This design comes from an exercise in tuning for small area on the open sky130 flow, not from production work. Where RTL was checked, it was by simulation tests only, not by an equivalence proof against the original. Not every run is shown, and edits may drop behaviour that the tests do not exercise. The RTL of runs 2 and 3 was laid out without a check of its function.

--- design/flow/config.mk ---
export PLATFORM = sky130hd
export DESIGN_NAME = fir
export DESIGN_NICKNAME = fir
export VERILOG_FILES = /design/flow/design.v
export SDC_FILE = /design/flow/constraint.sdc
export NUM_CORES = 4
export LEC_CHECK = 0
export CAP_MARGIN = 20
export CORE_MARGIN = 2
export CORE_UTILIZATION = 40
export SLEW_MARGIN = 20
--- design/flow/constraint.sdc ---
create_clock -name core_clock -period 12.0 [get_ports {clk}]
set_input_delay 2.4000 -clock core_clock [delete_from_list [all_inputs] [get_ports {clk}]]
set_output_delay 2.4000 -clock core_clock [all_outputs]
set_load 0.01 [all_outputs]
--- design/flow/design.v ---
`timescale 1ns/10ps
module fir(data_out, out_enable, data_in, sample_enable, coef_enable, error, clk, reset);
	parameter s_reset 	= 2'b00;
	parameter s_coeff 	= 2'b01;
	parameter s_filter 	= 2'b10;
	parameter s_error 	= 2'b11;
	output [15:0] data_out;
	output out_enable;
	output error;
	input [7:0] data_in;
	input sample_enable;
	input coef_enable;
	input clk;
	input reset;
        wire read_coef,read_samp,complete;
	Control_Unit M0(read_coef,read_samp,error,out_enable,sample_enable,coef_enable,clk,reset,complete,out_valid);
        Datapath_Unit M1(data_out,out_valid,complete,data_in,clk,reset,read_coef,read_samp);	
endmodule
module Datapath_Unit(
       output reg [15:0] data_out,
       output reg out_valid,complete,
       input [7:0] data_in,
       input clk,reset,read_coef,read_samp
);
reg[7:0] h[0:4]; 
reg[15:0] sample_his[0:3]; 
reg[2:0] i,j;
always@(*)
  data_out=sample_his[3]*h[4]+sample_his[2]*h[3]+sample_his[1]*h[2]+sample_his[0]*h[1]+h[0]*data_in;
always@(posedge clk or negedge reset)
if(~reset) begin 
h[0]<=0;
h[1]<=0;
h[2]<=0;
h[3]<=0;
h[4]<=0;
sample_his[0]<=0;
sample_his[1]<=0;
sample_his[2]<=0;
sample_his[3]<=0;
i<=0;
j<=0;
end
else begin
  if(read_coef) begin
      complete<=0;
      h[i]<=data_in;
      if(i<4) i<=i+1;
      else begin i<=0;complete<=1;end
  end
  if(read_samp) begin
      sample_his[0]<=data_in;
      sample_his[1]<=sample_his[0];
      sample_his[2]<=sample_his[1];
      sample_his[3]<=sample_his[2];
      end
end
endmodule 
module Control_Unit (
output reg read_coef,read_samp,error,out_enable,
input sample_enable,coef_enable,clk,reset,complete,out_valid
);
parameter s_reset 	= 2'b00;
parameter s_coeff 	= 2'b01;
parameter s_filter 	= 2'b10;
parameter s_error 	= 2'b11;
reg[1:0] state,nextstate;
always@(posedge clk or negedge reset)
 if(~reset) state<=s_reset; else state<=nextstate;
always@(*)begin
read_coef=0;
read_samp=0;
error=0;
nextstate=s_reset;
out_enable=0;
case(state)
   s_reset: begin
            if(coef_enable&&(!sample_enable))begin nextstate=s_coeff; read_coef=1;end
            else if(sample_enable) begin nextstate=s_error;error=1;end
            end
   s_coeff: begin
              if(coef_enable&&sample_enable) begin nextstate=s_error;error=1; end
              else if(coef_enable) begin nextstate=s_coeff;read_coef=1;end
              else if(!coef_enable&&complete) begin nextstate=s_filter;
                           if(sample_enable) begin read_samp=1;out_enable=1;end
                       end
              else if(!coef_enable&&(!complete)) begin error=1;nextstate=s_error;end
            end
   s_filter:begin
            out_enable=1;
            if(sample_enable&&(!coef_enable)) begin read_samp=1;nextstate=s_filter;end
            else if(sample_enable&&coef_enable) begin nextstate=s_error;error=1;end
            else if(!sample_enable&&!coef_enable) nextstate=s_filter;
            else if((!sample_enable)&&coef_enable) begin nextstate=s_coeff;read_coef=1;end
            end
   s_error: begin
            nextstate<=s_error;
            error=1;
            end
endcase
end
endmodule
--- design/flow/run.sh ---
#!/bin/bash
# synth_recipe.tcl (not shown) runs the flow's synth.tcl, then flattens the netlist and writes it again
# the make line also repeats each setting of config.mk as NAME=value (left out here)
make -C /OpenROAD-flow-scripts/flow DESIGN_CONFIG=/design/flow/config.mk WORK_HOME=/design/flow/orfs CLKGATE_MAP_FILE= SYNTH_SCRIPT=/design/flow/synth_recipe.tcl finish
### Routing congestion, run 1

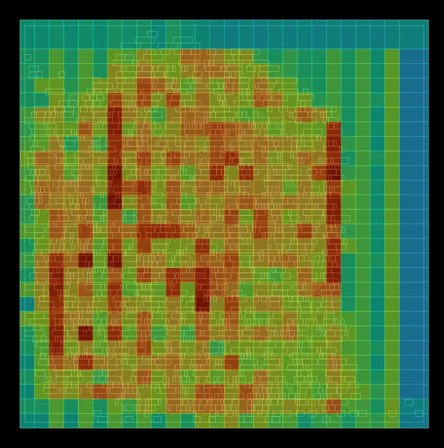
met3 Resource Use GR: 0.0195
Top Usage Layer GRT: met2
GRT Util Overall: 0.198
core occupancy in the finished layout: 0.438

### Metal layers overlaid, run 1

The bar under the picture is 50 um long. Two of the layers only.
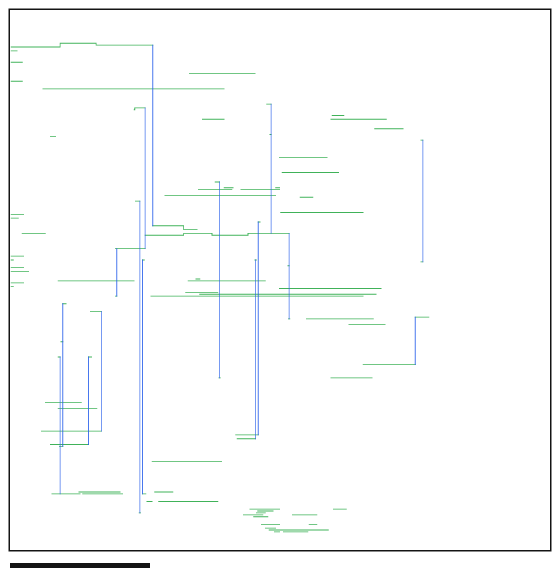
metal 4 -> blue  # wire length 849 um
metal 3 -> green  # wire length 1,050 um

==> implementation parameters, run 1 <==
Parameter                              Value

GRT
  Number of global-route vias before repair    10,100
  Global-route wire length before repair    between 50,000 and 60,000 um
  Global routing met1 resource utilization    0.270
  Aggregate global routing overflow    0

Detailed routing
  Via density    ~4.8
  Routed vias    roughly 9,300
  Uppermost routed layer    met4
  Met3 wire len    1050 um
  Total iterations of the first detailed-routing run    4

Synthesis
  Count of different cell masters after synthesis    44
  Sequential element share of the synthesized area    0.137
  Post-Syn Area    0.0143 mm^2
  Compound-cell area share of the yosys netlist    0.0198
  Leading post-synthesis cells by cell area    fa_1 39%, dfrtp_1 13%, ha_1 12%
  Top FF cell, synth    dfrtp_1
  Share of synthesized area spent on multiplexers    0.0583
  Share of the synthesized area in the top cell type    0.392
  Parity-gate share of the synthesized area counting xor and xnor cells    0.0141

Layout
  Layout filler cell count    3,473
  Layout net count    1,890
  Number of antenna cells inserted    0
  Final std cells w/o fill    1,922
  Most common cell after layout, fill and taps aside    inv_1

Worst hold path
  Cell depth of the worst min-delay path    2

Critical path
  Startpoint of the worst register-to-register path    M0.state[1]
  Data required time at the worst endpoint    about 9.6 ns
  Arrival time reported for the critical path endpoint    9.34 ns
  Slowest cell on crit path    clkdlybuf4s50_1
  Depth of the critical timing path with buffers and inverters included    22
  Crit end category    primary output
  Cells along the critical path    clkdlybuf4s50_1 -> nand2_1 -> fa_1 -> fa_1 -> inv_1 -> fa_1 -> inv_1 -> fa_1 -> fa_1 -> inv_1 -> fa_1 -> fa_1 -> inv_1 -> fa_1 -> inv_1 -> ha_1 -> a21o_1 -> a21oi_2 -> o21ai_2 -> mux2_2 -> nor4_1 -> clkdlybuf4s50_1
  Depth of the worst register-to-register path    4
  Reg-to-reg slack, setup    around 10 ns
  End point of the critical path    data_out[14]
  FF-to-FF End    M1.sample_his[3][0]
  Cell type with the highest occurrence count on the critical path    fa_1
  Element type at the critical path start    input port

Placed design
  Routability Congestion    0.831
  DP HPWL    28,300 um
  Pre-CTS worst setup slack    ~0.005 ns

CTS
  Cell chosen for the clock root    clkbuf_16
  Total number of clock tree sinks    78
  Later-pin clock latency in the skew report    0.35 ns
  CTS H-tree depth    3
  Clock-pin slew reported for the worst setup and hold paths after clock tree synthesis    0.06 ns
  Buffer levels on the longest clock path    2
  Hold buffer count at cts    0

Timing
  Normalized max-slew margin    0.552
  Final worst-path setup slack    0.265 ns

Floorplan
  Area enclosed by the die boundary    0.0373 mm^2
  DIE HEIGHT    193 um
  Io pins    30

Outcome
  Outcome    finished clean
### Metal 2, run 1

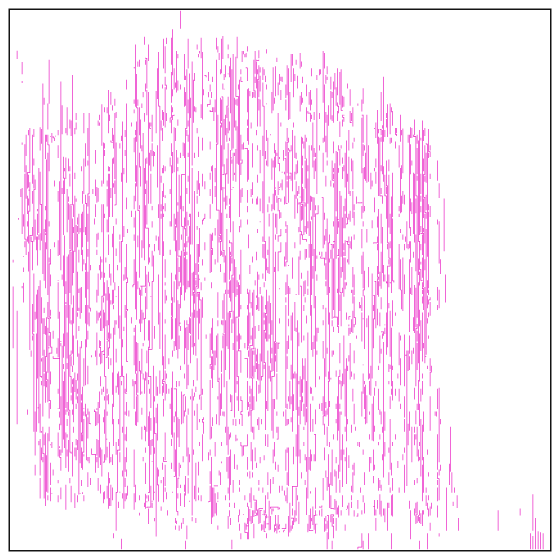
nets with wire on the layer = 1,598
share of all routed wire = 49%

## run 1: Yosys cell counts, types with 2 or more instances
cell type,number
nand2_1,118
a21oi_2,3
buf_2,3
o31ai_1,2
o21bai_1,2
xnor2_1,19
nand2_4,4
fa_1,280
mux2_2,66
a21o_1,3
inv_1,397
nand3b_1,2
or2_2,2
xor2_1,4
o21ai_0,10
and2_1,212
buf_6,3
o2111ai_1,2
o21a_1,3
nor3_1,8
a21oi_1,6
nand3_1,2
a211oi_1,4
clkbuf_1,29
ha_1,142
mux2_1,8
dfrtp_1,77
nor2_1,7
## run 1: area by class of cell
cell class / count / area, um^2 / share of cell area
Clock buffer: 12 / 267 / 0.0172
Clock inverter: 4 / 53.8 / 0.00347
Inverter: 397 / 1490 / 0.0962
Multi-Input combinational cell: 923 / 10700 / 0.692
Sequential cell: 78 / 1960 / 0.126
Tap cell: 461 / 577 / 0.0372
Timing Repair Buffer: 47 / 433 / 0.0279
## run 1: flip-flops by register name, indices dropped and copies added, names as in the netlist
name and cells:
M1.i 3, M1.complete 1, M1.h 40, M0.state 2, M1.sample_his 32
## run 1: through the flow
step                TNS [ns]  hold WS (ns)  instance area [um^2]
CTS                        0         0.656                 15500
global route               0         0.690                 15500
finish                     0         0.659                 15500
detailed placement         0         0.645                 15100
global placement     -0.0297         0.616                 15100
floorplan                  0         0.558                 14300
## run 1: worst min path at each step
stage          startpoint         end  slack [ns]
6_report          M1.i[1]     M1.i[1]        0.66
5_1_grt           M1.i[2]     M1.i[2]        0.69
4_1_cts           M1.i[1]     M1.i[1]        0.66
3_5_place_dp      M1.i[1]     M1.i[1]        0.64
3_3_place_gp      M1.i[1]     M1.i[1]        0.62
2_1_floorplan  M1.h[0][2]  M1.h[0][2]        0.56
## run 1: repair_timing
| action | CTS | global route |
|---|---|---|
| gates resized for setup | 1 | 8 |
| pin swaps | 0 | 0 |
| buffers inserted | 0 | 1 |
| setup endpoints to repair | 1 | 4 |
### Critical path on the layout, run 1

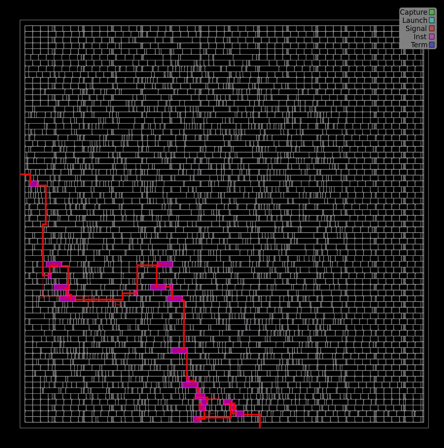

--- run 2 (changed files replaced; the others as in run 1) ---
==> design/flow/design.v <==
`timescale 1ns/10ps
module fir(data_out, out_enable, data_in, sample_enable, coef_enable, error, clk, reset);
	output [15:0] data_out;
	output out_enable;
	output error;
	input [7:0] data_in;
	input sample_enable;
	input coef_enable;
	input clk;
	input reset;
	localparam S_RESET  = 3'd5;
	localparam S_FILTER = 3'd6;
	localparam S_ERROR  = 3'd7;
	reg [2:0] state;
	reg primed;
	reg [7:0] c0n, c1n, c2n, c3n, c4n;
	reg [7:0] x1n, x2n, x3n, x4n;
	wire [7:0] dn = ~data_in;
	wire ce = coef_enable;
	wire se = sample_enable;
	wire st_reset  = (state == S_RESET);
	wire st_filter = (state == S_FILTER);
	wire st_error  = (state == S_ERROR);
	wire st_coeff  = (state < 3'd5);
	wire st_c0     = (state == 3'd0);
	wire read_coef = ce & ~se & ~st_error;
	wire read_samp = se & ~ce & (st_filter | st_c0);
	assign out_enable = st_filter | (st_c0 & ~ce & se);
	assign error = st_error | (st_reset & se) | (st_coeff & ce & se) |
	               (st_coeff & ~st_c0 & ~ce) | (st_filter & ce & se);
	reg [2:0] nstate;
	always @(*) begin
		nstate = state;
		if (error) nstate = S_ERROR;
		else if (read_coef) nstate = (st_coeff && state != 3'd4) ? state + 3'd1 : (st_coeff ? 3'd0 : 3'd1);
		else if (st_c0) nstate = S_FILTER;
	end
	always @(posedge clk or negedge reset)
		if (~reset) begin
			state <= S_RESET;
			primed <= 1'b0;
		end else begin
			state <= nstate;
			if (st_c0 & ~ce) primed <= 1'b1;
		end
	always @(posedge clk)
		if (read_samp | ~primed) begin
			x1n <= read_samp ? dn : 8'hff;
			x2n <= x1n; x3n <= x2n; x4n <= x3n;
		end
	always @(posedge clk)
		if (read_coef) begin
			c0n <= dn; c1n <= c0n; c2n <= c1n; c3n <= c2n; c4n <= c3n;
		end
	wire p0;
	wire p1;
	wire p2;
	wire p3;
	wire p4;
	wire p5;
	wire p6;
	wire p7;
	wire p8;
	wire p9;
	wire p10;
	wire p11;
	wire p12;
	wire p13;
	wire p14;
	wire p15;
	wire p16;
	wire p17;
	wire p18;
	wire p19;
	wire p20;
	wire p21;
	wire p22;
	wire p23;
	wire p24;
	wire p25;
	wire p26;
	wire p27;
	wire p28;
	wire p29;
	wire p30;
	wire p31;
	wire p32;
	wire p33;
	wire p34;
	wire p35;
	wire p36;
	wire p37;
	wire p38;
	wire p39;
	wire p40;
	wire p41;
	wire p42;
	wire p43;
	wire p44;
	wire p45;
	wire p46;
	wire p47;
	wire p48;
	wire p49;
	wire p50;
	wire p51;
	wire p52;
	wire p53;
	wire p54;
	wire p55;
	wire p56;
	wire p57;
	wire p58;
	wire p59;
	wire p60;
	wire p61;
	wire p62;
	wire p63;
	wire p64;
	wire p65;
	wire p66;
	wire p67;
	wire p68;
	wire p69;
	wire p70;
	wire p71;
	wire p72;
	wire p73;
	wire p74;
	wire p75;
	wire p76;
	wire p77;
	wire p78;
	wire p79;
	wire p80;
	wire p81;
	wire p82;
	wire p83;
	wire p84;
	wire p85;
	wire p86;
	wire p87;
	wire p88;
	wire p89;
	wire p90;
	wire p91;
	wire p92;
	wire p93;
	wire p94;
	wire p95;
	wire p96;
	wire p97;
	wire p98;
	wire p99;
	wire p100;
	wire p101;
	wire p102;
	wire p103;
	wire p104;
	wire p105;
	wire p106;
	wire p107;
	wire p108;
	wire p109;
	wire p110;
	wire p111;
	wire p112;
	wire p113;
	wire p114;
	wire p115;
	wire p116;
	wire p117;
	wire p118;
	wire p119;
	wire p120;
	wire p121;
	wire p122;
	wire p123;
	wire p124;
	wire p125;
	wire p126;
	wire p127;
	wire p128;
	wire p129;
	wire p130;
	wire p131;
	wire p132;
	wire p133;
	wire p134;
	wire p135;
	wire p136;
	wire p137;
	wire p138;
	wire p139;
	wire p140;
	wire p141;
	wire p142;
	wire p143;
	wire p144;
	wire p145;
	wire p146;
	wire p147;
	wire p148;
	wire p149;
	wire p150;
	wire p151;
	wire p152;
	wire p153;
	wire p154;
	wire p155;
	wire p156;
	wire p157;
	wire p158;
	wire p159;
	wire p160;
	wire p161;
	wire p162;
	wire p163;
	wire p164;
	wire p165;
	wire p166;
	wire p167;
	wire p168;
	wire p169;
	wire p170;
	wire p171;
	wire p172;
	wire p173;
	wire p174;
	wire p175;
	wire p176;
	wire p177;
	wire p178;
	wire p179;
	wire p180;
	wire p181;
	wire p182;
	wire p183;
	wire p184;
	wire p185;
	wire p186;
	wire p187;
	wire p188;
	wire p189;
	wire p190;
	wire p191;
	wire p192;
	wire p193;
	wire p194;
	wire p195;
	wire p196;
	wire p197;
	wire p198;
	wire p199;
	wire p200;
	wire p201;
	wire p202;
	wire p203;
	wire p204;
	wire p205;
	wire p206;
	wire p207;
	wire p208;
	wire p209;
	wire p210;
	wire p211;
	wire p212;
	wire p213;
	wire p214;
	wire p215;
	wire p216;
	wire p217;
	wire p218;
	wire p219;
	wire p220;
	wire p221;
	wire p222;
	wire p223;
	wire p224;
	wire p225;
	wire p226;
	wire p227;
	wire p228;
	wire p229;
	wire p230;
	wire p231;
	wire p232;
	wire p233;
	wire p234;
	wire p235;
	wire p236;
	wire p237;
	wire p238;
	wire p239;
	wire p240;
	wire p241;
	wire p242;
	wire p243;
	wire p244;
	wire p245;
	wire p246;
	wire p247;
	wire p248;
	wire p249;
	wire p250;
	wire p251;
	wire p252;
	wire p253;
	wire p254;
	wire p255;
	wire p256;
	wire p257;
	wire p258;
	wire p259;
	wire p260;
	wire p261;
	wire p262;
	wire p263;
	wire p264;
	wire p265;
	wire p266;
	wire p267;
	wire p268;
	wire p269;
	wire p270;
	wire p271;
	wire p272;
	wire p273;
	wire p274;
	wire p275;
	wire p276;
	wire p277;
	wire p278;
	wire p279;
	wire p280;
	wire p281;
	wire p282;
	wire p283;
	wire p284;
	wire p285;
	wire p286;
	wire p287;
	wire p288;
	wire p289;
	wire p290;
	wire p291;
	wire p292;
	wire p293;
	wire p294;
	wire p295;
	wire p296;
	wire p297;
	wire p298;
	wire p299;
	wire p300;
	wire p301;
	wire p302;
	wire p303;
	wire p304;
	wire p305;
	wire p306;
	wire p307;
	wire p308;
	wire p309;
	wire p310;
	wire p311;
	wire p312;
	wire p313;
	wire p314;
	wire p315;
	wire p316;
	wire p317;
	wire p318;
	wire p319;
	wire s320;
	wire k320;
	wire s321;
	wire k321;
	wire s322;
	wire k322;
	wire s323;
	wire k323;
	wire s324;
	wire k324;
	wire s325;
	wire k325;
	wire s326;
	wire k326;
	wire s327;
	wire k327;
	wire s328;
	wire k328;
	wire s329;
	wire k329;
	wire s330;
	wire k330;
	wire s331;
	wire k331;
	wire s332;
	wire k332;
	wire s333;
	wire k333;
	wire s334;
	wire k334;
	wire s335;
	wire k335;
	wire s336;
	wire k336;
	wire s337;
	wire k337;
	wire s338;
	wire k338;
	wire s339;
	wire k339;
	wire s340;
	wire k340;
	wire s341;
	wire k341;
	wire s342;
	wire k342;
	wire s343;
	wire k343;
	wire s344;
	wire k344;
	wire s345;
	wire k345;
	wire s346;
	wire k346;
	wire s347;
	wire k347;
	wire s348;
	wire k348;
	wire s349;
	wire k349;
	wire s350;
	wire k350;
	wire s351;
	wire k351;
	wire s352;
	wire k352;
	wire s353;
	wire k353;
	wire s354;
	wire k354;
	wire s355;
	wire k355;
	wire s356;
	wire k356;
	wire s357;
	wire k357;
	wire s358;
	wire k358;
	wire s359;
	wire k359;
	wire s360;
	wire k360;
	wire s361;
	wire k361;
	wire s362;
	wire k362;
	wire s363;
	wire k363;
	wire s364;
	wire k364;
	wire s365;
	wire k365;
	wire s366;
	wire k366;
	wire s367;
	wire k367;
	wire s368;
	wire k368;
	wire s369;
	wire k369;
	wire s370;
	wire k370;
	wire s371;
	wire k371;
	wire s372;
	wire k372;
	wire s373;
	wire k373;
	wire s374;
	wire k374;
	wire s375;
	wire k375;
	wire s376;
	wire k376;
	wire s377;
	wire k377;
	wire s378;
	wire k378;
	wire s379;
	wire k379;
	wire s380;
	wire k380;
	wire s381;
	wire k381;
	wire s382;
	wire k382;
	wire s383;
	wire k383;
	wire s384;
	wire k384;
	wire s385;
	wire k385;
	wire s386;
	wire k386;
	wire s387;
	wire k387;
	wire s388;
	wire k388;
	wire s389;
	wire k389;
	wire s390;
	wire k390;
	wire s391;
	wire k391;
	wire s392;
	wire k392;
	wire s393;
	wire k393;
	wire s394;
	wire k394;
	wire s395;
	wire k395;
	wire s396;
	wire k396;
	wire s397;
	wire k397;
	wire s398;
	wire k398;
	wire s399;
	wire k399;
	wire s400;
	wire k400;
	wire s401;
	wire k401;
	wire s402;
	wire k402;
	wire s403;
	wire k403;
	wire s404;
	wire k404;
	wire s405;
	wire k405;
	wire s406;
	wire k406;
	wire s407;
	wire k407;
	wire s408;
	wire k408;
	wire s409;
	wire k409;
	wire s410;
	wire k410;
	wire s411;
	wire k411;
	wire s412;
	wire k412;
	wire s413;
	wire k413;
	wire s414;
	wire k414;
	wire s415;
	wire k415;
	wire s416;
	wire k416;
	wire s417;
	wire k417;
	wire s418;
	wire k418;
	wire s419;
	wire k419;
	wire s420;
	wire k420;
	wire s421;
	wire k421;
	wire s422;
	wire k422;
	wire s423;
	wire k423;
	wire s424;
	wire k424;
	wire s425;
	wire k425;
	wire s426;
	wire k426;
	wire s427;
	wire k427;
	wire s428;
	wire k428;
	wire s429;
	wire k429;
	wire s430;
	wire k430;
	wire s431;
	wire k431;
	wire s432;
	wire k432;
	wire s433;
	wire k433;
	wire s434;
	wire k434;
	wire s435;
	wire k435;
	wire s436;
	wire k436;
	wire s437;
	wire k437;
	wire s438;
	wire k438;
	wire s439;
	wire k439;
	wire s440;
	wire k440;
	wire s441;
	wire k441;
	wire s442;
	wire k442;
	wire s443;
	wire k443;
	wire s444;
	wire k444;
	wire s445;
	wire k445;
	wire s446;
	wire k446;
	wire s447;
	wire k447;
	wire s448;
	wire k448;
	wire s449;
	wire k449;
	wire s450;
	wire k450;
	wire s451;
	wire k451;
	wire s452;
	wire k452;
	wire s453;
	wire k453;
	wire s454;
	wire k454;
	wire s455;
	wire k455;
	wire s456;
	wire k456;
	wire s457;
	wire k457;
	wire s458;
	wire k458;
	wire s459;
	wire k459;
	wire s460;
	wire k460;
	wire s461;
	wire k461;
	wire s462;
	wire k462;
	wire s463;
	wire k463;
	wire s464;
	wire k464;
	wire s465;
	wire k465;
	wire s466;
	wire k466;
	wire s467;
	wire k467;
	wire s468;
	wire k468;
	wire s469;
	wire k469;
	wire s470;
	wire k470;
	wire s471;
	wire k471;
	wire s472;
	wire k472;
	wire s473;
	wire k473;
	wire s474;
	wire k474;
	wire s475;
	wire k475;
	wire s476;
	wire k476;
	wire s477;
	wire k477;
	wire s478;
	wire k478;
	wire s479;
	wire k479;
	wire s480;
	wire k480;
	wire s481;
	wire k481;
	wire s482;
	wire k482;
	wire s483;
	wire k483;
	wire s484;
	wire k484;
	wire s485;
	wire k485;
	wire s486;
	wire k486;
	wire s487;
	wire k487;
	wire s488;
	wire k488;
	wire s489;
	wire k489;
	wire s490;
	wire k490;
	wire s491;
	wire k491;
	wire s492;
	wire k492;
	wire s493;
	wire k493;
	wire s494;
	wire k494;
	wire s495;
	wire k495;
	wire s496;
	wire k496;
	wire s497;
	wire k497;
	wire s498;
	wire k498;
	wire s499;
	wire k499;
	wire s500;
	wire k500;
	wire s501;
	wire k501;
	wire s502;
	wire k502;
	wire s503;
	wire k503;
	wire s504;
	wire k504;
	wire s505;
	wire k505;
	wire s506;
	wire k506;
	wire s507;
	wire k507;
	wire s508;
	wire k508;
	wire s509;
	wire k509;
	wire s510;
	wire k510;
	wire s511;
	wire k511;
	wire s512;
	wire k512;
	wire s513;
	wire k513;
	wire s514;
	wire k514;
	wire s515;
	wire k515;
	wire s516;
	wire k516;
	wire s517;
	wire k517;
	wire s518;
	wire k518;
	wire s519;
	wire k519;
	wire s520;
	wire k520;
	wire s521;
	wire k521;
	wire s522;
	wire k522;
	wire s523;
	wire k523;
	wire s524;
	wire k524;
	wire s525;
	wire k525;
	wire s526;
	wire k526;
	wire s527;
	wire k527;
	wire s528;
	wire k528;
	wire s529;
	wire k529;
	wire s530;
	wire k530;
	wire s531;
	wire k531;
	wire s532;
	wire k532;
	wire s533;
	wire k533;
	wire s534;
	wire k534;
	wire s535;
	wire k535;
	wire s536;
	wire k536;
	wire s537;
	wire k537;
	wire s538;
	wire k538;
	wire s539;
	wire k539;
	wire s540;
	wire k540;
	wire s541;
	wire k541;
	wire s542;
	wire k542;
	wire s543;
	wire k543;
	wire s544;
	wire k544;
	wire s545;
	wire k545;
	wire s546;
	wire k546;
	wire s547;
	wire k547;
	wire s548;
	wire k548;
	wire s549;
	wire k549;
	wire s550;
	wire k550;
	wire s551;
	wire k551;
	wire s552;
	wire k552;
	wire s553;
	wire k553;
	wire s554;
	wire k554;
	wire s555;
	wire k555;
	wire s556;
	wire k556;
	wire s557;
	wire k557;
	wire s558;
	wire k558;
	wire s559;
	wire k559;
	wire s560;
	wire k560;
	wire s561;
	wire k561;
	wire s562;
	wire k562;
	wire s563;
	wire k563;
	wire s564;
	wire k564;
	wire s565;
	wire k565;
	wire s566;
	wire k566;
	wire s567;
	wire k567;
	wire s568;
	wire k568;
	wire s569;
	wire k569;
	wire s570;
	wire k570;
	wire s571;
	wire k571;
	wire s572;
	wire k572;
	wire s573;
	wire k573;
	wire s574;
	wire k574;
	wire s575;
	wire k575;
	wire s576;
	wire k576;
	wire s577;
	wire k577;
	wire s578;
	wire k578;
	wire s579;
	wire k579;
	wire s580;
	wire k580;
	wire s581;
	wire k581;
	wire s582;
	wire k582;
	wire s583;
	wire k583;
	wire s584;
	wire k584;
	wire s585;
	wire k585;
	wire s586;
	wire k586;
	wire s587;
	wire k587;
	wire s588;
	wire k588;
	wire s589;
	wire k589;
	wire s590;
	wire k590;
	wire s591;
	wire k591;
	wire s592;
	wire k592;
	wire s593;
	wire k593;
	wire s594;
	wire k594;
	wire s595;
	wire k595;
	wire s596;
	wire k596;
	wire s597;
	wire k597;
	wire s598;
	wire k598;
	wire s599;
	wire k599;
	wire s600;
	wire k600;
	wire s601;
	wire k601;
	wire s602;
	wire k602;
	wire s603;
	wire k603;
	wire s604;
	wire k604;
	wire s605;
	wire k605;
	wire s606;
	wire k606;
	wire s607;
	wire k607;
	wire s608;
	wire k608;
	wire s609;
	wire k609;
	wire s610;
	wire k610;
	wire s611;
	wire k611;
	wire s612;
	wire k612;
	wire s613;
	wire k613;
	wire s614;
	wire k614;
	wire s615;
	wire k615;
	wire s616;
	wire k616;
	wire s617;
	wire k617;
	wire s618;
	wire k618;
	wire s619;
	wire k619;
	wire s620;
	wire k620;
	wire s621;
	wire k621;
	wire s622;
	wire k622;
	wire s623;
	wire k623;
	wire s624;
	wire k624;
	wire s625;
	wire k625;
	wire s626;
	wire k626;
	wire s627;
	wire k627;
	assign p0 = ~(c4n[0] | dn[0]);
	assign p1 = ~(c4n[0] | dn[1]);
	assign p2 = ~(c4n[0] | dn[2]);
	assign p3 = ~(c4n[0] | dn[3]);
	assign p4 = ~(c4n[0] | dn[4]);
	assign p5 = ~(c4n[0] | dn[5]);
	assign p6 = ~(c4n[0] | dn[6]);
	assign p7 = ~(c4n[0] | dn[7]);
	assign p8 = ~(c4n[1] | dn[0]);
	assign p9 = ~(c4n[1] | dn[1]);
	assign p10 = ~(c4n[1] | dn[2]);
	assign p11 = ~(c4n[1] | dn[3]);
	assign p12 = ~(c4n[1] | dn[4]);
	assign p13 = ~(c4n[1] | dn[5]);
	assign p14 = ~(c4n[1] | dn[6]);
	assign p15 = ~(c4n[1] | dn[7]);
	assign p16 = ~(c4n[2] | dn[0]);
	assign p17 = ~(c4n[2] | dn[1]);
	assign p18 = ~(c4n[2] | dn[2]);
	assign p19 = ~(c4n[2] | dn[3]);
	assign p20 = ~(c4n[2] | dn[4]);
	assign p21 = ~(c4n[2] | dn[5]);
	assign p22 = ~(c4n[2] | dn[6]);
	assign p23 = ~(c4n[2] | dn[7]);
	assign p24 = ~(c4n[3] | dn[0]);
	assign p25 = ~(c4n[3] | dn[1]);
	assign p26 = ~(c4n[3] | dn[2]);
	assign p27 = ~(c4n[3] | dn[3]);
	assign p28 = ~(c4n[3] | dn[4]);
	assign p29 = ~(c4n[3] | dn[5]);
	assign p30 = ~(c4n[3] | dn[6]);
	assign p31 = ~(c4n[3] | dn[7]);
	assign p32 = ~(c4n[4] | dn[0]);
	assign p33 = ~(c4n[4] | dn[1]);
	assign p34 = ~(c4n[4] | dn[2]);
	assign p35 = ~(c4n[4] | dn[3]);
	assign p36 = ~(c4n[4] | dn[4]);
	assign p37 = ~(c4n[4] | dn[5]);
	assign p38 = ~(c4n[4] | dn[6]);
	assign p39 = ~(c4n[4] | dn[7]);
	assign p40 = ~(c4n[5] | dn[0]);
	assign p41 = ~(c4n[5] | dn[1]);
	assign p42 = ~(c4n[5] | dn[2]);
	assign p43 = ~(c4n[5] | dn[3]);
	assign p44 = ~(c4n[5] | dn[4]);
	assign p45 = ~(c4n[5] | dn[5]);
	assign p46 = ~(c4n[5] | dn[6]);
	assign p47 = ~(c4n[5] | dn[7]);
	assign p48 = ~(c4n[6] | dn[0]);
	assign p49 = ~(c4n[6] | dn[1]);
	assign p50 = ~(c4n[6] | dn[2]);
	assign p51 = ~(c4n[6] | dn[3]);
	assign p52 = ~(c4n[6] | dn[4]);
	assign p53 = ~(c4n[6] | dn[5]);
	assign p54 = ~(c4n[6] | dn[6]);
	assign p55 = ~(c4n[6] | dn[7]);
	assign p56 = ~(c4n[7] | dn[0]);
	assign p57 = ~(c4n[7] | dn[1]);
	assign p58 = ~(c4n[7] | dn[2]);
	assign p59 = ~(c4n[7] | dn[3]);
	assign p60 = ~(c4n[7] | dn[4]);
	assign p61 = ~(c4n[7] | dn[5]);
	assign p62 = ~(c4n[7] | dn[6]);
	assign p63 = ~(c4n[7] | dn[7]);
	assign p64 = ~(c3n[0] | x1n[0]);
	assign p65 = ~(c3n[0] | x1n[1]);
	assign p66 = ~(c3n[0] | x1n[2]);
	assign p67 = ~(c3n[0] | x1n[3]);
	assign p68 = ~(c3n[0] | x1n[4]);
	assign p69 = ~(c3n[0] | x1n[5]);
	assign p70 = ~(c3n[0] | x1n[6]);
	assign p71 = ~(c3n[0] | x1n[7]);
	assign p72 = ~(c3n[1] | x1n[0]);
	assign p73 = ~(c3n[1] | x1n[1]);
	assign p74 = ~(c3n[1] | x1n[2]);
	assign p75 = ~(c3n[1] | x1n[3]);
	assign p76 = ~(c3n[1] | x1n[4]);
	assign p77 = ~(c3n[1] | x1n[5]);
	assign p78 = ~(c3n[1] | x1n[6]);
	assign p79 = ~(c3n[1] | x1n[7]);
	assign p80 = ~(c3n[2] | x1n[0]);
	assign p81 = ~(c3n[2] | x1n[1]);
	assign p82 = ~(c3n[2] | x1n[2]);
	assign p83 = ~(c3n[2] | x1n[3]);
	assign p84 = ~(c3n[2] | x1n[4]);
	assign p85 = ~(c3n[2] | x1n[5]);
	assign p86 = ~(c3n[2] | x1n[6]);
	assign p87 = ~(c3n[2] | x1n[7]);
	assign p88 = ~(c3n[3] | x1n[0]);
	assign p89 = ~(c3n[3] | x1n[1]);
	assign p90 = ~(c3n[3] | x1n[2]);
	assign p91 = ~(c3n[3] | x1n[3]);
	assign p92 = ~(c3n[3] | x1n[4]);
	assign p93 = ~(c3n[3] | x1n[5]);
	assign p94 = ~(c3n[3] | x1n[6]);
	assign p95 = ~(c3n[3] | x1n[7]);
	assign p96 = ~(c3n[4] | x1n[0]);
	assign p97 = ~(c3n[4] | x1n[1]);
	assign p98 = ~(c3n[4] | x1n[2]);
	assign p99 = ~(c3n[4] | x1n[3]);
	assign p100 = ~(c3n[4] | x1n[4]);
	assign p101 = ~(c3n[4] | x1n[5]);
	assign p102 = ~(c3n[4] | x1n[6]);
	assign p103 = ~(c3n[4] | x1n[7]);
	assign p104 = ~(c3n[5] | x1n[0]);
	assign p105 = ~(c3n[5] | x1n[1]);
	assign p106 = ~(c3n[5] | x1n[2]);
	assign p107 = ~(c3n[5] | x1n[3]);
	assign p108 = ~(c3n[5] | x1n[4]);
	assign p109 = ~(c3n[5] | x1n[5]);
	assign p110 = ~(c3n[5] | x1n[6]);
	assign p111 = ~(c3n[5] | x1n[7]);
	assign p112 = ~(c3n[6] | x1n[0]);
	assign p113 = ~(c3n[6] | x1n[1]);
	assign p114 = ~(c3n[6] | x1n[2]);
	assign p115 = ~(c3n[6] | x1n[3]);
	assign p116 = ~(c3n[6] | x1n[4]);
	assign p117 = ~(c3n[6] | x1n[5]);
	assign p118 = ~(c3n[6] | x1n[6]);
	assign p119 = ~(c3n[6] | x1n[7]);
	assign p120 = ~(c3n[7] | x1n[0]);
	assign p121 = ~(c3n[7] | x1n[1]);
	assign p122 = ~(c3n[7] | x1n[2]);
	assign p123 = ~(c3n[7] | x1n[3]);
	assign p124 = ~(c3n[7] | x1n[4]);
	assign p125 = ~(c3n[7] | x1n[5]);
	assign p126 = ~(c3n[7] | x1n[6]);
	assign p127 = ~(c3n[7] | x1n[7]);
	assign p128 = ~(c2n[0] | x2n[0]);
	assign p129 = ~(c2n[0] | x2n[1]);
	assign p130 = ~(c2n[0] | x2n[2]);
	assign p131 = ~(c2n[0] | x2n[3]);
	assign p132 = ~(c2n[0] | x2n[4]);
	assign p133 = ~(c2n[0] | x2n[5]);
	assign p134 = ~(c2n[0] | x2n[6]);
	assign p135 = ~(c2n[0] | x2n[7]);
	assign p136 = ~(c2n[1] | x2n[0]);
	assign p137 = ~(c2n[1] | x2n[1]);
	assign p138 = ~(c2n[1] | x2n[2]);
	assign p139 = ~(c2n[1] | x2n[3]);
	assign p140 = ~(c2n[1] | x2n[4]);
	assign p141 = ~(c2n[1] | x2n[5]);
	assign p142 = ~(c2n[1] | x2n[6]);
	assign p143 = ~(c2n[1] | x2n[7]);
	assign p144 = ~(c2n[2] | x2n[0]);
	assign p145 = ~(c2n[2] | x2n[1]);
	assign p146 = ~(c2n[2] | x2n[2]);
	assign p147 = ~(c2n[2] | x2n[3]);
	assign p148 = ~(c2n[2] | x2n[4]);
	assign p149 = ~(c2n[2] | x2n[5]);
	assign p150 = ~(c2n[2] | x2n[6]);
	assign p151 = ~(c2n[2] | x2n[7]);
	assign p152 = ~(c2n[3] | x2n[0]);
	assign p153 = ~(c2n[3] | x2n[1]);
	assign p154 = ~(c2n[3] | x2n[2]);
	assign p155 = ~(c2n[3] | x2n[3]);
	assign p156 = ~(c2n[3] | x2n[4]);
	assign p157 = ~(c2n[3] | x2n[5]);
	assign p158 = ~(c2n[3] | x2n[6]);
	assign p159 = ~(c2n[3] | x2n[7]);
	assign p160 = ~(c2n[4] | x2n[0]);
	assign p161 = ~(c2n[4] | x2n[1]);
	assign p162 = ~(c2n[4] | x2n[2]);
	assign p163 = ~(c2n[4] | x2n[3]);
	assign p164 = ~(c2n[4] | x2n[4]);
	assign p165 = ~(c2n[4] | x2n[5]);
	assign p166 = ~(c2n[4] | x2n[6]);
	assign p167 = ~(c2n[4] | x2n[7]);
	assign p168 = ~(c2n[5] | x2n[0]);
	assign p169 = ~(c2n[5] | x2n[1]);
	assign p170 = ~(c2n[5] | x2n[2]);
	assign p171 = ~(c2n[5] | x2n[3]);
	assign p172 = ~(c2n[5] | x2n[4]);
	assign p173 = ~(c2n[5] | x2n[5]);
	assign p174 = ~(c2n[5] | x2n[6]);
	assign p175 = ~(c2n[5] | x2n[7]);
	assign p176 = ~(c2n[6] | x2n[0]);
	assign p177 = ~(c2n[6] | x2n[1]);
	assign p178 = ~(c2n[6] | x2n[2]);
	assign p179 = ~(c2n[6] | x2n[3]);
	assign p180 = ~(c2n[6] | x2n[4]);
	assign p181 = ~(c2n[6] | x2n[5]);
	assign p182 = ~(c2n[6] | x2n[6]);
	assign p183 = ~(c2n[6] | x2n[7]);
	assign p184 = ~(c2n[7] | x2n[0]);
	assign p185 = ~(c2n[7] | x2n[1]);
	assign p186 = ~(c2n[7] | x2n[2]);
	assign p187 = ~(c2n[7] | x2n[3]);
	assign p188 = ~(c2n[7] | x2n[4]);
	assign p189 = ~(c2n[7] | x2n[5]);
	assign p190 = ~(c2n[7] | x2n[6]);
	assign p191 = ~(c2n[7] | x2n[7]);
	assign p192 = ~(c1n[0] | x3n[0]);
	assign p193 = ~(c1n[0] | x3n[1]);
	assign p194 = ~(c1n[0] | x3n[2]);
	assign p195 = ~(c1n[0] | x3n[3]);
	assign p196 = ~(c1n[0] | x3n[4]);
	assign p197 = ~(c1n[0] | x3n[5]);
	assign p198 = ~(c1n[0] | x3n[6]);
	assign p199 = ~(c1n[0] | x3n[7]);
	assign p200 = ~(c1n[1] | x3n[0]);
	assign p201 = ~(c1n[1] | x3n[1]);
	assign p202 = ~(c1n[1] | x3n[2]);
	assign p203 = ~(c1n[1] | x3n[3]);
	assign p204 = ~(c1n[1] | x3n[4]);
	assign p205 = ~(c1n[1] | x3n[5]);
	assign p206 = ~(c1n[1] | x3n[6]);
	assign p207 = ~(c1n[1] | x3n[7]);
	assign p208 = ~(c1n[2] | x3n[0]);
	assign p209 = ~(c1n[2] | x3n[1]);
	assign p210 = ~(c1n[2] | x3n[2]);
	assign p211 = ~(c1n[2] | x3n[3]);
	assign p212 = ~(c1n[2] | x3n[4]);
	assign p213 = ~(c1n[2] | x3n[5]);
	assign p214 = ~(c1n[2] | x3n[6]);
	assign p215 = ~(c1n[2] | x3n[7]);
	assign p216 = ~(c1n[3] | x3n[0]);
	assign p217 = ~(c1n[3] | x3n[1]);
	assign p218 = ~(c1n[3] | x3n[2]);
	assign p219 = ~(c1n[3] | x3n[3]);
	assign p220 = ~(c1n[3] | x3n[4]);
	assign p221 = ~(c1n[3] | x3n[5]);
	assign p222 = ~(c1n[3] | x3n[6]);
	assign p223 = ~(c1n[3] | x3n[7]);
	assign p224 = ~(c1n[4] | x3n[0]);
	assign p225 = ~(c1n[4] | x3n[1]);
	assign p226 = ~(c1n[4] | x3n[2]);
	assign p227 = ~(c1n[4] | x3n[3]);
	assign p228 = ~(c1n[4] | x3n[4]);
	assign p229 = ~(c1n[4] | x3n[5]);
	assign p230 = ~(c1n[4] | x3n[6]);
	assign p231 = ~(c1n[4] | x3n[7]);
	assign p232 = ~(c1n[5] | x3n[0]);
	assign p233 = ~(c1n[5] | x3n[1]);
	assign p234 = ~(c1n[5] | x3n[2]);
	assign p235 = ~(c1n[5] | x3n[3]);
	assign p236 = ~(c1n[5] | x3n[4]);
	assign p237 = ~(c1n[5] | x3n[5]);
	assign p238 = ~(c1n[5] | x3n[6]);
	assign p239 = ~(c1n[5] | x3n[7]);
	assign p240 = ~(c1n[6] | x3n[0]);
	assign p241 = ~(c1n[6] | x3n[1]);
	assign p242 = ~(c1n[6] | x3n[2]);
	assign p243 = ~(c1n[6] | x3n[3]);
	assign p244 = ~(c1n[6] | x3n[4]);
	assign p245 = ~(c1n[6] | x3n[5]);
	assign p246 = ~(c1n[6] | x3n[6]);
	assign p247 = ~(c1n[6] | x3n[7]);
	assign p248 = ~(c1n[7] | x3n[0]);
	assign p249 = ~(c1n[7] | x3n[1]);
	assign p250 = ~(c1n[7] | x3n[2]);
	assign p251 = ~(c1n[7] | x3n[3]);
	assign p252 = ~(c1n[7] | x3n[4]);
	assign p253 = ~(c1n[7] | x3n[5]);
	assign p254 = ~(c1n[7] | x3n[6]);
	assign p255 = ~(c1n[7] | x3n[7]);
	assign p256 = ~(c0n[0] | x4n[0]);
	assign p257 = ~(c0n[0] | x4n[1]);
	assign p258 = ~(c0n[0] | x4n[2]);
	assign p259 = ~(c0n[0] | x4n[3]);
	assign p260 = ~(c0n[0] | x4n[4]);
	assign p261 = ~(c0n[0] | x4n[5]);
	assign p262 = ~(c0n[0] | x4n[6]);
	assign p263 = ~(c0n[0] | x4n[7]);
	assign p264 = ~(c0n[1] | x4n[0]);
	assign p265 = ~(c0n[1] | x4n[1]);
	assign p266 = ~(c0n[1] | x4n[2]);
	assign p267 = ~(c0n[1] | x4n[3]);
	assign p268 = ~(c0n[1] | x4n[4]);
	assign p269 = ~(c0n[1] | x4n[5]);
	assign p270 = ~(c0n[1] | x4n[6]);
	assign p271 = ~(c0n[1] | x4n[7]);
	assign p272 = ~(c0n[2] | x4n[0]);
	assign p273 = ~(c0n[2] | x4n[1]);
	assign p274 = ~(c0n[2] | x4n[2]);
	assign p275 = ~(c0n[2] | x4n[3]);
	assign p276 = ~(c0n[2] | x4n[4]);
	assign p277 = ~(c0n[2] | x4n[5]);
	assign p278 = ~(c0n[2] | x4n[6]);
	assign p279 = ~(c0n[2] | x4n[7]);
	assign p280 = ~(c0n[3] | x4n[0]);
	assign p281 = ~(c0n[3] | x4n[1]);
	assign p282 = ~(c0n[3] | x4n[2]);
	assign p283 = ~(c0n[3] | x4n[3]);
	assign p284 = ~(c0n[3] | x4n[4]);
	assign p285 = ~(c0n[3] | x4n[5]);
	assign p286 = ~(c0n[3] | x4n[6]);
	assign p287 = ~(c0n[3] | x4n[7]);
	assign p288 = ~(c0n[4] | x4n[0]);
	assign p289 = ~(c0n[4] | x4n[1]);
	assign p290 = ~(c0n[4] | x4n[2]);
	assign p291 = ~(c0n[4] | x4n[3]);
	assign p292 = ~(c0n[4] | x4n[4]);
	assign p293 = ~(c0n[4] | x4n[5]);
	assign p294 = ~(c0n[4] | x4n[6]);
	assign p295 = ~(c0n[4] | x4n[7]);
	assign p296 = ~(c0n[5] | x4n[0]);
	assign p297 = ~(c0n[5] | x4n[1]);
	assign p298 = ~(c0n[5] | x4n[2]);
	assign p299 = ~(c0n[5] | x4n[3]);
	assign p300 = ~(c0n[5] | x4n[4]);
	assign p301 = ~(c0n[5] | x4n[5]);
	assign p302 = ~(c0n[5] | x4n[6]);
	assign p303 = ~(c0n[5] | x4n[7]);
	assign p304 = ~(c0n[6] | x4n[0]);
	assign p305 = ~(c0n[6] | x4n[1]);
	assign p306 = ~(c0n[6] | x4n[2]);
	assign p307 = ~(c0n[6] | x4n[3]);
	assign p308 = ~(c0n[6] | x4n[4]);
	assign p309 = ~(c0n[6] | x4n[5]);
	assign p310 = ~(c0n[6] | x4n[6]);
	assign p311 = ~(c0n[6] | x4n[7]);
	assign p312 = ~(c0n[7] | x4n[0]);
	assign p313 = ~(c0n[7] | x4n[1]);
	assign p314 = ~(c0n[7] | x4n[2]);
	assign p315 = ~(c0n[7] | x4n[3]);
	assign p316 = ~(c0n[7] | x4n[4]);
	assign p317 = ~(c0n[7] | x4n[5]);
	assign p318 = ~(c0n[7] | x4n[6]);
	assign p319 = ~(c0n[7] | x4n[7]);
	fir_fa u320 (p128, p192, p256, s320, k320);
	fir_fa u321 (p64, s320, p0, s321, k321);
	fir_fa u322 (p129, p136, p193, s322, k322);
	fir_fa u323 (p200, p257, p264, s323, k323);
	fir_fa u324 (p65, p72, k320, s324, k324);
	fir_fa u325 (s322, s323, s324, s325, k325);
	fir_fa u326 (s325, p1, p8, s326, k326);
	fir_ha u327 (k321, s326, s327, k327);
	fir_fa u328 (p130, p137, p144, s328, k328);
	fir_fa u329 (p194, p201, p208, s329, k329);
	fir_fa u330 (p258, p265, p272, s330, k330);
	fir_fa u331 (p66, p73, p80, s331, k331);
	fir_fa u332 (k322, k323, s328, s332, k332);
	fir_fa u333 (s329, s330, s331, s333, k333);
	fir_fa u334 (k324, s332, s333, s334, k334);
	fir_fa u335 (k325, s334, p16, s335, k335);
	fir_fa u336 (p2, p9, k326, s336, k336);
	fir_fa u337 (s335, k327, s336, s337, k337);
	fir_fa u338 (p131, p138, p145, s338, k338);
	fir_fa u339 (p152, p195, p202, s339, k339);
	fir_fa u340 (p209, p216, p259, s340, k340);
	fir_fa u341 (p266, p273, p280, s341, k341);
	fir_fa u342 (p67, p74, p81, s342, k342);
	fir_fa u343 (p88, k328, k329, s343, k343);
	fir_fa u344 (k330, k331, s338, s344, k344);
	fir_fa u345 (s339, s340, s341, s345, k345);
	fir_fa u346 (s342, k332, k333, s346, k346);
	fir_fa u347 (s343, s344, s345, s347, k347);
	fir_fa u348 (s346, k334, s347, s348, k348);
	fir_fa u349 (s348, p10, p17, s349, k349);
	fir_fa u350 (p24, p3, k335, s350, k350);
	fir_fa u351 (s349, k336, s350, s351, k351);
	fir_ha u352 (k337, s351, s352, k352);
	fir_fa u353 (p132, p139, p146, s353, k353);
	fir_fa u354 (p153, p160, p196, s354, k354);
	fir_fa u355 (p203, p210, p217, s355, k355);
	fir_fa u356 (p224, p260, p267, s356, k356);
	fir_fa u357 (p274, p281, p288, s357, k357);
	fir_fa u358 (p68, p75, p82, s358, k358);
	fir_fa u359 (p89, p96, k338, s359, k359);
	fir_fa u360 (k339, k340, k341, s360, k360);
	fir_fa u361 (k342, s353, s354, s361, k361);
	fir_fa u362 (s355, s356, s357, s362, k362);
	fir_fa u363 (s358, k343, k344, s363, k363);
	fir_fa u364 (k345, s359, s360, s364, k364);
	fir_fa u365 (s361, s362, k346, s365, k365);
	fir_fa u366 (s363, k347, s364, s366, k366);
	fir_fa u367 (s365, k348, s366, s367, k367);
	fir_fa u368 (s367, p11, p18, s368, k368);
	fir_fa u369 (p25, p32, p4, s369, k369);
	fir_fa u370 (k349, s368, s369, s370, k370);
	fir_fa u371 (k350, s370, k351, s371, k371);
	fir_ha u372 (k352, s371, s372, k372);
	fir_fa u373 (p104, p133, p140, s373, k373);
	fir_fa u374 (p147, p154, p161, s374, k374);
	fir_fa u375 (p168, p197, p204, s375, k375);
	fir_fa u376 (p211, p218, p225, s376, k376);
	fir_fa u377 (p232, p261, p268, s377, k377);
	fir_fa u378 (p275, p282, p289, s378, k378);
	fir_fa u379 (p296, p69, p76, s379, k379);
	fir_fa u380 (p83, p90, p97, s380, k380);
	fir_fa u381 (k353, k354, k355, s381, k381);
	fir_fa u382 (k356, k357, k358, s382, k382);
	fir_fa u383 (s373, s374, s375, s383, k383);
	fir_fa u384 (s376, s377, s378, s384, k384);
	fir_fa u385 (s379, s380, k359, s385, k385);
	fir_fa u386 (k360, k361, k362, s386, k386);
	fir_fa u387 (s381, s382, s383, s387, k387);
	fir_fa u388 (s384, k363, k364, s388, k388);
	fir_fa u389 (s385, s386, s387, s389, k389);
	fir_fa u390 (k365, k366, s388, s390, k390);
	fir_fa u391 (s389, k367, s390, s391, k391);
	fir_fa u392 (p12, p19, p26, s392, k392);
	fir_fa u393 (p33, p40, p5, s393, k393);
	fir_fa u394 (s391, k368, k369, s394, k394);
	fir_fa u395 (s392, s393, k370, s395, k395);
	fir_fa u396 (s394, s395, k371, s396, k396);
	fir_ha u397 (k372, s396, s397, k397);
	fir_fa u398 (p105, p112, p134, s398, k398);
	fir_fa u399 (p141, p148, p155, s399, k399);
	fir_fa u400 (p162, p169, p176, s400, k400);
	fir_fa u401 (p198, p205, p212, s401, k401);
	fir_fa u402 (p219, p226, p233, s402, k402);
	fir_fa u403 (p240, p262, p269, s403, k403);
	fir_fa u404 (p276, p283, p290, s404, k404);
	fir_fa u405 (p297, p304, p70, s405, k405);
	fir_fa u406 (p77, p84, p91, s406, k406);
	fir_fa u407 (p98, k373, k374, s407, k407);
	fir_fa u408 (k375, k376, k377, s408, k408);
	fir_fa u409 (k378, k379, k380, s409, k409);
	fir_fa u410 (s398, s399, s400, s410, k410);
	fir_fa u411 (s401, s402, s403, s411, k411);
	fir_fa u412 (s404, s405, s406, s412, k412);
	fir_fa u413 (k381, k382, k383, s413, k413);
	fir_fa u414 (k384, s407, s408, s414, k414);
	fir_fa u415 (s409, s410, s411, s415, k415);
	fir_fa u416 (s412, k385, k386, s416, k416);
	fir_fa u417 (s413, k387, s414, s417, k417);
	fir_fa u418 (s415, k388, s416, s418, k418);
	fir_fa u419 (k389, s417, k390, s419, k419);
	fir_fa u420 (s418, p13, p20, s420, k420);
	fir_fa u421 (p27, p34, p41, s421, k421);
	fir_fa u422 (p48, p6, k391, s422, k422);
	fir_fa u423 (s419, k392, k393, s423, k423);
	fir_fa u424 (s420, s421, s422, s424, k424);
	fir_fa u425 (k394, s423, s424, s425, k425);
	fir_fa u426 (k395, s425, k396, s426, k426);
	fir_ha u427 (k397, s426, s427, k427);
	fir_fa u428 (p106, p113, p120, s428, k428);
	fir_fa u429 (p135, p142, p149, s429, k429);
	fir_fa u430 (p156, p163, p170, s430, k430);
	fir_fa u431 (p177, p184, p199, s431, k431);
	fir_fa u432 (p206, p213, p220, s432, k432);
	fir_fa u433 (p227, p234, p241, s433, k433);
	fir_fa u434 (p248, p263, p270, s434, k434);
	fir_fa u435 (p277, p284, p291, s435, k435);
	fir_fa u436 (p298, p305, p312, s436, k436);
	fir_fa u437 (p71, p78, p85, s437, k437);
	fir_fa u438 (p92, p99, k398, s438, k438);
	fir_fa u439 (k399, k400, k401, s439, k439);
	fir_fa u440 (k402, k403, k404, s440, k440);
	fir_fa u441 (k405, k406, s428, s441, k441);
	fir_fa u442 (s429, s430, s431, s442, k442);
	fir_fa u443 (s432, s433, s434, s443, k443);
	fir_fa u444 (s435, s436, s437, s444, k444);
	fir_fa u445 (k407, k408, k409, s445, k445);
	fir_fa u446 (k410, k411, k412, s446, k446);
	fir_fa u447 (s438, s439, s440, s447, k447);
	fir_fa u448 (s441, s442, s443, s448, k448);
	fir_fa u449 (s444, k413, k414, s449, k449);
	fir_fa u450 (s445, s446, k415, s450, k450);
	fir_fa u451 (s447, s448, k416, s451, k451);
	fir_fa u452 (k417, s449, s450, s452, k452);
	fir_fa u453 (k418, s451, s452, s453, k453);
	fir_fa u454 (k419, p14, p21, s454, k454);
	fir_fa u455 (p28, p35, p42, s455, k455);
	fir_fa u456 (p49, p56, p7, s456, k456);
	fir_fa u457 (s453, k420, k421, s457, k457);
	fir_fa u458 (k422, s454, s455, s458, k458);
	fir_fa u459 (s456, k423, s457, s459, k459);
	fir_fa u460 (k424, s458, k425, s460, k460);
	fir_fa u461 (s459, s460, k426, s461, k461);
	fir_ha u462 (k427, s461, s462, k462);
	fir_fa u463 (p100, p107, p114, s463, k463);
	fir_fa u464 (p121, p143, p150, s464, k464);
	fir_fa u465 (p157, p164, p171, s465, k465);
	fir_fa u466 (p178, p185, p207, s466, k466);
	fir_fa u467 (p214, p221, p228, s467, k467);
	fir_fa u468 (p235, p242, p249, s468, k468);
	fir_fa u469 (p271, p278, p285, s469, k469);
	fir_fa u470 (p292, p299, p306, s470, k470);
	fir_fa u471 (p313, p79, p86, s471, k471);
	fir_fa u472 (p93, k428, k429, s472, k472);
	fir_fa u473 (k430, k431, k432, s473, k473);
	fir_fa u474 (k433, k434, k435, s474, k474);
	fir_fa u475 (k436, k437, s463, s475, k475);
	fir_fa u476 (s464, s465, s466, s476, k476);
	fir_fa u477 (s467, s468, s469, s477, k477);
	fir_fa u478 (s470, s471, k438, s478, k478);
	fir_fa u479 (k439, k440, k441, s479, k479);
	fir_fa u480 (k442, k443, k444, s480, k480);
	fir_fa u481 (s472, s473, s474, s481, k481);
	fir_fa u482 (s475, s476, s477, s482, k482);
	fir_fa u483 (k445, k446, k447, s483, k483);
	fir_fa u484 (s478, s479, s480, s484, k484);
	fir_fa u485 (k448, s481, s482, s485, k485);
	fir_fa u486 (k449, k450, s483, s486, k486);
	fir_fa u487 (s484, s485, k451, s487, k487);
	fir_fa u488 (k452, s486, s487, s488, k488);
	fir_fa u489 (p15, p22, p29, s489, k489);
	fir_fa u490 (p36, p43, p50, s490, k490);
	fir_fa u491 (p57, k453, k454, s491, k491);
	fir_fa u492 (k455, k456, s488, s492, k492);
	fir_fa u493 (s489, s490, k457, s493, k493);
	fir_fa u494 (k458, s491, s492, s494, k494);
	fir_fa u495 (k459, s493, s494, s495, k495);
	fir_fa u496 (k460, s495, k461, s496, k496);
	fir_ha u497 (k462, s496, s497, k497);
	fir_fa u498 (p101, p108, p115, s498, k498);
	fir_fa u499 (p122, p151, p158, s499, k499);
	fir_fa u500 (p165, p172, p179, s500, k500);
	fir_fa u501 (p186, p215, p222, s501, k501);
	fir_fa u502 (p229, p236, p243, s502, k502);
	fir_fa u503 (p250, p279, p286, s503, k503);
	fir_fa u504 (p293, p300, p307, s504, k504);
	fir_fa u505 (p314, p87, p94, s505, k505);
	fir_fa u506 (k463, k464, k465, s506, k506);
	fir_fa u507 (k466, k467, k468, s507, k507);
	fir_fa u508 (k469, k470, k471, s508, k508);
	fir_fa u509 (s498, s499, s500, s509, k509);
	fir_fa u510 (s501, s502, s503, s510, k510);
	fir_fa u511 (s504, s505, k472, s511, k511);
	fir_fa u512 (k473, k474, k475, s512, k512);
	fir_fa u513 (k476, k477, s506, s513, k513);
	fir_fa u514 (s507, s508, s509, s514, k514);
	fir_fa u515 (s510, k478, k479, s515, k515);
	fir_fa u516 (k480, k481, s511, s516, k516);
	fir_fa u517 (s512, k482, s513, s517, k517);
	fir_fa u518 (s514, k483, k484, s518, k518);
	fir_fa u519 (s515, s516, k485, s519, k519);
	fir_fa u520 (s517, k486, s518, s520, k520);
	fir_fa u521 (s519, k487, p23, s521, k521);
	fir_fa u522 (p30, p37, p44, s522, k522);
	fir_fa u523 (p51, p58, s520, s523, k523);
	fir_fa u524 (k488, k489, k490, s524, k524);
	fir_fa u525 (s521, s522, s523, s525, k525);
	fir_fa u526 (k491, k492, s524, s526, k526);
	fir_fa u527 (s525, k493, k494, s527, k527);
	fir_fa u528 (s526, k495, s527, s528, k528);
	fir_fa u529 (s528, k496, k497, s529, k529);
	fir_fa u530 (p102, p109, p116, s530, k530);
	fir_fa u531 (p123, p159, p166, s531, k531);
	fir_fa u532 (p173, p180, p187, s532, k532);
	fir_fa u533 (p223, p230, p237, s533, k533);
	fir_fa u534 (p244, p251, p287, s534, k534);
	fir_fa u535 (p294, p301, p308, s535, k535);
	fir_fa u536 (p315, p95, k498, s536, k536);
	fir_fa u537 (k499, k500, k501, s537, k537);
	fir_fa u538 (k502, k503, k504, s538, k538);
	fir_fa u539 (k505, s530, s531, s539, k539);
	fir_fa u540 (s532, s533, s534, s540, k540);
	fir_fa u541 (s535, k506, k507, s541, k541);
	fir_fa u542 (k508, k509, k510, s542, k542);
	fir_fa u543 (s536, s537, s538, s543, k543);
	fir_fa u544 (s539, s540, k511, s544, k544);
	fir_fa u545 (k512, k513, s541, s545, k545);
	fir_fa u546 (s542, k514, s543, s546, k546);
	fir_fa u547 (k515, k516, s544, s547, k547);
	fir_fa u548 (k517, s545, s546, s548, k548);
	fir_fa u549 (k518, s547, k519, s549, k549);
	fir_fa u550 (s548, k520, p31, s550, k550);
	fir_fa u551 (p38, p45, p52, s551, k551);
	fir_fa u552 (p59, s549, k521, s552, k552);
	fir_fa u553 (k522, k523, s550, s553, k553);
	fir_fa u554 (s551, k524, s552, s554, k554);
	fir_fa u555 (k525, s553, k526, s555, k555);
	fir_fa u556 (s554, k527, s555, s556, k556);
	fir_fa u557 (k528, s556, k529, s557, k557);
	fir_fa u558 (p103, p110, p117, s558, k558);
	fir_fa u559 (p124, p167, p174, s559, k559);
	fir_fa u560 (p181, p188, p231, s560, k560);
	fir_fa u561 (p238, p245, p252, s561, k561);
	fir_fa u562 (p295, p302, p309, s562, k562);
	fir_fa u563 (p316, k530, k531, s563, k563);
	fir_fa u564 (k532, k533, k534, s564, k564);
	fir_fa u565 (k535, s558, s559, s565, k565);
	fir_fa u566 (s560, s561, s562, s566, k566);
	fir_fa u567 (k536, k537, k538, s567, k567);
	fir_fa u568 (k539, k540, s563, s568, k568);
	fir_fa u569 (s564, s565, s566, s569, k569);
	fir_fa u570 (k541, k542, k543, s570, k570);
	fir_fa u571 (s567, s568, s569, s571, k571);
	fir_fa u572 (k544, k545, k546, s572, k572);
	fir_fa u573 (s570, s571, k547, s573, k573);
	fir_fa u574 (k548, s572, s573, s574, k574);
	fir_fa u575 (p39, p46, p53, s575, k575);
	fir_fa u576 (p60, k549, k550, s576, k576);
	fir_fa u577 (k551, s574, s575, s577, k577);
	fir_fa u578 (k552, k553, s576, s578, k578);
	fir_fa u579 (s577, k554, s578, s579, k579);
	fir_fa u580 (k555, s579, k556, s580, k580);
	fir_ha u581 (s580, k557, s581, k581);
	fir_fa u582 (p111, p118, p125, s582, k582);
	fir_fa u583 (p175, p182, p189, s583, k583);
	fir_fa u584 (p239, p246, p253, s584, k584);
	fir_fa u585 (p303, p310, p317, s585, k585);
	fir_fa u586 (k558, k559, k560, s586, k586);
	fir_fa u587 (k561, k562, s582, s587, k587);
	fir_fa u588 (s583, s584, s585, s588, k588);
	fir_fa u589 (k563, k564, k565, s589, k589);
	fir_fa u590 (k566, s586, s587, s590, k590);
	fir_fa u591 (s588, k567, k568, s591, k591);
	fir_fa u592 (s589, k569, s590, s592, k592);
	fir_fa u593 (k570, s591, k571, s593, k593);
	fir_fa u594 (s592, k572, s593, s594, k594);
	fir_fa u595 (k573, p47, p54, s595, k595);
	fir_fa u596 (p61, s594, k574, s596, k596);
	fir_fa u597 (k575, s595, k576, s597, k597);
	fir_fa u598 (s596, k577, k578, s598, k598);
	fir_fa u599 (s597, k579, s598, s599, k599);
	fir_fa u600 (s599, k580, k581, s600, k600);
	fir_fa u601 (p119, p126, p183, s601, k601);
	fir_fa u602 (p190, p247, p254, s602, k602);
	fir_fa u603 (p311, p318, k582, s603, k603);
	fir_fa u604 (k583, k584, k585, s604, k604);
	fir_fa u605 (s601, s602, k586, s605, k605);
	fir_fa u606 (k587, k588, s603, s606, k606);
	fir_fa u607 (s604, k589, s605, s607, k607);
	fir_fa u608 (k590, s606, k591, s608, k608);
	fir_fa u609 (s607, k592, s608, s609, k609);
	fir_fa u610 (k593, p55, p62, s610, k610);
	fir_fa u611 (s609, k594, k595, s611, k611);
	fir_fa u612 (s610, k596, s611, s612, k612);
	fir_fa u613 (k597, s612, k598, s613, k613);
	fir_fa u614 (k599, s613, k600, s614, k614);
	fir_fa u615 (p127, p191, p255, s615, k615);
	fir_fa u616 (p319, k601, k602, s616, k616);
	fir_fa u617 (s615, k603, k604, s617, k617);
	fir_fa u618 (s616, k605, k606, s618, k618);
	fir_fa u619 (s617, k607, s618, s619, k619);
	fir_fa u620 (k608, s619, k609, s620, k620);
	fir_fa u621 (p63, k610, s620, s621, k621);
	fir_fa u622 (k611, s621, k612, s622, k622);
	fir_fa u623 (s622, k613, k614, s623, k623);
	fir_fa u624 (k615, k616, k617, s624, k624);
	fir_fa u625 (k618, s624, k619, s625, k625);
	fir_fa u626 (s625, k620, k621, s626, k626);
	fir_fa u627 (s626, k622, k623, s627, k627);
	assign data_out = {s627, s623, s614, s600, s581, s557, s529, s497, s462, s427, s397, s372, s352, s337, s327, s321};
endmodule
module fir_fa(input a, input b, input c, output s, output co);
	assign s = a ^ b ^ c;
	assign co = (a & b) | (c & (a ^ b));
endmodule
module fir_ha(input a, input b, output s, output co);
	assign s = a ^ b;
	assign co = a & b;
endmodule
==> design/flow/config.mk <==
export PLATFORM = sky130hd
export DESIGN_NAME = fir
export DESIGN_NICKNAME = fir
export VERILOG_FILES = /design/flow/design.v
export SDC_FILE = /design/flow/constraint.sdc
export NUM_CORES = 4
export LEC_CHECK = 0
export CAP_MARGIN = 20
export CORE_MARGIN = 2
export CORE_UTILIZATION = 40
export SLEW_MARGIN = 20
export SYNTH_HIERARCHICAL = 1
### Critical path on the layout, run 2

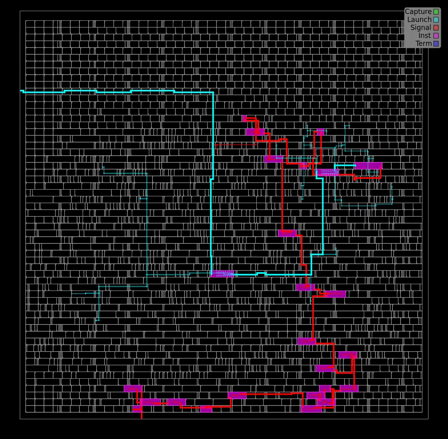
final worst-path setup slack: 0.311 ns
minimum clock period: 11.69 ns
final std cells w/o fill: 1,211
Total Neg Setup Slack: 0 ns
core occupancy in the finished layout: 0.460

### Wires at chosen ports, followed through buffers, run 2

The bar under the picture is 50 um long.
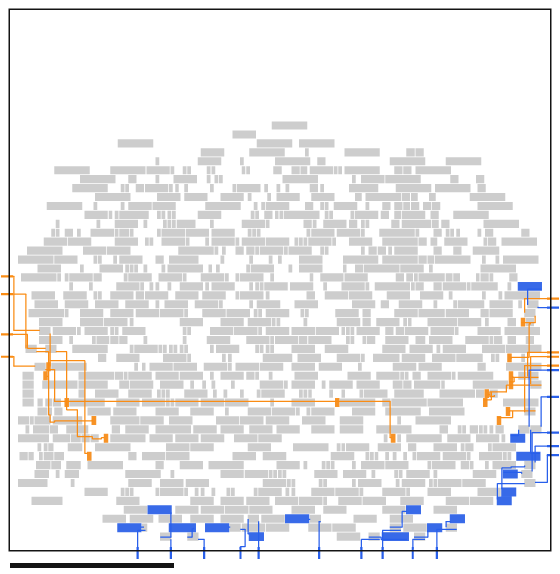
data_out -> blue  # bits 16, direction output, end cells 16, buffers 16, wire 264 um
data_in -> orange  # bits 8, direction input, end cells 16, buffers 10, wire 463 um

==> run 2 against run 1 <==
  * Critical endpoint unchanged
  * Flip-flop and latch count down 2
  * Largest cell class unchanged
  * Highest routed layer unchanged
  * Utilization grew 2.2 points
  * Fmax is 0.40% higher
  * Critical path depth unchanged
  * Non-clock buffer count increased by 67
==> implementation parameters, run 2 <==
Parameter                              Value

GRT
  Number of global-route vias before repair    7,386
  Global-route wire length before repair    41,800 um
  Aggregate global routing overflow    0
  GRT Util Overall    0.214

Layout
  Multi-input logic area    0.00764 mm^2
  Layout filler cell count    2,289
  Number of antenna cells inserted    0
  Share of layout cells above drive strength 1    0.150
  Sequential cell area in the final layout    between 0.002 and 0.0025 mm^2
  Most common cell after layout, fill and taps aside    nor2_1
  Final cell area excluding filler cells    between 0.01 and 0.015 mm^2
  Layout net count    1,201

Synthesis
  Leading post-synthesis cells by cell area    fa_1 58%, edfxtp_1 21%, nor2_1 12%
  Number of register bits inferred by synthesis    76
  Net Count, Synth    between 1,000 and 1,500
  Sequential element share of the synthesized area    0.220
  Share of the synthesized area in the top cell type    0.584
  Top post-synthesis cells by count    321 x nor2_1, 300 x fa_1, 72 x clkbuf_1, 72 x edfxtp_1, 16 x buf_4
  Count of different cell masters after synthesis    28
  Top FF cell, synth    edfxtp_1
  Post-Syn Area    0.0103 mm^2
  Most instantiated library cell after synthesis    nor2_1
  Warnings, synthesis    7

Critical path
  Slowest cell on crit path    fa_1
  Reg-to-reg slack, setup    9.12 ns
  Element type at the critical path start    register
  Crit end category    primary output
  Data required time at the worst endpoint    9.60 ns
  FF-to-FF End    x3n[5]
  Kind of cell with the highest combined delay on the critical path    adder cells
  Cells along the critical path    buf_4 -> buf_4 -> nor2_1 -> fa_1 -> fa_1 -> fa_1 -> fa_1 -> fa_2 -> fa_1 -> fa_1 -> fa_1 -> fa_1 -> fa_1 -> fa_1 -> ha_1 -> fa_2 -> fa_1 -> ha_1 -> fa_1 -> fa_2 -> fa_1 -> clkdlybuf4s50_1
  Startpoint of the worst register-to-register path    state[1]
  Arrival time reported for the critical path endpoint    9.29 ns
  Maximum fanout along the worst path    4
  Cell type with the highest occurrence count on the critical path    fa_1
  Depth of the worst register-to-register path    6

Floorplan
  DIE HEIGHT    164 um
  Count of standard-cell rows    58
  Io pins    30
  Area enclosed by the die boundary    approximately 0.027 mm^2

Worst hold path
  Worst Hold Launch    primed
  Worst min path class    register to register
  Cell depth of the worst min-delay path    1
  Endpoint of the worst hold path    primed

Outcome
  Outcome    finished clean

CTS
  Cell chosen for the clock root    clkbuf_16
  CTS H-tree depth    3
  Later-pin clock latency in the skew report    0.36 ns
  Total number of clock tree sinks    76
  Buffer levels on the longest clock path    2
  Clock-pin slew reported for the worst setup and hold paths after clock tree synthesis    0.07 ns

Detailed routing
  Via density    ~5.3
  Routed vias    6,364
  Total iterations of the first detailed-routing run    5

Placed design
  Routability Congestion    a little over 0.9
  Cell Area, Placed    0.0111 mm^2
  DP HPWL    21,900 um

Timing
  Highest attainable clock frequency    approximately 86 MHz
  Normalized max-slew margin    0.532
### The metal 1 layer, run 2

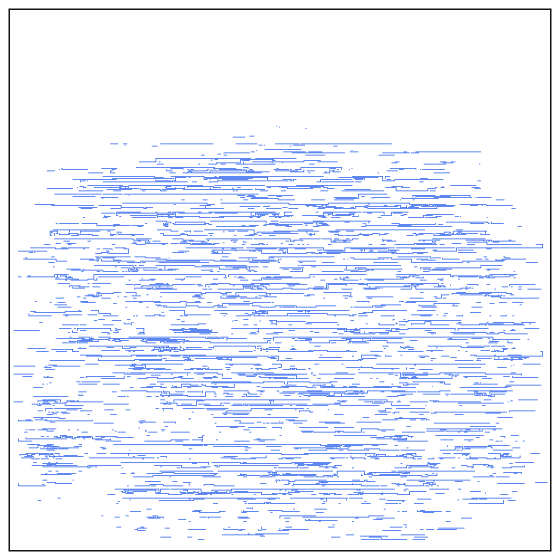
share of all routed wire = 39%
longest straight run = 66.7 um
main direction = horizontal
nets with wire on the layer = 1,040
wire length on this layer = 10,200 um

run 2: cell types whose count changed after synthesis, moves of 16 or more:
cell,change
nand2_1,-106
edfxtp_1,+71
nor2_1,+314
xnor2_1,-19
ha_1,-129
buf_4,+16
inv_1,-394
and2_1,-212
clkbuf_1,+43
fa_1,+20
mux2_2,-66
dfrtp_1,-75
run 2: metal layers:
metal	vias up	GRT usage	share of wire
met3	57	0.0460	0.074
li1	2603	-	-
met4	0	0.0785	0.032
met1	3436	0.284	0.39
met5	-	0	0
met2	268	0.349	0.50
run 2: what timing repair did:
item | in CTS | in global routing
hold buffers | 0 | 0
endpoints found under the setup margin | 1 | 2
pin swaps | 3 | 16
resized for setup | 10 | 15
setup buffers | 7 | 4
run 2: worst max-delay path by stage:
| stage | to | from | depth (start not counted) |
|---|---|---|---|
| global route | data_out[15] | c2n[1] | 23 |
| finish | data_out[14] | x2n[0] | 22 |
| CTS | data_out[15] | c1n[1] | 22 |
| floorplan | data_out[15] | x2n[0] | 23 |
| detailed placement | data_out[15] | data_in[0] | 20 |
| global placement | data_out[15] | data_in[4] | 19 |
run 2: stage by stage:
| step | hold WS (ns) | setup slack, ns |
|---|---|---|
| after CTS | 0.496 | 0.00223 |
| final | 0.496 | 0.311 |
| after floorplan | 0.424 | 0.732 |
| after global routing | 0.533 | 0.0136 |
| after global placement | 0.460 | -0.0791 |
| after detailed placement | 0.477 | -0.151 |
run 2: cell families after synthesis:
family          synth area share
simple gates               0.129
compound gates           0.00803
buf+inv                   0.0434
flops                      0.220
fa+ha+maj                  0.600
run 2: per-module statistics from Yosys, one instance, submodules excluded:
| module | flip-flops and latches | times used |
|---|---|---|
| fir_fa | 0 | 300 |
| fir_ha | 0 | 8 |
| fir | 76 | 1 |
run 2: area by class of cell:
class / instances / share of cell area
flip-flops and latches: 76 / 0.196
repair buffers: 114 / 0.0798
inverters: 11 / 0.00357
multi-input cells: 664 / 0.660
well taps: 330 / 0.0357
clock inverters: 7 / 0.00605
clock buffers: 9 / 0.0195
### Metal 2, run 2

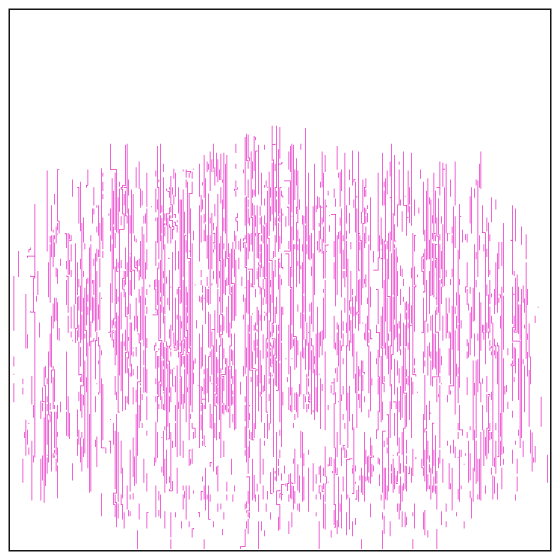

--- run 3 (diff from run 2) ---
--- a/design/flow/design.v
+++ b/design/flow/design.v
@@ -1337,5 +1337,5 @@
 	fir_fa u346 (s342, k332, k333, s346, k346);
 	fir_fa u347 (s343, s344, s345, s347, k347);
-	fir_fa u348 (s346, k334, s347, s348, k348);
+	fir_fa u348 (k334, s346, s347, s348, k348);
 	fir_fa u349 (s348, p10, p17, s349, k349);
 	fir_fa u350 (p24, p3, k335, s350, k350);
@@ -1352,11 +1352,11 @@
 	fir_fa u361 (k342, s353, s354, s361, k361);
 	fir_fa u362 (s355, s356, s357, s362, k362);
-	fir_fa u363 (s358, k343, k344, s363, k363);
-	fir_fa u364 (k345, s359, s360, s364, k364);
+	fir_fa u363 (s358, k343, s359, s363, k363);
+	fir_fa u364 (k344, k345, s360, s364, k364);
 	fir_fa u365 (s361, s362, k346, s365, k365);
 	fir_fa u366 (s363, k347, s364, s366, k366);
 	fir_fa u367 (s365, k348, s366, s367, k367);
-	fir_fa u368 (s367, p11, p18, s368, k368);
-	fir_fa u369 (p25, p32, p4, s369, k369);
+	fir_fa u368 (p11, p18, p25, s368, k368);
+	fir_fa u369 (p32, p4, s367, s369, k369);
 	fir_fa u370 (k349, s368, s369, s370, k370);
 	fir_fa u371 (k350, s370, k351, s371, k371);
@@ -1377,12 +1377,12 @@
 	fir_fa u386 (k360, k361, k362, s386, k386);
 	fir_fa u387 (s381, s382, s383, s387, k387);
-	fir_fa u388 (s384, k363, k364, s388, k388);
-	fir_fa u389 (s385, s386, s387, s389, k389);
-	fir_fa u390 (k365, k366, s388, s390, k390);
-	fir_fa u391 (s389, k367, s390, s391, k391);
-	fir_fa u392 (p12, p19, p26, s392, k392);
-	fir_fa u393 (p33, p40, p5, s393, k393);
-	fir_fa u394 (s391, k368, k369, s394, k394);
-	fir_fa u395 (s392, s393, k370, s395, k395);
+	fir_fa u388 (s384, s385, k363, s388, k388);
+	fir_fa u389 (k364, s386, s387, s389, k389);
+	fir_fa u390 (k365, s388, k366, s390, k390);
+	fir_fa u391 (s389, p12, p19, s391, k391);
+	fir_fa u392 (p26, p33, p40, s392, k392);
+	fir_fa u393 (p5, s390, k367, s393, k393);
+	fir_fa u394 (k368, s391, s392, s394, k394);
+	fir_fa u395 (k369, s393, k370, s395, k395);
 	fir_fa u396 (s394, s395, k371, s396, k396);
 	fir_ha u397 (k372, s396, s397, k397);
@@ -1409,8 +1409,8 @@
 	fir_fa u418 (s415, k388, s416, s418, k418);
 	fir_fa u419 (k389, s417, k390, s419, k419);
-	fir_fa u420 (s418, p13, p20, s420, k420);
-	fir_fa u421 (p27, p34, p41, s421, k421);
-	fir_fa u422 (p48, p6, k391, s422, k422);
-	fir_fa u423 (s419, k392, k393, s423, k423);
+	fir_fa u420 (p13, p20, p27, s420, k420);
+	fir_fa u421 (p34, p41, p48, s421, k421);
+	fir_fa u422 (p6, s418, k391, s422, k422);
+	fir_fa u423 (k392, s419, k393, s423, k423);
 	fir_fa u424 (s420, s421, s422, s424, k424);
 	fir_fa u425 (k394, s423, s424, s425, k425);
@@ -1435,20 +1435,20 @@
 	fir_fa u444 (s435, s436, s437, s444, k444);
 	fir_fa u445 (k407, k408, k409, s445, k445);
-	fir_fa u446 (k410, k411, k412, s446, k446);
-	fir_fa u447 (s438, s439, s440, s447, k447);
+	fir_fa u446 (s438, k410, k411, s446, k446);
+	fir_fa u447 (k412, s439, s440, s447, k447);
 	fir_fa u448 (s441, s442, s443, s448, k448);
 	fir_fa u449 (s444, k413, k414, s449, k449);
-	fir_fa u450 (s445, s446, k415, s450, k450);
-	fir_fa u451 (s447, s448, k416, s451, k451);
-	fir_fa u452 (k417, s449, s450, s452, k452);
-	fir_fa u453 (k418, s451, s452, s453, k453);
-	fir_fa u454 (k419, p14, p21, s454, k454);
-	fir_fa u455 (p28, p35, p42, s455, k455);
-	fir_fa u456 (p49, p56, p7, s456, k456);
-	fir_fa u457 (s453, k420, k421, s457, k457);
-	fir_fa u458 (k422, s454, s455, s458, k458);
+	fir_fa u450 (s445, s446, s447, s450, k450);
+	fir_fa u451 (k415, s448, k416, s451, k451);
+	fir_fa u452 (s449, k417, s450, s452, k452);
+	fir_fa u453 (k418, s451, p14, s453, k453);
+	fir_fa u454 (p21, p28, p35, s454, k454);
+	fir_fa u455 (p42, p49, p56, s455, k455);
+	fir_fa u456 (p7, s452, k419, s456, k456);
+	fir_fa u457 (k420, k421, s453, s457, k457);
+	fir_fa u458 (s454, s455, k422, s458, k458);
 	fir_fa u459 (s456, k423, s457, s459, k459);
-	fir_fa u460 (k424, s458, k425, s460, k460);
-	fir_fa u461 (s459, s460, k426, s461, k461);
+	fir_fa u460 (k424, s458, s459, s460, k460);
+	fir_fa u461 (k425, s460, k426, s461, k461);
 	fir_ha u462 (k427, s461, s462, k462);
 	fir_fa u463 (p100, p107, p114, s463, k463);
@@ -1472,17 +1472,17 @@
 	fir_fa u481 (s472, s473, s474, s481, k481);
 	fir_fa u482 (s475, s476, s477, s482, k482);
-	fir_fa u483 (k445, k446, k447, s483, k483);
-	fir_fa u484 (s478, s479, s480, s484, k484);
-	fir_fa u485 (k448, s481, s482, s485, k485);
-	fir_fa u486 (k449, k450, s483, s486, k486);
+	fir_fa u483 (s478, k445, k446, s483, k483);
+	fir_fa u484 (k447, s479, s480, s484, k484);
+	fir_fa u485 (s481, k448, s482, s485, k485);
+	fir_fa u486 (k449, s483, k450, s486, k486);
 	fir_fa u487 (s484, s485, k451, s487, k487);
-	fir_fa u488 (k452, s486, s487, s488, k488);
-	fir_fa u489 (p15, p22, p29, s489, k489);
-	fir_fa u490 (p36, p43, p50, s490, k490);
-	fir_fa u491 (p57, k453, k454, s491, k491);
-	fir_fa u492 (k455, k456, s488, s492, k492);
-	fir_fa u493 (s489, s490, k457, s493, k493);
-	fir_fa u494 (k458, s491, s492, s494, k494);
-	fir_fa u495 (k459, s493, s494, s495, k495);
+	fir_fa u488 (p15, p22, p29, s488, k488);
+	fir_fa u489 (p36, p43, p50, s489, k489);
+	fir_fa u490 (p57, s486, k452, s490, k490);
+	fir_fa u491 (s487, k453, k454, s491, k491);
+	fir_fa u492 (k455, s488, s489, s492, k492);
+	fir_fa u493 (s490, k456, k457, s493, k493);
+	fir_fa u494 (s491, s492, k458, s494, k494);
+	fir_fa u495 (s493, k459, s494, s495, k495);
 	fir_fa u496 (k460, s495, k461, s496, k496);
 	fir_ha u497 (k462, s496, s497, k497);
@@ -1505,17 +1505,17 @@
 	fir_fa u514 (s507, s508, s509, s514, k514);
 	fir_fa u515 (s510, k478, k479, s515, k515);
-	fir_fa u516 (k480, k481, s511, s516, k516);
-	fir_fa u517 (s512, k482, s513, s517, k517);
-	fir_fa u518 (s514, k483, k484, s518, k518);
-	fir_fa u519 (s515, s516, k485, s519, k519);
-	fir_fa u520 (s517, k486, s518, s520, k520);
-	fir_fa u521 (s519, k487, p23, s521, k521);
-	fir_fa u522 (p30, p37, p44, s522, k522);
-	fir_fa u523 (p51, p58, s520, s523, k523);
-	fir_fa u524 (k488, k489, k490, s524, k524);
-	fir_fa u525 (s521, s522, s523, s525, k525);
-	fir_fa u526 (k491, k492, s524, s526, k526);
-	fir_fa u527 (s525, k493, k494, s527, k527);
-	fir_fa u528 (s526, k495, s527, s528, k528);
+	fir_fa u516 (s511, k480, k481, s516, k516);
+	fir_fa u517 (s512, s513, k482, s517, k517);
+	fir_fa u518 (s514, s515, k483, s518, k518);
+	fir_fa u519 (k484, s516, k485, s519, k519);
+	fir_fa u520 (s517, p23, p30, s520, k520);
+	fir_fa u521 (p37, p44, p51, s521, k521);
+	fir_fa u522 (p58, s518, k486, s522, k522);
+	fir_fa u523 (s519, k487, k488, s523, k523);
+	fir_fa u524 (k489, s520, s521, s524, k524);
+	fir_fa u525 (k490, s522, k491, s525, k525);
+	fir_fa u526 (s523, k492, s524, s526, k526);
+	fir_fa u527 (k493, s525, s526, s527, k527);
+	fir_fa u528 (k494, s527, k495, s528, k528);
 	fir_fa u529 (s528, k496, k497, s529, k529);
 	fir_fa u530 (p102, p109, p116, s530, k530);
@@ -1531,20 +1531,20 @@
 	fir_fa u540 (s532, s533, s534, s540, k540);
 	fir_fa u541 (s535, k506, k507, s541, k541);
-	fir_fa u542 (k508, k509, k510, s542, k542);
-	fir_fa u543 (s536, s537, s538, s543, k543);
+	fir_fa u542 (k508, s536, k509, s542, k542);
+	fir_fa u543 (k510, s537, s538, s543, k543);
 	fir_fa u544 (s539, s540, k511, s544, k544);
 	fir_fa u545 (k512, k513, s541, s545, k545);
 	fir_fa u546 (s542, k514, s543, s546, k546);
-	fir_fa u547 (k515, k516, s544, s547, k547);
+	fir_fa u547 (k515, s544, k516, s547, k547);
 	fir_fa u548 (k517, s545, s546, s548, k548);
-	fir_fa u549 (k518, s547, k519, s549, k549);
-	fir_fa u550 (s548, k520, p31, s550, k550);
-	fir_fa u551 (p38, p45, p52, s551, k551);
-	fir_fa u552 (p59, s549, k521, s552, k552);
-	fir_fa u553 (k522, k523, s550, s553, k553);
-	fir_fa u554 (s551, k524, s552, s554, k554);
-	fir_fa u555 (k525, s553, k526, s555, k555);
+	fir_fa u549 (k518, p31, p38, s549, k549);
+	fir_fa u550 (p45, p52, p59, s550, k550);
+	fir_fa u551 (s547, k519, s548, s551, k551);
+	fir_fa u552 (k520, k521, k522, s552, k552);
+	fir_fa u553 (s549, s550, s551, s553, k553);
+	fir_fa u554 (k523, k524, s552, s554, k554);
+	fir_fa u555 (s553, k525, k526, s555, k555);
 	fir_fa u556 (s554, k527, s555, s556, k556);
-	fir_fa u557 (k528, s556, k529, s557, k557);
+	fir_fa u557 (s556, k528, k529, s557, k557);
 	fir_fa u558 (p103, p110, p117, s558, k558);
 	fir_fa u559 (p124, p167, p174, s559, k559);
@@ -1561,11 +1561,11 @@
 	fir_fa u570 (k541, k542, k543, s570, k570);
 	fir_fa u571 (s567, s568, s569, s571, k571);
-	fir_fa u572 (k544, k545, k546, s572, k572);
-	fir_fa u573 (s570, s571, k547, s573, k573);
-	fir_fa u574 (k548, s572, s573, s574, k574);
-	fir_fa u575 (p39, p46, p53, s575, k575);
-	fir_fa u576 (p60, k549, k550, s576, k576);
-	fir_fa u577 (k551, s574, s575, s577, k577);
-	fir_fa u578 (k552, k553, s576, s578, k578);
+	fir_fa u572 (k544, k545, s570, s572, k572);
+	fir_fa u573 (k546, s571, k547, s573, k573);
+	fir_fa u574 (p39, p46, p53, s574, k574);
+	fir_fa u575 (p60, k548, s572, s575, k575);
+	fir_fa u576 (s573, k549, k550, s576, k576);
+	fir_fa u577 (s574, k551, s575, s577, k577);
+	fir_fa u578 (k552, s576, k553, s578, k578);
 	fir_fa u579 (s577, k554, s578, s579, k579);
 	fir_fa u580 (k555, s579, k556, s580, k580);
@@ -1581,12 +1581,12 @@
 	fir_fa u590 (k566, s586, s587, s590, k590);
 	fir_fa u591 (s588, k567, k568, s591, k591);
-	fir_fa u592 (s589, k569, s590, s592, k592);
+	fir_fa u592 (s589, s590, k569, s592, k592);
 	fir_fa u593 (k570, s591, k571, s593, k593);
-	fir_fa u594 (s592, k572, s593, s594, k594);
-	fir_fa u595 (k573, p47, p54, s595, k595);
-	fir_fa u596 (p61, s594, k574, s596, k596);
-	fir_fa u597 (k575, s595, k576, s597, k597);
-	fir_fa u598 (s596, k577, k578, s598, k598);
-	fir_fa u599 (s597, k579, s598, s599, k599);
+	fir_fa u594 (s592, k572, p47, s594, k594);
+	fir_fa u595 (p54, p61, s593, s595, k595);
+	fir_fa u596 (k573, k574, k575, s596, k596);
+	fir_fa u597 (s594, s595, k576, s597, k597);
+	fir_fa u598 (s596, k577, s597, s598, k598);
+	fir_fa u599 (k578, s598, k579, s599, k599);
 	fir_fa u600 (s599, k580, k581, s600, k600);
 	fir_fa u601 (p119, p126, p183, s601, k601);
@@ -1595,24 +1595,24 @@
 	fir_fa u604 (k583, k584, k585, s604, k604);
 	fir_fa u605 (s601, s602, k586, s605, k605);
-	fir_fa u606 (k587, k588, s603, s606, k606);
-	fir_fa u607 (s604, k589, s605, s607, k607);
+	fir_fa u606 (s603, k587, k588, s606, k606);
+	fir_fa u607 (s604, s605, k589, s607, k607);
 	fir_fa u608 (k590, s606, k591, s608, k608);
 	fir_fa u609 (s607, k592, s608, s609, k609);
-	fir_fa u610 (k593, p55, p62, s610, k610);
+	fir_fa u610 (p55, p62, k593, s610, k610);
 	fir_fa u611 (s609, k594, k595, s611, k611);
 	fir_fa u612 (s610, k596, s611, s612, k612);
 	fir_fa u613 (k597, s612, k598, s613, k613);
-	fir_fa u614 (k599, s613, k600, s614, k614);
+	fir_fa u614 (s613, k599, k600, s614, k614);
 	fir_fa u615 (p127, p191, p255, s615, k615);
 	fir_fa u616 (p319, k601, k602, s616, k616);
 	fir_fa u617 (s615, k603, k604, s617, k617);
-	fir_fa u618 (s616, k605, k606, s618, k618);
-	fir_fa u619 (s617, k607, s618, s619, k619);
-	fir_fa u620 (k608, s619, k609, s620, k620);
-	fir_fa u621 (p63, k610, s620, s621, k621);
+	fir_fa u618 (s616, k605, s617, s618, k618);
+	fir_fa u619 (k606, k607, s618, s619, k619);
+	fir_fa u620 (k608, p63, s619, s620, k620);
+	fir_fa u621 (k609, k610, s620, s621, k621);
 	fir_fa u622 (k611, s621, k612, s622, k622);
 	fir_fa u623 (s622, k613, k614, s623, k623);
 	fir_fa u624 (k615, k616, k617, s624, k624);
-	fir_fa u625 (k618, s624, k619, s625, k625);
+	fir_fa u625 (s624, k618, k619, s625, k625);
 	fir_fa u626 (s625, k620, k621, s626, k626);
 	fir_fa u627 (s626, k622, k623, s627, k627);
--- a/design/flow/config.mk
+++ b/design/flow/config.mk
@@ -9,4 +9,5 @@
 export CORE_MARGIN = 2
 export CORE_UTILIZATION = 40
+export GPL_TIMING_DRIVEN = 0
 export SLEW_MARGIN = 20
 export SYNTH_HIERARCHICAL = 1
### Metal 2, run 3

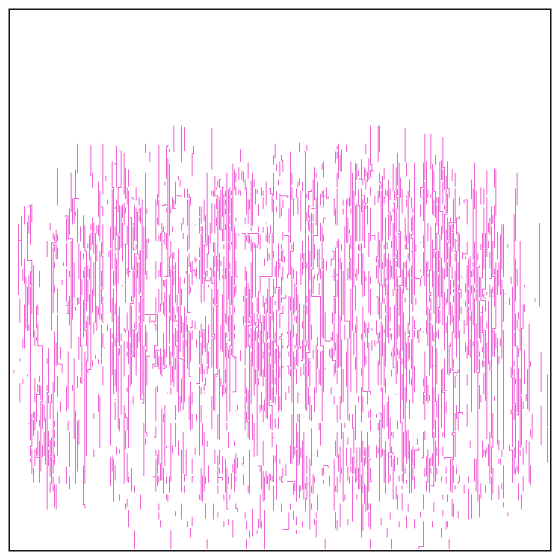
main direction = vertical
share of all routed wire = 51%
wire length on this layer = 13,200 um

### Metal layers overlaid, run 3

The bar under the picture is 50 um long. Two of the layers only.
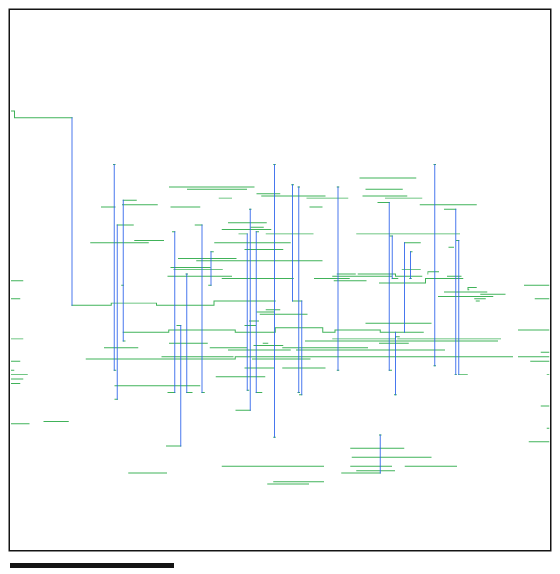
metal 4 -> blue  # wire length 1,100 um
metal 3 -> green  # wire length 1,610 um

### The metal 1 layer, run 3

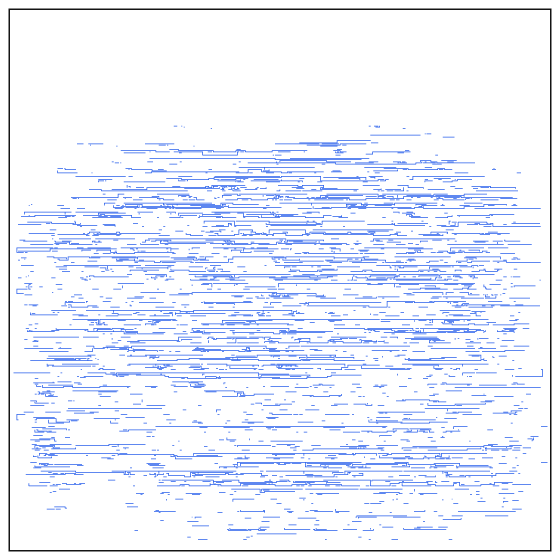
main direction = horizontal
wire length on this layer = 9,760 um
share of all routed wire = 38%
nets with wire on the layer = 1,070

==> run 3 against run 2 <==
  * Still clean
  * Register-to-register slack improved by 0.53 ns
  * Worst hold slack got worse by 0.054 ns
  * First-iteration DRC count decreased by 30%
  * Synthesized cell count unchanged
  * Flip-flop and latch count unchanged
  * Cell count increased by 2.1%
  * Highest routed layer unchanged
==> implementation parameters, run 3 <==
Parameter                              Value

Outcome
  Outcome    finished clean

GRT
  Aggregate global routing overflow    0
  Global-route wire length before repair    40,800 um
  Pin count of the biggest net entering global routing    30
  Number of global-route vias before repair    7,466
  GRT Util Overall    0.206

Detailed routing
  Met3 wire len    between 1500 and 2000 um
  Final routed wirelength across all metal layers    25,600 um
  Uppermost routed layer    met4
  Routed vias    6,463
  Total iterations of the first detailed-routing run    6
  Post-route met1 wirelength    9760 um
  Wire length on met2    between 10,000 and 15,000 um
  Via density    5.23

Critical path
  Cells along the critical path    buf_4 -> nor2_4 -> fa_1 -> fa_2 -> fa_2 -> fa_2 -> fa_1 -> fa_1 -> fa_2 -> fa_1 -> fa_1 -> fa_2 -> fa_2 -> fa_1 -> ha_2 -> fa_2 -> fa_2 -> ha_1 -> fa_2 -> fa_2 -> fa_1 -> fa_1 -> buf_4 -> dlygate4sd2_1
  Arrival time reported for the critical path endpoint    9.38 ns
  Slowest cell on crit path    fa_2
  Setup CP Type    register to primary output
  Crit end category    primary output
  Maximum fanout along the worst path    8
  FF-to-FF End    x1n[2]
  Depth of the worst register-to-register path    6
  Startpoint of the worst register-to-register path    state[1]
  Reg-to-reg slack, setup    9.65 ns
  Cell type with the highest occurrence count on the critical path    fa_2
  Element type at the critical path start    register
  Data required time at the worst endpoint    around 9.6 ns

Layout
  Layout filler cell count    2,207
  Core occupancy in the finished layout    0.469
  Number of antenna cells inserted    0
  Area added between synthesis and finish    14.8%
  Layout net count    1,226
  Most common cell after layout, fill and taps aside    nor2_1
  Share of layout cells above drive strength 1    0.141

CTS
  Buffer levels on the longest clock path    2
  Hold buffer count at cts    0
  Later-pin clock latency in the skew report    0.35 ns
  Total number of clock tree sinks    76
  Clock-pin slew reported for the worst setup and hold paths after clock tree synthesis    0.06 ns
  Cell chosen for the clock root    clkbuf_16
  Total clock buffers created by CTS    9
  CTS H-tree depth    3
  CTS tree    built

Synthesis
  Mapped Cells    840
  Number of enable flip-flop cells after synthesis    between 70 and 80
  Share of synthesized area spent on multiplexers    0
  Asr flop ratio synth    0.0526
  Combinational family with the most area after synthesis    adder cells
  Compound-cell area share of the yosys netlist    0.00803
  Most instantiated library cell after synthesis    nor2_1
  Net Count, Synth    1,165
  Top FF cell, synth    edfxtp_1
  Post-Syn Area    between 0.01 and 0.015 mm^2
  Sequential element share of the synthesized area    0.220
  Number of register bits inferred by synthesis    76
  Adder-cell share of the synthesized area    0.600
  Parity-gate share of the synthesized area counting xor and xnor cells    0
  Top post-synthesis cells by count    321 x nor2_1, 300 x fa_1, 72 x clkbuf_1, 72 x edfxtp_1, 16 x buf_4
  Area share of and/or/nand/nor cells after synthesis    0.129
  Count of different cell masters after synthesis    28
  Share of the synthesized area in the top cell type    0.584
  Warnings, synthesis    7
  Leading post-synthesis cells by cell area    fa_1 58%, edfxtp_1 21%, nor2_1 12%

Timing
  Highest attainable clock frequency    84.9 MHz
  Total Neg Setup Slack    0 ns
  Normalized max-slew margin    0.528
  Max-slew violation count    0
  Final-report setup violation count    0
  Final hold violation count    0
  Final period utilization    0.982
  Minimum clock period    11.78 ns
  Transition at the pin with the smallest max-transition slack    0.707 ns

Placed design
  # port buffers    29
  DP HPWL    21,100 um
  Routability Congestion    0.912

Worst hold path
  Worst Hold Launch    c0n[4]
  Endpoint of the worst hold path    c1n[4]
  Cell depth of the worst min-delay path    0
  Worst min path class    register to register

Floorplan
  Io pins    30
  Area enclosed by the die boundary    0.0270 mm^2
  DIE HEIGHT    164 um
  Count of standard-cell rows    just under 60
==> run 3: cell type report <==
class | instances | area (um^2) | share of cell area
Multi-Input combinational cell | 664 | 7660 | 0.649
Sequential cell | 76 | 2260 | 0.192
Inverter | 11 | 46.3 | 0.00392
Clock buffer | 10 | 229 | 0.0194
Buffer | 81 | 549 | 0.0465
Timing Repair Buffer | 58 | 534 | 0.0452
Clock inverter | 6 | 111 | 0.00943
Tap cell | 330 | 413 | 0.0350
==> run 3: worst max-delay path, delay by kind of cell, from the launching register on <==
family / cells / cell delay, ns
AND/OR/NAND/NOR: 1 / 0.13
adder cells (fa/ha/maj): 20 / 7.91
buffers and inverters: 3 / 0.61
flip-flops: 1 / 0.39
==> run 3: metal layers <==
metal,vias up,GRT usage
met5,-,0
met4,0,0.0921
met3,54,0.0391
met2,254,0.347
met1,3502,0.259
li1,2653,-
==> run 3: how the worst max path moves through the flow <==
| stage | startpoint | endpoint | slack (ns) | depth (start not counted) |
|---|---|---|---|---|
| 2_1_floorplan | x2n[0] | data_out[15] | 0.86 | 23 |
| 3_3_place_gp | data_in[3] | data_out[15] | -0.45 | 20 |
| 3_5_place_dp | data_in[3] | data_out[15] | -0.48 | 20 |
| 4_1_cts | c0n[2] | data_out[15] | 0.03 | 24 |
| 5_1_grt | c0n[0] | data_out[15] | -0.03 | 24 |
| 6_report | c1n[0] | data_out[15] | 0.22 | 24 |
==> run 3: per-module statistics from Yosys (local to each module, per instance) <==
module	cell area [um^2]	cells inside	times used
fir_ha	12.5	1	8
fir_fa	20.0	1	300
fir	4180	532	1
==> run 3: per-stage QoR <==
step	hold slack, ns	instance area [um^2]	cells	setup slack [ns]
after floorplan	0.424	10300	840	0.860
after global placement	0.427	11000	1199	-0.445
after detailed placement	0.430	11100	1203	-0.483
after CTS	0.441	11700	1230	0.0301
after global routing	0.455	11800	1236	-0.0260
final	0.441	11800	1236	0.215
==> run 3: repair_timing <==
action / CTS / global route
cloned: 0 / 0
endpoints found under the setup margin: 2 / 2
setup buffers: 18 / 7
pin swaps: 7 / 8
resized for setup: 81 / 28
### Routing congestion, run 3

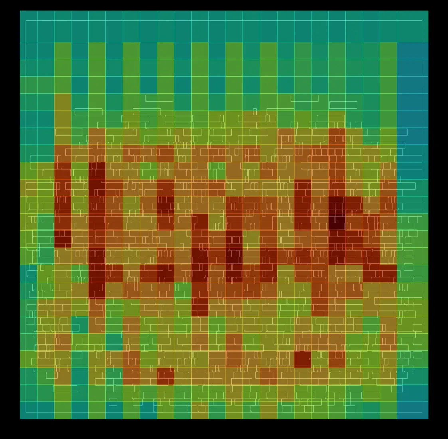

--- run 4 (diff from run 3) ---
--- a/design/flow/design.v
+++ b/design/flow/design.v
@@ -987,6 +987,12 @@
 	wire s626;
 	wire k626;
-	wire s627;
-	wire k627;
+	wire o627;
+	wire o628;
+	wire r629;
+	wire o630;
+	wire r631;
+	wire o632;
+	wire r633;
+	wire o634;
 	assign p0 = ~(c4n[0] | dn[0]);
 	assign p1 = ~(c4n[0] | dn[1]);
@@ -1570,52 +1576,59 @@
 	fir_fa u579 (s577, k554, s578, s579, k579);
 	fir_fa u580 (k555, s579, k556, s580, k580);
-	fir_ha u581 (s580, k557, s581, k581);
-	fir_fa u582 (p111, p118, p125, s582, k582);
-	fir_fa u583 (p175, p182, p189, s583, k583);
-	fir_fa u584 (p239, p246, p253, s584, k584);
-	fir_fa u585 (p303, p310, p317, s585, k585);
-	fir_fa u586 (k558, k559, k560, s586, k586);
-	fir_fa u587 (k561, k562, s582, s587, k587);
-	fir_fa u588 (s583, s584, s585, s588, k588);
-	fir_fa u589 (k563, k564, k565, s589, k589);
-	fir_fa u590 (k566, s586, s587, s590, k590);
-	fir_fa u591 (s588, k567, k568, s591, k591);
-	fir_fa u592 (s589, s590, k569, s592, k592);
-	fir_fa u593 (k570, s591, k571, s593, k593);
-	fir_fa u594 (s592, k572, p47, s594, k594);
-	fir_fa u595 (p54, p61, s593, s595, k595);
-	fir_fa u596 (k573, k574, k575, s596, k596);
-	fir_fa u597 (s594, s595, k576, s597, k597);
-	fir_fa u598 (s596, k577, s597, s598, k598);
-	fir_fa u599 (k578, s598, k579, s599, k599);
-	fir_fa u600 (s599, k580, k581, s600, k600);
-	fir_fa u601 (p119, p126, p183, s601, k601);
-	fir_fa u602 (p190, p247, p254, s602, k602);
-	fir_fa u603 (p311, p318, k582, s603, k603);
-	fir_fa u604 (k583, k584, k585, s604, k604);
-	fir_fa u605 (s601, s602, k586, s605, k605);
-	fir_fa u606 (s603, k587, k588, s606, k606);
-	fir_fa u607 (s604, s605, k589, s607, k607);
-	fir_fa u608 (k590, s606, k591, s608, k608);
-	fir_fa u609 (s607, k592, s608, s609, k609);
-	fir_fa u610 (p55, p62, k593, s610, k610);
-	fir_fa u611 (s609, k594, k595, s611, k611);
-	fir_fa u612 (s610, k596, s611, s612, k612);
-	fir_fa u613 (k597, s612, k598, s613, k613);
-	fir_fa u614 (s613, k599, k600, s614, k614);
-	fir_fa u615 (p127, p191, p255, s615, k615);
-	fir_fa u616 (p319, k601, k602, s616, k616);
-	fir_fa u617 (s615, k603, k604, s617, k617);
-	fir_fa u618 (s616, k605, s617, s618, k618);
-	fir_fa u619 (k606, k607, s618, s619, k619);
-	fir_fa u620 (k608, p63, s619, s620, k620);
-	fir_fa u621 (k609, k610, s620, s621, k621);
-	fir_fa u622 (k611, s621, k612, s622, k622);
-	fir_fa u623 (s622, k613, k614, s623, k623);
-	fir_fa u624 (k615, k616, k617, s624, k624);
-	fir_fa u625 (s624, k618, k619, s625, k625);
-	fir_fa u626 (s625, k620, k621, s626, k626);
-	fir_fa u627 (s626, k622, k623, s627, k627);
-	assign data_out = {s627, s623, s614, s600, s581, s557, s529, s497, s462, s427, s397, s372, s352, s337, s327, s321};
+	fir_fa u581 (p111, p118, p125, s581, k581);
+	fir_fa u582 (p175, p182, p189, s582, k582);
+	fir_fa u583 (p239, p246, p253, s583, k583);
+	fir_fa u584 (p303, p310, p317, s584, k584);
+	fir_fa u585 (k558, k559, k560, s585, k585);
+	fir_fa u586 (k561, k562, s581, s586, k586);
+	fir_fa u587 (s582, s583, s584, s587, k587);
+	fir_fa u588 (k563, k564, k565, s588, k588);
+	fir_fa u589 (k566, s585, s586, s589, k589);
+	fir_fa u590 (s587, k567, k568, s590, k590);
+	fir_fa u591 (s588, s589, k569, s591, k591);
+	fir_fa u592 (k570, s590, k571, s592, k592);
+	fir_fa u593 (s591, k572, p47, s593, k593);
+	fir_fa u594 (p54, p61, s592, s594, k594);
+	fir_fa u595 (k573, k574, k575, s595, k595);
+	fir_fa u596 (s593, s594, k576, s596, k596);
+	fir_fa u597 (s595, k577, s596, s597, k597);
+	fir_fa u598 (k578, s597, k579, s598, k598);
+	fir_ha u599 (s598, k580, s599, k599);
+	fir_fa u600 (p119, p126, p183, s600, k600);
+	fir_fa u601 (p190, p247, p254, s601, k601);
+	fir_fa u602 (p311, p318, k581, s602, k602);
+	fir_fa u603 (k582, k583, k584, s603, k603);
+	fir_fa u604 (s600, s601, k585, s604, k604);
+	fir_fa u605 (s602, k586, k587, s605, k605);
+	fir_fa u606 (s603, s604, k588, s606, k606);
+	fir_fa u607 (k589, s605, k590, s607, k607);
+	fir_fa u608 (s606, k591, s607, s608, k608);
+	fir_fa u609 (p55, p62, k592, s609, k609);
+	fir_fa u610 (s608, k593, k594, s610, k610);
+	fir_fa u611 (s609, k595, s610, s611, k611);
+	fir_fa u612 (k596, s611, k597, s612, k612);
+	fir_fa u613 (s612, k598, k599, s613, k613);
+	fir_fa u614 (p127, p191, p255, s614, k614);
+	fir_fa u615 (p319, k600, k601, s615, k615);
+	fir_fa u616 (s614, k602, k603, s616, k616);
+	fir_fa u617 (s615, k604, s616, s617, k617);
+	fir_fa u618 (k605, k606, s617, s618, k618);
+	fir_fa u619 (k607, p63, s618, s619, k619);
+	fir_fa u620 (k608, k609, s619, s620, k620);
+	fir_fa u621 (k610, s620, k611, s621, k621);
+	fir_fa u622 (s621, k612, k613, s622, k622);
+	fir_fa u623 (k614, k615, k616, s623, k623);
+	fir_fa u624 (s623, k617, k618, s624, k624);
+	fir_fa u625 (s624, k619, k620, s625, k625);
+	fir_fa u626 (s625, k621, k622, s626, k626);
+	assign o627 = s580 ^ k557;
+	assign o628 = s599 ^ (k557 & s580);
+	assign r629 = s580 & s599;
+	assign o630 = s613 ^ (k557 & r629);
+	assign r631 = r629 & s613;
+	assign o632 = s622 ^ (k557 & r631);
+	assign r633 = r631 & s622;
+	assign o634 = s626 ^ (k557 & r633);
+	assign data_out = {o634, o632, o630, o628, o627, s557, s529, s497, s462, s427, s397, s372, s352, s337, s327, s321};
 endmodule
 module fir_fa(input a, input b, input c, output s, output co);
==> design/flow/flow/run.sh (new file) <==
#!/bin/bash
# The standard layout, with smaller port buffers and a clock tree built
# from small clock buffers without dummy balancing loads.
set -uo pipefail
bash standard.sh \
  "BUFFER_PORTS_ARGS=-buffer_cell sky130_fd_sc_hd__buf_1" \
  "CTS_ARGS=-sink_clustering_enable -repair_clock_nets -buf_list sky130_fd_sc_hd__clkbuf_4 -root_buf sky130_fd_sc_hd__clkbuf_8 -dont_use_dummy_load" \
  finish > standard_make.log 2>&1
==> design/flow/standard.sh (new file) <==
#!/bin/bash
# synth_recipe.tcl (not shown) runs the flow's synth.tcl, then flattens the netlist and writes it again
# the make line also repeats each setting of config.mk as NAME=value (left out here)
make -C /OpenROAD-flow-scripts/flow DESIGN_CONFIG=/design/flow/config.mk WORK_HOME=/design/flow/orfs CLKGATE_MAP_FILE= SYNTH_SCRIPT=/design/flow/synth_recipe.tcl "${@:-finish}"
--- a/design/flow/config.mk
+++ b/design/flow/config.mk
@@ -9,5 +9,4 @@
 export CORE_MARGIN = 2
 export CORE_UTILIZATION = 40
-export GPL_TIMING_DRIVEN = 0
 export SLEW_MARGIN = 20
 export SYNTH_HIERARCHICAL = 1
removed: design/flow/run.sh
### Routing congestion, run 4

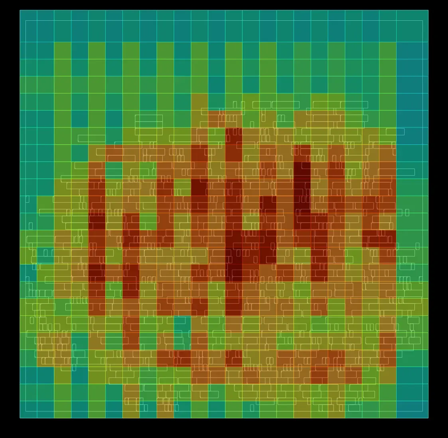
met3 Resource Use GR: 0.0369
global routing met1 resource utilization: 0.273
GRT Util Overall: 0.207
core occupancy in the finished layout: 0.419
fraction of met2 tracks used by global routing: 0.350

### Metal layers overlaid, run 4

The bar under the picture is 50 um long. Two of the layers only.
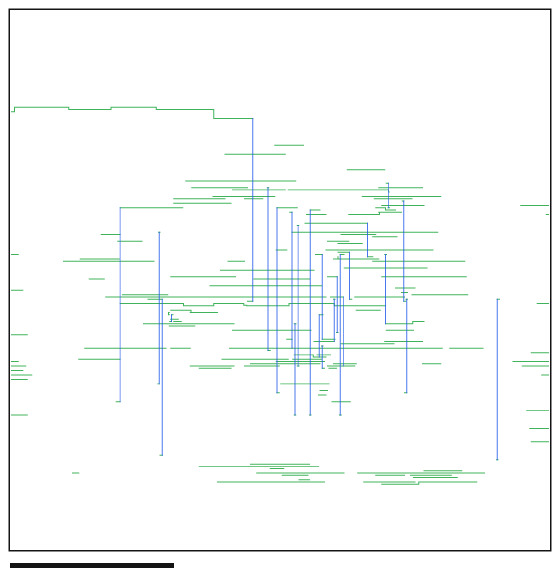
metal 4 -> blue  # wire length 798 um
metal 3 -> green  # wire length 1,800 um

### The metal 1 layer, run 4

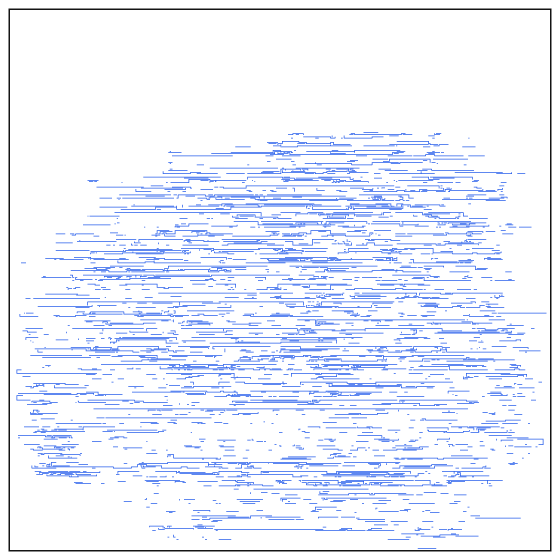
wire length on this layer = 9,790 um
longest straight run = 114 um
main direction = horizontal

==> run 4 against run 3 <==
  * First-iteration DRC count is 39% higher
  * Non-clock buffer count is 108 lower
  * Critical path depth is 5 lower
  * Register-to-register slack better by 0.09 ns
  * Worst hold slack better by 0.053 ns
  * Area after synthesis is 0.39% higher
  * Largest cell class unchanged
  * Still clean on timing, DRC and antenna
==> implementation parameters, run 4 <==
Parameter                              Value

Floorplan
  Io pins    30
  Die width    165 um
  Area enclosed by the die boundary    around 0.027 mm^2
  DIE HEIGHT    165 um
  Initial Utilization    0.409
  Count of standard-cell rows    58
  Core area    0.0253 mm^2

Critical path
  Data required time at the worst endpoint    9.60 ns
  Reg-to-reg slack, setup    9.74 ns
  Crit end category    primary output
  Element type at the critical path start    register
  Setup CP Type    register to primary output
  Maximum fanout along the worst path    9
  Arrival time reported for the critical path endpoint    8.18 ns

Layout
  Area added between synthesis and finish    2.51%
  Most common cell after layout, fill and taps aside    nor2_1
  Number of antenna cells inserted    0
  Commonest cells after routing, fill and taps aside    322 x nor2_1, 299 x fa_1, 72 x edfxtp_1, 29 x buf_1, 14 x ha_1
  Share of layout cells above drive strength 1    0.0225
  Layout net count    1,128

Timing
  Setup repair after global routing missed its margin    false
  Final-report setup violation count    0
  Normalized max-slew margin    0.568
  Worst Hold Slack    just under 0.5 ns
  Final hold violation count    0
  Minimum clock period    10.58 ns
  Final period utilization    0.882
  Highest attainable clock frequency    roughly 95 MHz
  Transition at the pin with the smallest max-transition slack    0.648 ns
  Max-slew violation count    0
  Total Neg Setup Slack    0 ns
  Worst clock skew on the final layout    0.0256 ns

Synthesis
  Most instantiated library cell after synthesis    nor2_1
  Top FF cell, synth    edfxtp_1
  Dominant cell type by area after synthesis    fa_1
  Sequential element share of the synthesized area    0.219
  Share of the synthesized area in the top cell type    0.580
  Warnings, synthesis    7
  Mapped Cells    850
  Number of enable flip-flop cells after synthesis    72
  Asr flop ratio synth    0.0526
  Post-Syn Area    0.0103 mm^2
  Number of register bits inferred by synthesis    76
  Leading post-synthesis cells by cell area    fa_1 58%, edfxtp_1 21%, nor2_1 12%
  Net Count, Synth    1,175
  Count of different cell masters after synthesis    28
  Top post-synthesis cells by count    322 x nor2_1, 299 x fa_1, 72 x clkbuf_1, 72 x edfxtp_1, 16 x buf_4
  Mean cell area of the mapped netlist    12.1 um^2

GRT
  Pin count of the biggest net entering global routing    45
  Antenna violations before repair    0
  Global-route wire length before repair    40,900 um
  Number of global-route vias before repair    7,069
  Aggregate global routing overflow    0

Placed design
  Routability Congestion    0.975
  DP HPWL    20,800 um
  # port buffers    29

CTS
  Buffer levels on the longest clock path    2
  Post-cts gate resize count    0
  Hold buffer count at cts    0
  CTS H-tree depth    3
  Clock-pin slew reported for the worst setup and hold paths after clock tree synthesis    about 0.090 ns
  Total clock buffers created by CTS    9
  Cell chosen for the clock root    clkbuf_8
  Setup Buffers After CTS    0
  Later-pin clock latency in the skew report    0.38 ns
  CTS tree    built
  Total number of clock tree sinks    76

Detailed routing
  Final antenna-violating net count    0
  Average wire per cell in the routed design    22.5 um
  Via density    approximately 5.4
  DRC violation total after the first TritonRoute iteration    514
  Routed vias    6,146
  Final routed wirelength across all metal layers    25,500 um
  Total iterations of the first detailed-routing run    5
  Post-route DRC    0

Job
  Max-capacitance violation count    0

Outcome
  Outcome    finished clean

Worst hold path
  Worst min path class    register to register
## run 4: logic make-up (layout without fill, tap and decap cells)
family / count (synthesis) / in the layout / synth area share
adders and majority gates: 313 / 313 / 0.597
AOI/OAI and AO/OA: 10 / 10 / 0.00897
and+or+nand+nor: 345 / 345 / 0.128
xor gates and xnor gates: 4 / 4 / 0.00339
buffers and inverters: 102 / 53 / 0.0436
DFF: 76 / 76 / 0.219
## run 4: through the flow
| stage | std cells | area, um^2 | setup WS, ns |
|---|---|---|---|
| CTS | 1131 | 10600 | 1.37 |
| global placement | 1122 | 10500 | 1.83 |
| finish | 1131 | 10600 | 1.42 |
| floorplan | 850 | 10300 | 2.23 |
| detailed placement | 1122 | 10500 | 1.77 |
| global route | 1131 | 10600 | 1.10 |
## run 4: area by class of cell
cell class                 count  area [um^2]
fill                        2381        14700
multi-input combinational    672         7610
sequential                    76         2260
tap                          330          413
clock buffer                   9          124
timing repair buffer          31          124
inverter                      13         48.8
## run 4: modules after synthesis (local to each module, per instance)
module	cells inside	flip-flops and latches
fir	543	76
fir_ha	1	0
fir_fa	1	0
## run 4: worst max-delay path: stages (launching register included)
cell	delay [ns]
edfxtp_1	0.59
nor2_1	0.21
fa_1	0.48
fa_1	0.59
fa_1	0.45
fa_1	0.40
fa_1	0.57
fa_1	0.44
fa_1	0.39
fa_1	0.46
fa_1	0.43
fa_1	0.39
fa_1	0.39
fa_1	0.44
ha_1	0.21
fa_1	0.40
fa_1	0.44
ha_1	0.23
xor2_1	0.14
buf_1	0.16
## run 4: routing by layer
metal	vias up	track usage	wire length (um)
met5	-	0	0
met4	0	0.0676	798
met3	56	0.0369	1800
met2	282	0.350	13100
met1	3350	0.273	9790
li1	2458	-	-
## run 4: path summary, 6_finish.rpt
check / to / from / depth (start not counted)
max in group asynchronous: state[2] / reset / 1
hold / removal: primed / primed / 1
min in group asynchronous: state[1] / reset / 1
setup reg to reg: x1n[2] / state[0] / 6
hold reg to reg: primed / primed / 1
setup / recovery: data_out[12] / x3n[2] / 19
### Metal 2, run 4

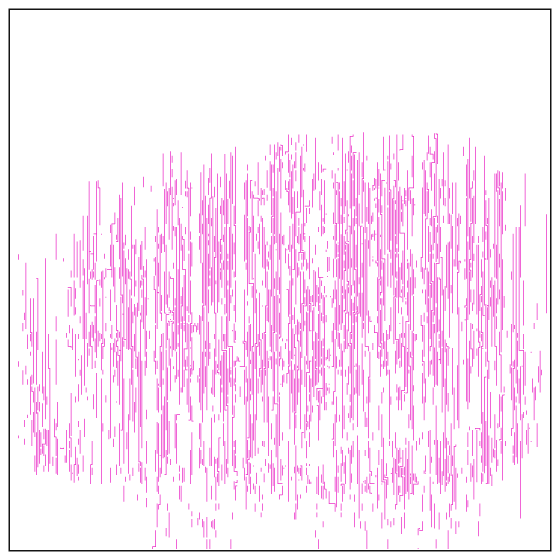

--- run 5 (diff from run 4) ---
==> design/flow/flow/run.sh (replaced) <==
#!/bin/bash
# The standard layout, with smaller port buffers and a clock tree built
# from small clock buffers without dummy balancing loads.
set -uo pipefail
bash standard.sh \
  "BUFFER_PORTS_ARGS=-buffer_cell sky130_fd_sc_hd__buf_1" \
  "CTS_ARGS=-sink_clustering_enable -repair_clock_nets -buf_list sky130_fd_sc_hd__clkbuf_8 -root_buf sky130_fd_sc_hd__clkbuf_8 -sink_clustering_size 40 -sink_clustering_max_diameter 300 -dont_use_dummy_load" \
  finish > standard_make.log 2>&1
--- a/design/flow/config.mk
+++ b/design/flow/config.mk
@@ -8,5 +8,5 @@
 export CAP_MARGIN = 20
 export CORE_MARGIN = 2
-export CORE_UTILIZATION = 40
+export CORE_UTILIZATION = 65
 export SLEW_MARGIN = 20
 export SYNTH_HIERARCHICAL = 1
### Metal 2, run 5

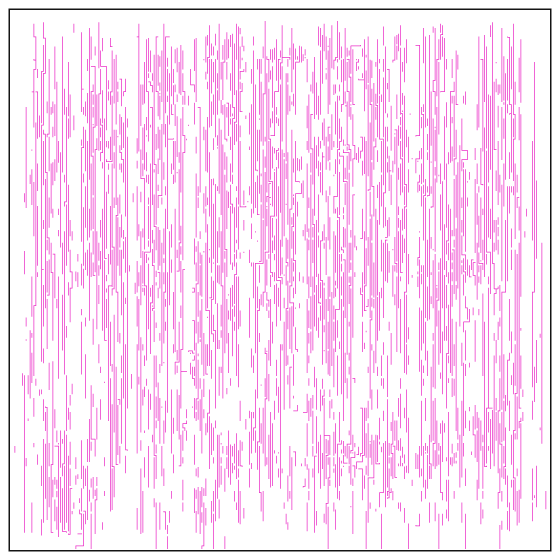
main direction = vertical
longest straight run = 65.3 um
nets with wire on the layer = 1,030
wire length on this layer = 13,600 um
share of all routed wire = 52%

### Wires at chosen ports, followed through buffers, run 5

The bar under the picture is 50 um long.
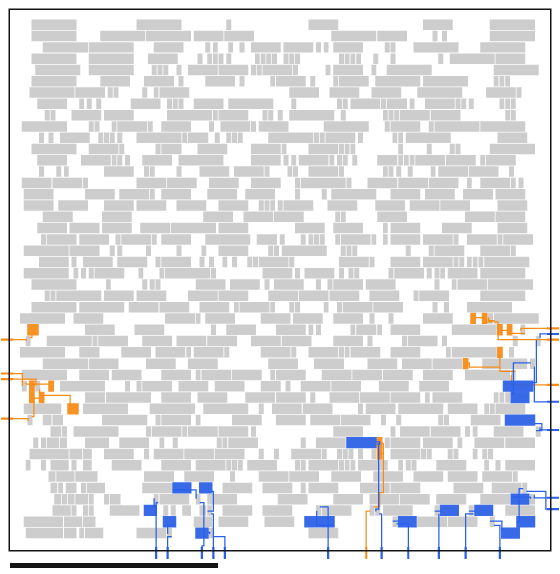
data_out -> blue  # bits 16, direction output, end cells 16, buffers 16, wire 224 um
data_in -> orange  # bits 8, direction input, end cells 16, buffers 8, wire 142 um

==> run 5 against run 4 <==
  * First-iteration DRC count decreased by 3.5%
  * Fmax decreased by 1.1%
  * Die area decreased by 38%
  * Cell count decreased by 10%
  * Area after synthesis unchanged
  * Sequential share of layout area increased by 0.29 points
  * Highest routed layer unchanged
  * Synthesized cell count unchanged
  * Design area decreased by 1.3%
  * Wire length increased by 2.3%
  * Global-route usage increased by 14 points
==> implementation parameters, run 5 <==
Parameter                              Value

Outcome
  Outcome    finished clean

CTS
  Total clock buffers created by CTS    9
  Total number of clock tree sinks    76
  CTS H-tree depth    3
  CTS tree    built
  Buffer levels on the longest clock path    2
  Cell chosen for the clock root    clkbuf_8
  Clock-pin slew reported for the worst setup and hold paths after clock tree synthesis    0.09 ns
  Post-cts gate resize count    0
  Hold buffer count at cts    0
  Setup Buffers After CTS    0

GRT
  Global-route wire length before repair    41,100 um
  Antenna violations before repair    0
  Number of global-route vias before repair    7,297
  Aggregate global routing overflow    0

Synthesis
  Compound-cell area share of the yosys netlist    0.00897
  Count of different cell masters after synthesis    28
  Warnings, synthesis    7
  Top post-synthesis cells by count    322 x nor2_1, 299 x fa_1, 72 x clkbuf_1, 72 x edfxtp_1, 16 x buf_4
  Top FF cell, synth    edfxtp_1
  Mean cell area of the mapped netlist    12.1 um^2
  Area share of and/or/nand/nor cells after synthesis    0.128
  Share of synthesized area spent on multiplexers    0
  Share of the synthesized area in the top cell type    0.580
  Number of enable flip-flop cells after synthesis    ~70
  Most instantiated library cell after synthesis    nor2_1
  Combinational family with the most area after synthesis    adder cells
  Asr flop ratio synth    0.0526
  Parity-gate share of the synthesized area counting xor and xnor cells    0.00339
  Leading post-synthesis cells by cell area    fa_1 58%, edfxtp_1 21%, nor2_1 12%
  Dominant cell type by area after synthesis    fa_1
  Mapped Cells    850
  Net Count, Synth    approximately 1,200

Critical path
  Launch point of the critical path    x2n[1]
  Setup CP Type    register to primary output
  Data required time at the worst endpoint    approximately 9.6 ns
  Startpoint of the worst register-to-register path    state[1]
  Depth of the worst register-to-register path    6
  Maximum fanout along the worst path    9
  Arrival time reported for the critical path endpoint    8.30 ns
  FF-to-FF End    x1n[0]
  End point of the critical path    data_out[12]
  Crit end category    primary output

Floorplan
  Count of standard-cell rows    46
  Initial Utilization    0.657
  Area enclosed by the die boundary    0.0169 mm^2
  Core area    0.0157 mm^2
  Io pins    30
  DIE HEIGHT    130 um
  Die width    130 um

Layout
  Commonest cells after routing, fill and taps aside    322 x nor2_1, 299 x fa_1, 72 x edfxtp_1, 29 x buf_1, 14 x ha_1
  Layout filler cell count    approximately 1,200
  Sequential cell area in the final layout    0.00226 mm^2
  Layout net count    1,128
  Most common cell after layout, fill and taps aside    nor2_1
  Final std cells w/o fill    1,017
  Number of antenna cells inserted    0
  Multi-input logic area    0.00761 mm^2

Timing
  Transition at the pin with the smallest max-transition slack    around 0.67 ns
  Final hold violation count    0
  Worst clock skew on the final layout    0.0283 ns
  Worst Hold Slack    0.488 ns
  Total Neg Setup Slack    0 ns
  Final-report setup violation count    0
  Final period utilization    0.892
  Max-slew violation count    0
  Normalized max-slew margin    0.557
  Setup repair after global routing missed its margin    false
  Minimum clock period    10.70 ns
  Highest attainable clock frequency    93.4 MHz
  Final worst-path setup slack    1.30 ns

Worst hold path
  Cell depth of the worst min-delay path    1
  Worst min path class    register to register

Placed design
  Routability Congestion    0.974
  # port buffers    29
  Pre-CTS worst setup slack    around 1.7 ns
  DP HPWL    20,900 um
  Count of placed standard cells including taps    1,008

Detailed routing
  Final routed wirelength across all metal layers    around 26,000 um
  Routed vias    roughly 6,400
  Total iterations of the first detailed-routing run    5
  DRC violation total after the first TritonRoute iteration    slightly below 500
  Post-route DRC    0

Job
  Max-capacitance violation count    0
### Routing congestion, run 5

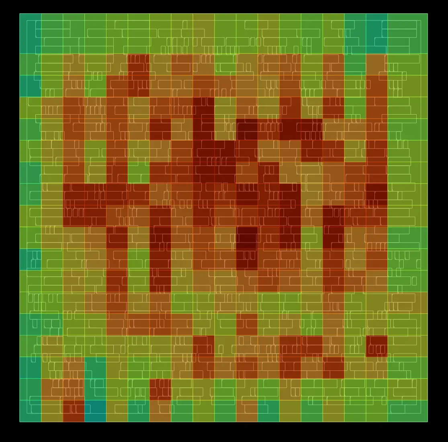
core occupancy in the finished layout: 0.665
fraction of met2 tracks used by global routing: 0.585
global routing met1 resource utilization: 0.432
GRT Util Overall: 0.346
average wire per cell in the routed design: 25.6 um

-- run 5: cell type report --
cell class	instances	area share
clock buffer	9	0.0119
inverter	13	0.00467
multi-input combinational	672	0.729
sequential	76	0.217
tap	216	0.0259
timing repair buffer	31	0.0119
-- run 5: metal layers --
| layer | wire length (um) | track usage | vias to the layer above |
|---|---|---|---|
| li1 | - | - | 2462 |
| met1 | 8720 | 0.432 | 3441 |
| met2 | 13600 | 0.585 | 379 |
| met3 | 2170 | 0.0701 | 95 |
| met4 | 1550 | 0.174 | 0 |
| met5 | 0 | 0 | - |
-- run 5: logic make-up (layout without fill, tap and decap cells) --
group / count (synthesis) / after routing
DFF: 76 / 76
xor gates and xnor gates: 4 / 4
adders and majority gates: 313 / 313
buffers and inverters: 102 / 53
AOI/OAI and AO/OA: 10 / 10
and+or+nand+nor: 345 / 345
-- run 5: per-module statistics from Yosys, one instance, submodules excluded --
module,area (um^2),cells,flip-flops and latches
fir,4240,543,76
fir_fa,20.0,1,0
fir_ha,12.5,1,0
-- run 5: per-stage QoR --
stage / utilization / cell area (um^2)
after CTS: 0.665 / 10400
after floorplan: - / 10300
after global placement: 0.657 / 10300
after global routing: 0.665 / 10400
final: 0.665 / 10400
after detailed placement: 0.657 / 10300
-- run 5: worst min-delay path by stage --
stage / startpoint / slack [ns] / to
detailed placement: primed / 0.47 / primed
global route: primed / 0.50 / primed
floorplan: c0n[0] / 0.42 / c1n[0]
global placement: primed / 0.46 / primed
CTS: primed / 0.49 / primed
finish: primed / 0.49 / primed
-- run 5: critical path: stages (launching register included) --
cell and delay [ns]:
edfxtp_1 0.70, nor2_1 0.13, fa_1 0.48, fa_1 0.46, fa_1 0.43, fa_1 0.49
fa_1 0.63, fa_1 0.47, fa_1 0.39, fa_1 0.47, fa_1 0.42, fa_1 0.38
fa_1 0.39, fa_1 0.45, ha_1 0.23, fa_1 0.41, fa_1 0.45, ha_1 0.25
xor2_1 0.14, buf_1 0.16
### The metal 1 layer, run 5

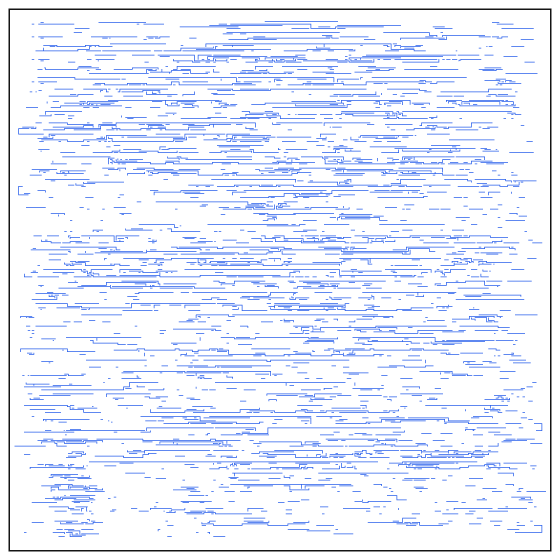

--- run 6 (diff from run 5) ---
==> design/flow/flow/run.sh (replaced) <==
#!/bin/bash
# The standard layout, with smaller port buffers and a clock tree built
# from small clock buffers without dummy balancing loads.
set -uo pipefail
bash standard.sh \
  "BUFFER_PORTS_ARGS=-buffer_cell sky130_fd_sc_hd__buf_1" \
  "CTS_ARGS=-sink_clustering_enable -repair_clock_nets -buf_list sky130_fd_sc_hd__clkbuf_16 -root_buf sky130_fd_sc_hd__clkbuf_16 -sink_clustering_size 80 -sink_clustering_max_diameter 500 -dont_use_dummy_load" \
  finish > standard_make.log 2>&1
--- a/design/flow/config.mk
+++ b/design/flow/config.mk
@@ -8,5 +8,5 @@
 export CAP_MARGIN = 20
 export CORE_MARGIN = 2
-export CORE_UTILIZATION = 65
+export CORE_UTILIZATION = 40
 export SLEW_MARGIN = 20
 export SYNTH_HIERARCHICAL = 1
### The metal 1 layer, run 6

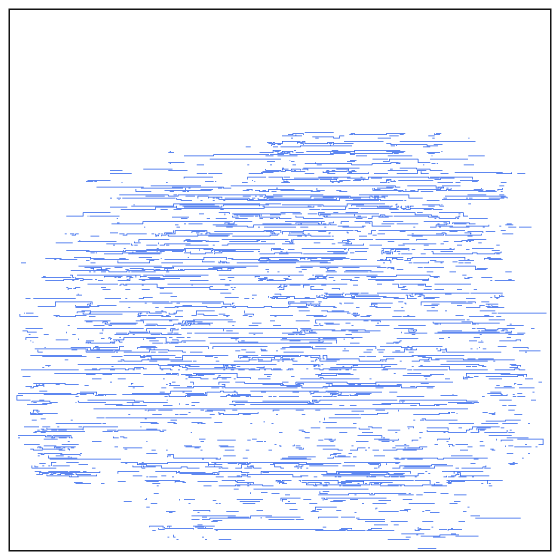
wire length on this layer = 9,730 um
share of all routed wire = 38%
longest straight run = 114 um

### Routing congestion, run 6

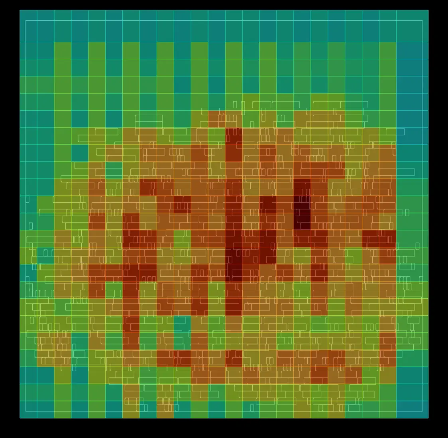
GRT Util Overall: 0.208
core occupancy in the finished layout: 0.423
met3 Resource Use GR: 0.0362
global routing met1 resource utilization: 0.276
fraction of met2 tracks used by global routing: 0.351

==> run 6 against run 5 <==
  * Still clean on timing, DRC and antenna
  * Design area grew 2.3%
  * Utilization shrank 24 points
  * Register-to-register slack gained 0.04 ns
  * Synthesized cell count is the same
  * Wire length shrank 1.9%
  * First-iteration DRC count grew 14%
  * Critical path type unchanged
  * Highest routed layer unchanged
==> implementation parameters, run 6 <==
Parameter                              Value

Detailed routing
  Average wire per cell in the routed design    between 20 and 25 um
  Final antenna-violating net count    0
  Via density    about 5.4
  Final routed wirelength across all metal layers    25,500 um
  Post-route DRC    0

CTS
  Total clock buffers created by CTS    9
  CTS H-tree depth    3
  Post-cts gate resize count    0
  CTS tree    built
  Setup Buffers After CTS    0
  Buffer levels on the longest clock path    2
  Hold buffer count at cts    0
  Clock-pin slew reported for the worst setup and hold paths after clock tree synthesis    0.06 ns
  Total number of clock tree sinks    76
  Later-pin clock latency in the skew report    0.35 ns
  Cell chosen for the clock root    clkbuf_16

Synthesis
  Sequential element share of the synthesized area    0.219
  Share of the synthesized area in the top cell type    0.580
  Area share of and/or/nand/nor cells after synthesis    0.128
  Mean cell area of the mapped netlist    12.1 um^2
  Parity-gate share of the synthesized area counting xor and xnor cells    0.00339
  Share of synthesized area spent on multiplexers    0
  Adder-cell share of the synthesized area    0.597
  Number of enable flip-flop cells after synthesis    72
  Top FF cell, synth    edfxtp_1
  Post-Syn Area    ~0.010 mm^2
  Leading post-synthesis cells by cell area    fa_1 58%, edfxtp_1 21%, nor2_1 12%
  Top post-synthesis cells by count    322 x nor2_1, 299 x fa_1, 72 x clkbuf_1, 72 x edfxtp_1, 16 x buf_4
  Compound-cell area share of the yosys netlist    0.00897
  Mapped Cells    850
  Warnings, synthesis    7
  Combinational family with the most area after synthesis    adder cells
  Asr flop ratio synth    0.0526

Layout
  Layout filler cell count    around 2,400
  Area added between synthesis and finish    3.49%
  Commonest cells after routing, fill and taps aside    322 x nor2_1, 299 x fa_1, 72 x edfxtp_1, 29 x buf_1, 14 x ha_1
  Layout net count    around 1,100

Critical path
  Data required time at the worst endpoint    9.60 ns
  Element type at the critical path start    register
  Reg-to-reg slack, setup    9.76 ns
  Setup CP Type    register to primary output
  Maximum fanout along the worst path    9
  Crit end category    primary output
  Arrival time reported for the critical path endpoint    8.14 ns

GRT
  Global-route wire length before repair    41,100 um
  Aggregate global routing overflow    0
  Pin count of the biggest net entering global routing    45
  Number of global-route vias before repair    just over 7,000

Timing
  Final-report setup violation count    0
  Total Neg Setup Slack    0 ns
  Worst Hold Slack    slightly below 0.5 ns
  Final hold violation count    0
  Transition at the pin with the smallest max-transition slack    ~0.66 ns
  Minimum clock period    about 11 ns
  Final period utilization    0.878
  Highest attainable clock frequency    94.9 MHz
  Worst clock skew on the final layout    0.0173 ns

Floorplan
  Die width    approximately 160 um
  DIE HEIGHT    165 um
  Initial Utilization    0.409
  Area enclosed by the die boundary    roughly 0.027 mm^2
  Core area    0.0253 mm^2
  Count of standard-cell rows    58
  Io pins    30

Job
  Max-capacitance violation count    0

Worst hold path
  Endpoint of the worst hold path    primed

Placed design
  Routability Congestion    0.975
  DP HPWL    20,800 um
  Pre-CTS worst setup slack    1.77 ns

Outcome
  Outcome    finished clean
### Metal layers overlaid, run 6

The bar under the picture is 50 um long. Two of the layers only.
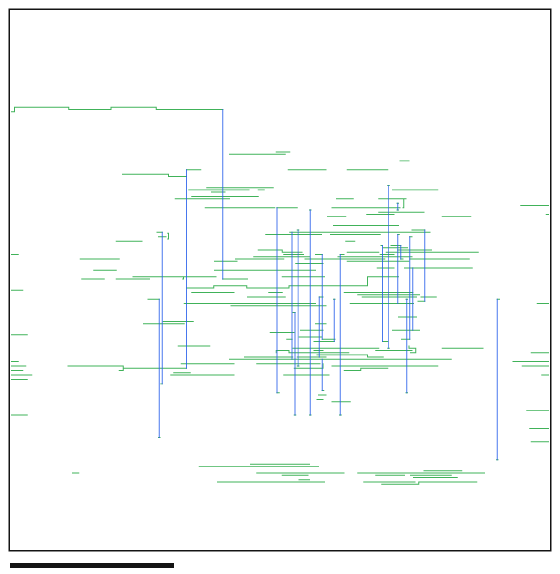
metal 4 -> blue  # wire length 802 um
metal 3 -> green  # wire length 1,880 um

## run 6: cell counts after synthesis
Identical to the previous run, type by type.
## run 6: kinds of logic after synthesis
| logic type | Yosys count |
|---|---|
| buffers and inverters | 102 |
| adder cells (fa/ha/maj) | 313 |
| AO/OA/AOI/OAI | 10 |
| AND/OR/NAND/NOR | 345 |
| XOR/XNOR | 4 |
| flip-flops | 76 |
## run 6: per-stage QoR
step           area (um^2)  instances
2_1_floorplan        10300        850
3_3_place_gp         10500       1122
3_5_place_dp         10500       1122
4_1_cts              10700       1131
5_1_grt              10700       1131
6_report             10700       1131
## run 6: critical path: stages (launching register included)
cell	delay (ns)
edfxtp_1	0.58
nor2_1	0.21
fa_1	0.48
fa_1	0.58
fa_1	0.44
fa_1	0.40
fa_1	0.57
fa_1	0.44
fa_1	0.39
fa_1	0.46
fa_1	0.43
fa_1	0.39
fa_1	0.39
fa_1	0.44
ha_1	0.21
fa_1	0.40
fa_1	0.44
ha_1	0.23
xor2_1	0.14
buf_1	0.16
## run 6: worst max path at each step
stage	startpoint	end	slack, ns
2_1_floorplan	x2n[0]	data_out[12]	2.23
3_3_place_gp	x3n[2]	data_out[12]	1.83
3_5_place_dp	x3n[2]	data_out[12]	1.77
6_report	x3n[2]	data_out[12]	1.46
5_1_grt	x3n[1]	data_out[15]	1.14
4_1_cts	x3n[2]	data_out[12]	1.41
## run 6: routing by layer
layer | global-route usage | vias up | wire length [um]
li1 | - | 2459 | -
met1 | 0.276 | 3332 | 9730
met2 | 0.351 | 303 | 13100
met3 | 0.0362 | 54 | 1880
met4 | 0.0640 | 0 | 802
met5 | 0 | - | 0
## run 6: cell type report
type | instances | area, um^2 | share of cell area
Multi-Input combinational cell | 672 | 7610 | 0.712
Sequential cell | 76 | 2260 | 0.212
Tap cell | 330 | 413 | 0.0386
Clock buffer | 9 | 225 | 0.0211
Timing Repair Buffer | 31 | 124 | 0.0116
Inverter | 13 | 48.8 | 0.00457
## run 6: per-module statistics from Yosys (local to each module, per instance)
module	cells	cell area, um^2	flip-flops and latches
fir_fa	1	20.0	0
fir	543	4240	76
fir_ha	1	12.5	0

what the ideal ports hide:
The flow's constraints put no driver on any port. The routed layouts listed below were extracted and timed again, unchanged, in two steps. Step 1 assumes that a clkbuf_16 drives the clock port and a buf_2 every other input. Step 2 times the ports against the registers' clock, not the clock port: input delays grow and output delays shrink by t, the midpoint of the rising clock arrivals with the driver on. Slacks: ideal ports / drivers / drivers and shift; pairs: ideal ports / drivers.
run	t, ns	setup slack, ns	cell pins on the clock port's net
run 1	0.388	0.265 / 0.238 / 0.238	1
run 2	0.402	0.311 / 0.265 / 0.361	1
run 3	0.395	0.215 / 0.168 / 0.288	1
run 4	0.404	1.419 / 1.381 / 1.785	1
run 5	0.403	1.299 / 1.261 / 1.664	1
run 6	0.382	1.465 / 1.423 / 1.804	1
After both steps setup and hold are still met in every run listed. The setup slack of run 1, which loses most, moves by -0.027 ns with the drivers and by -0.027 ns with both steps.
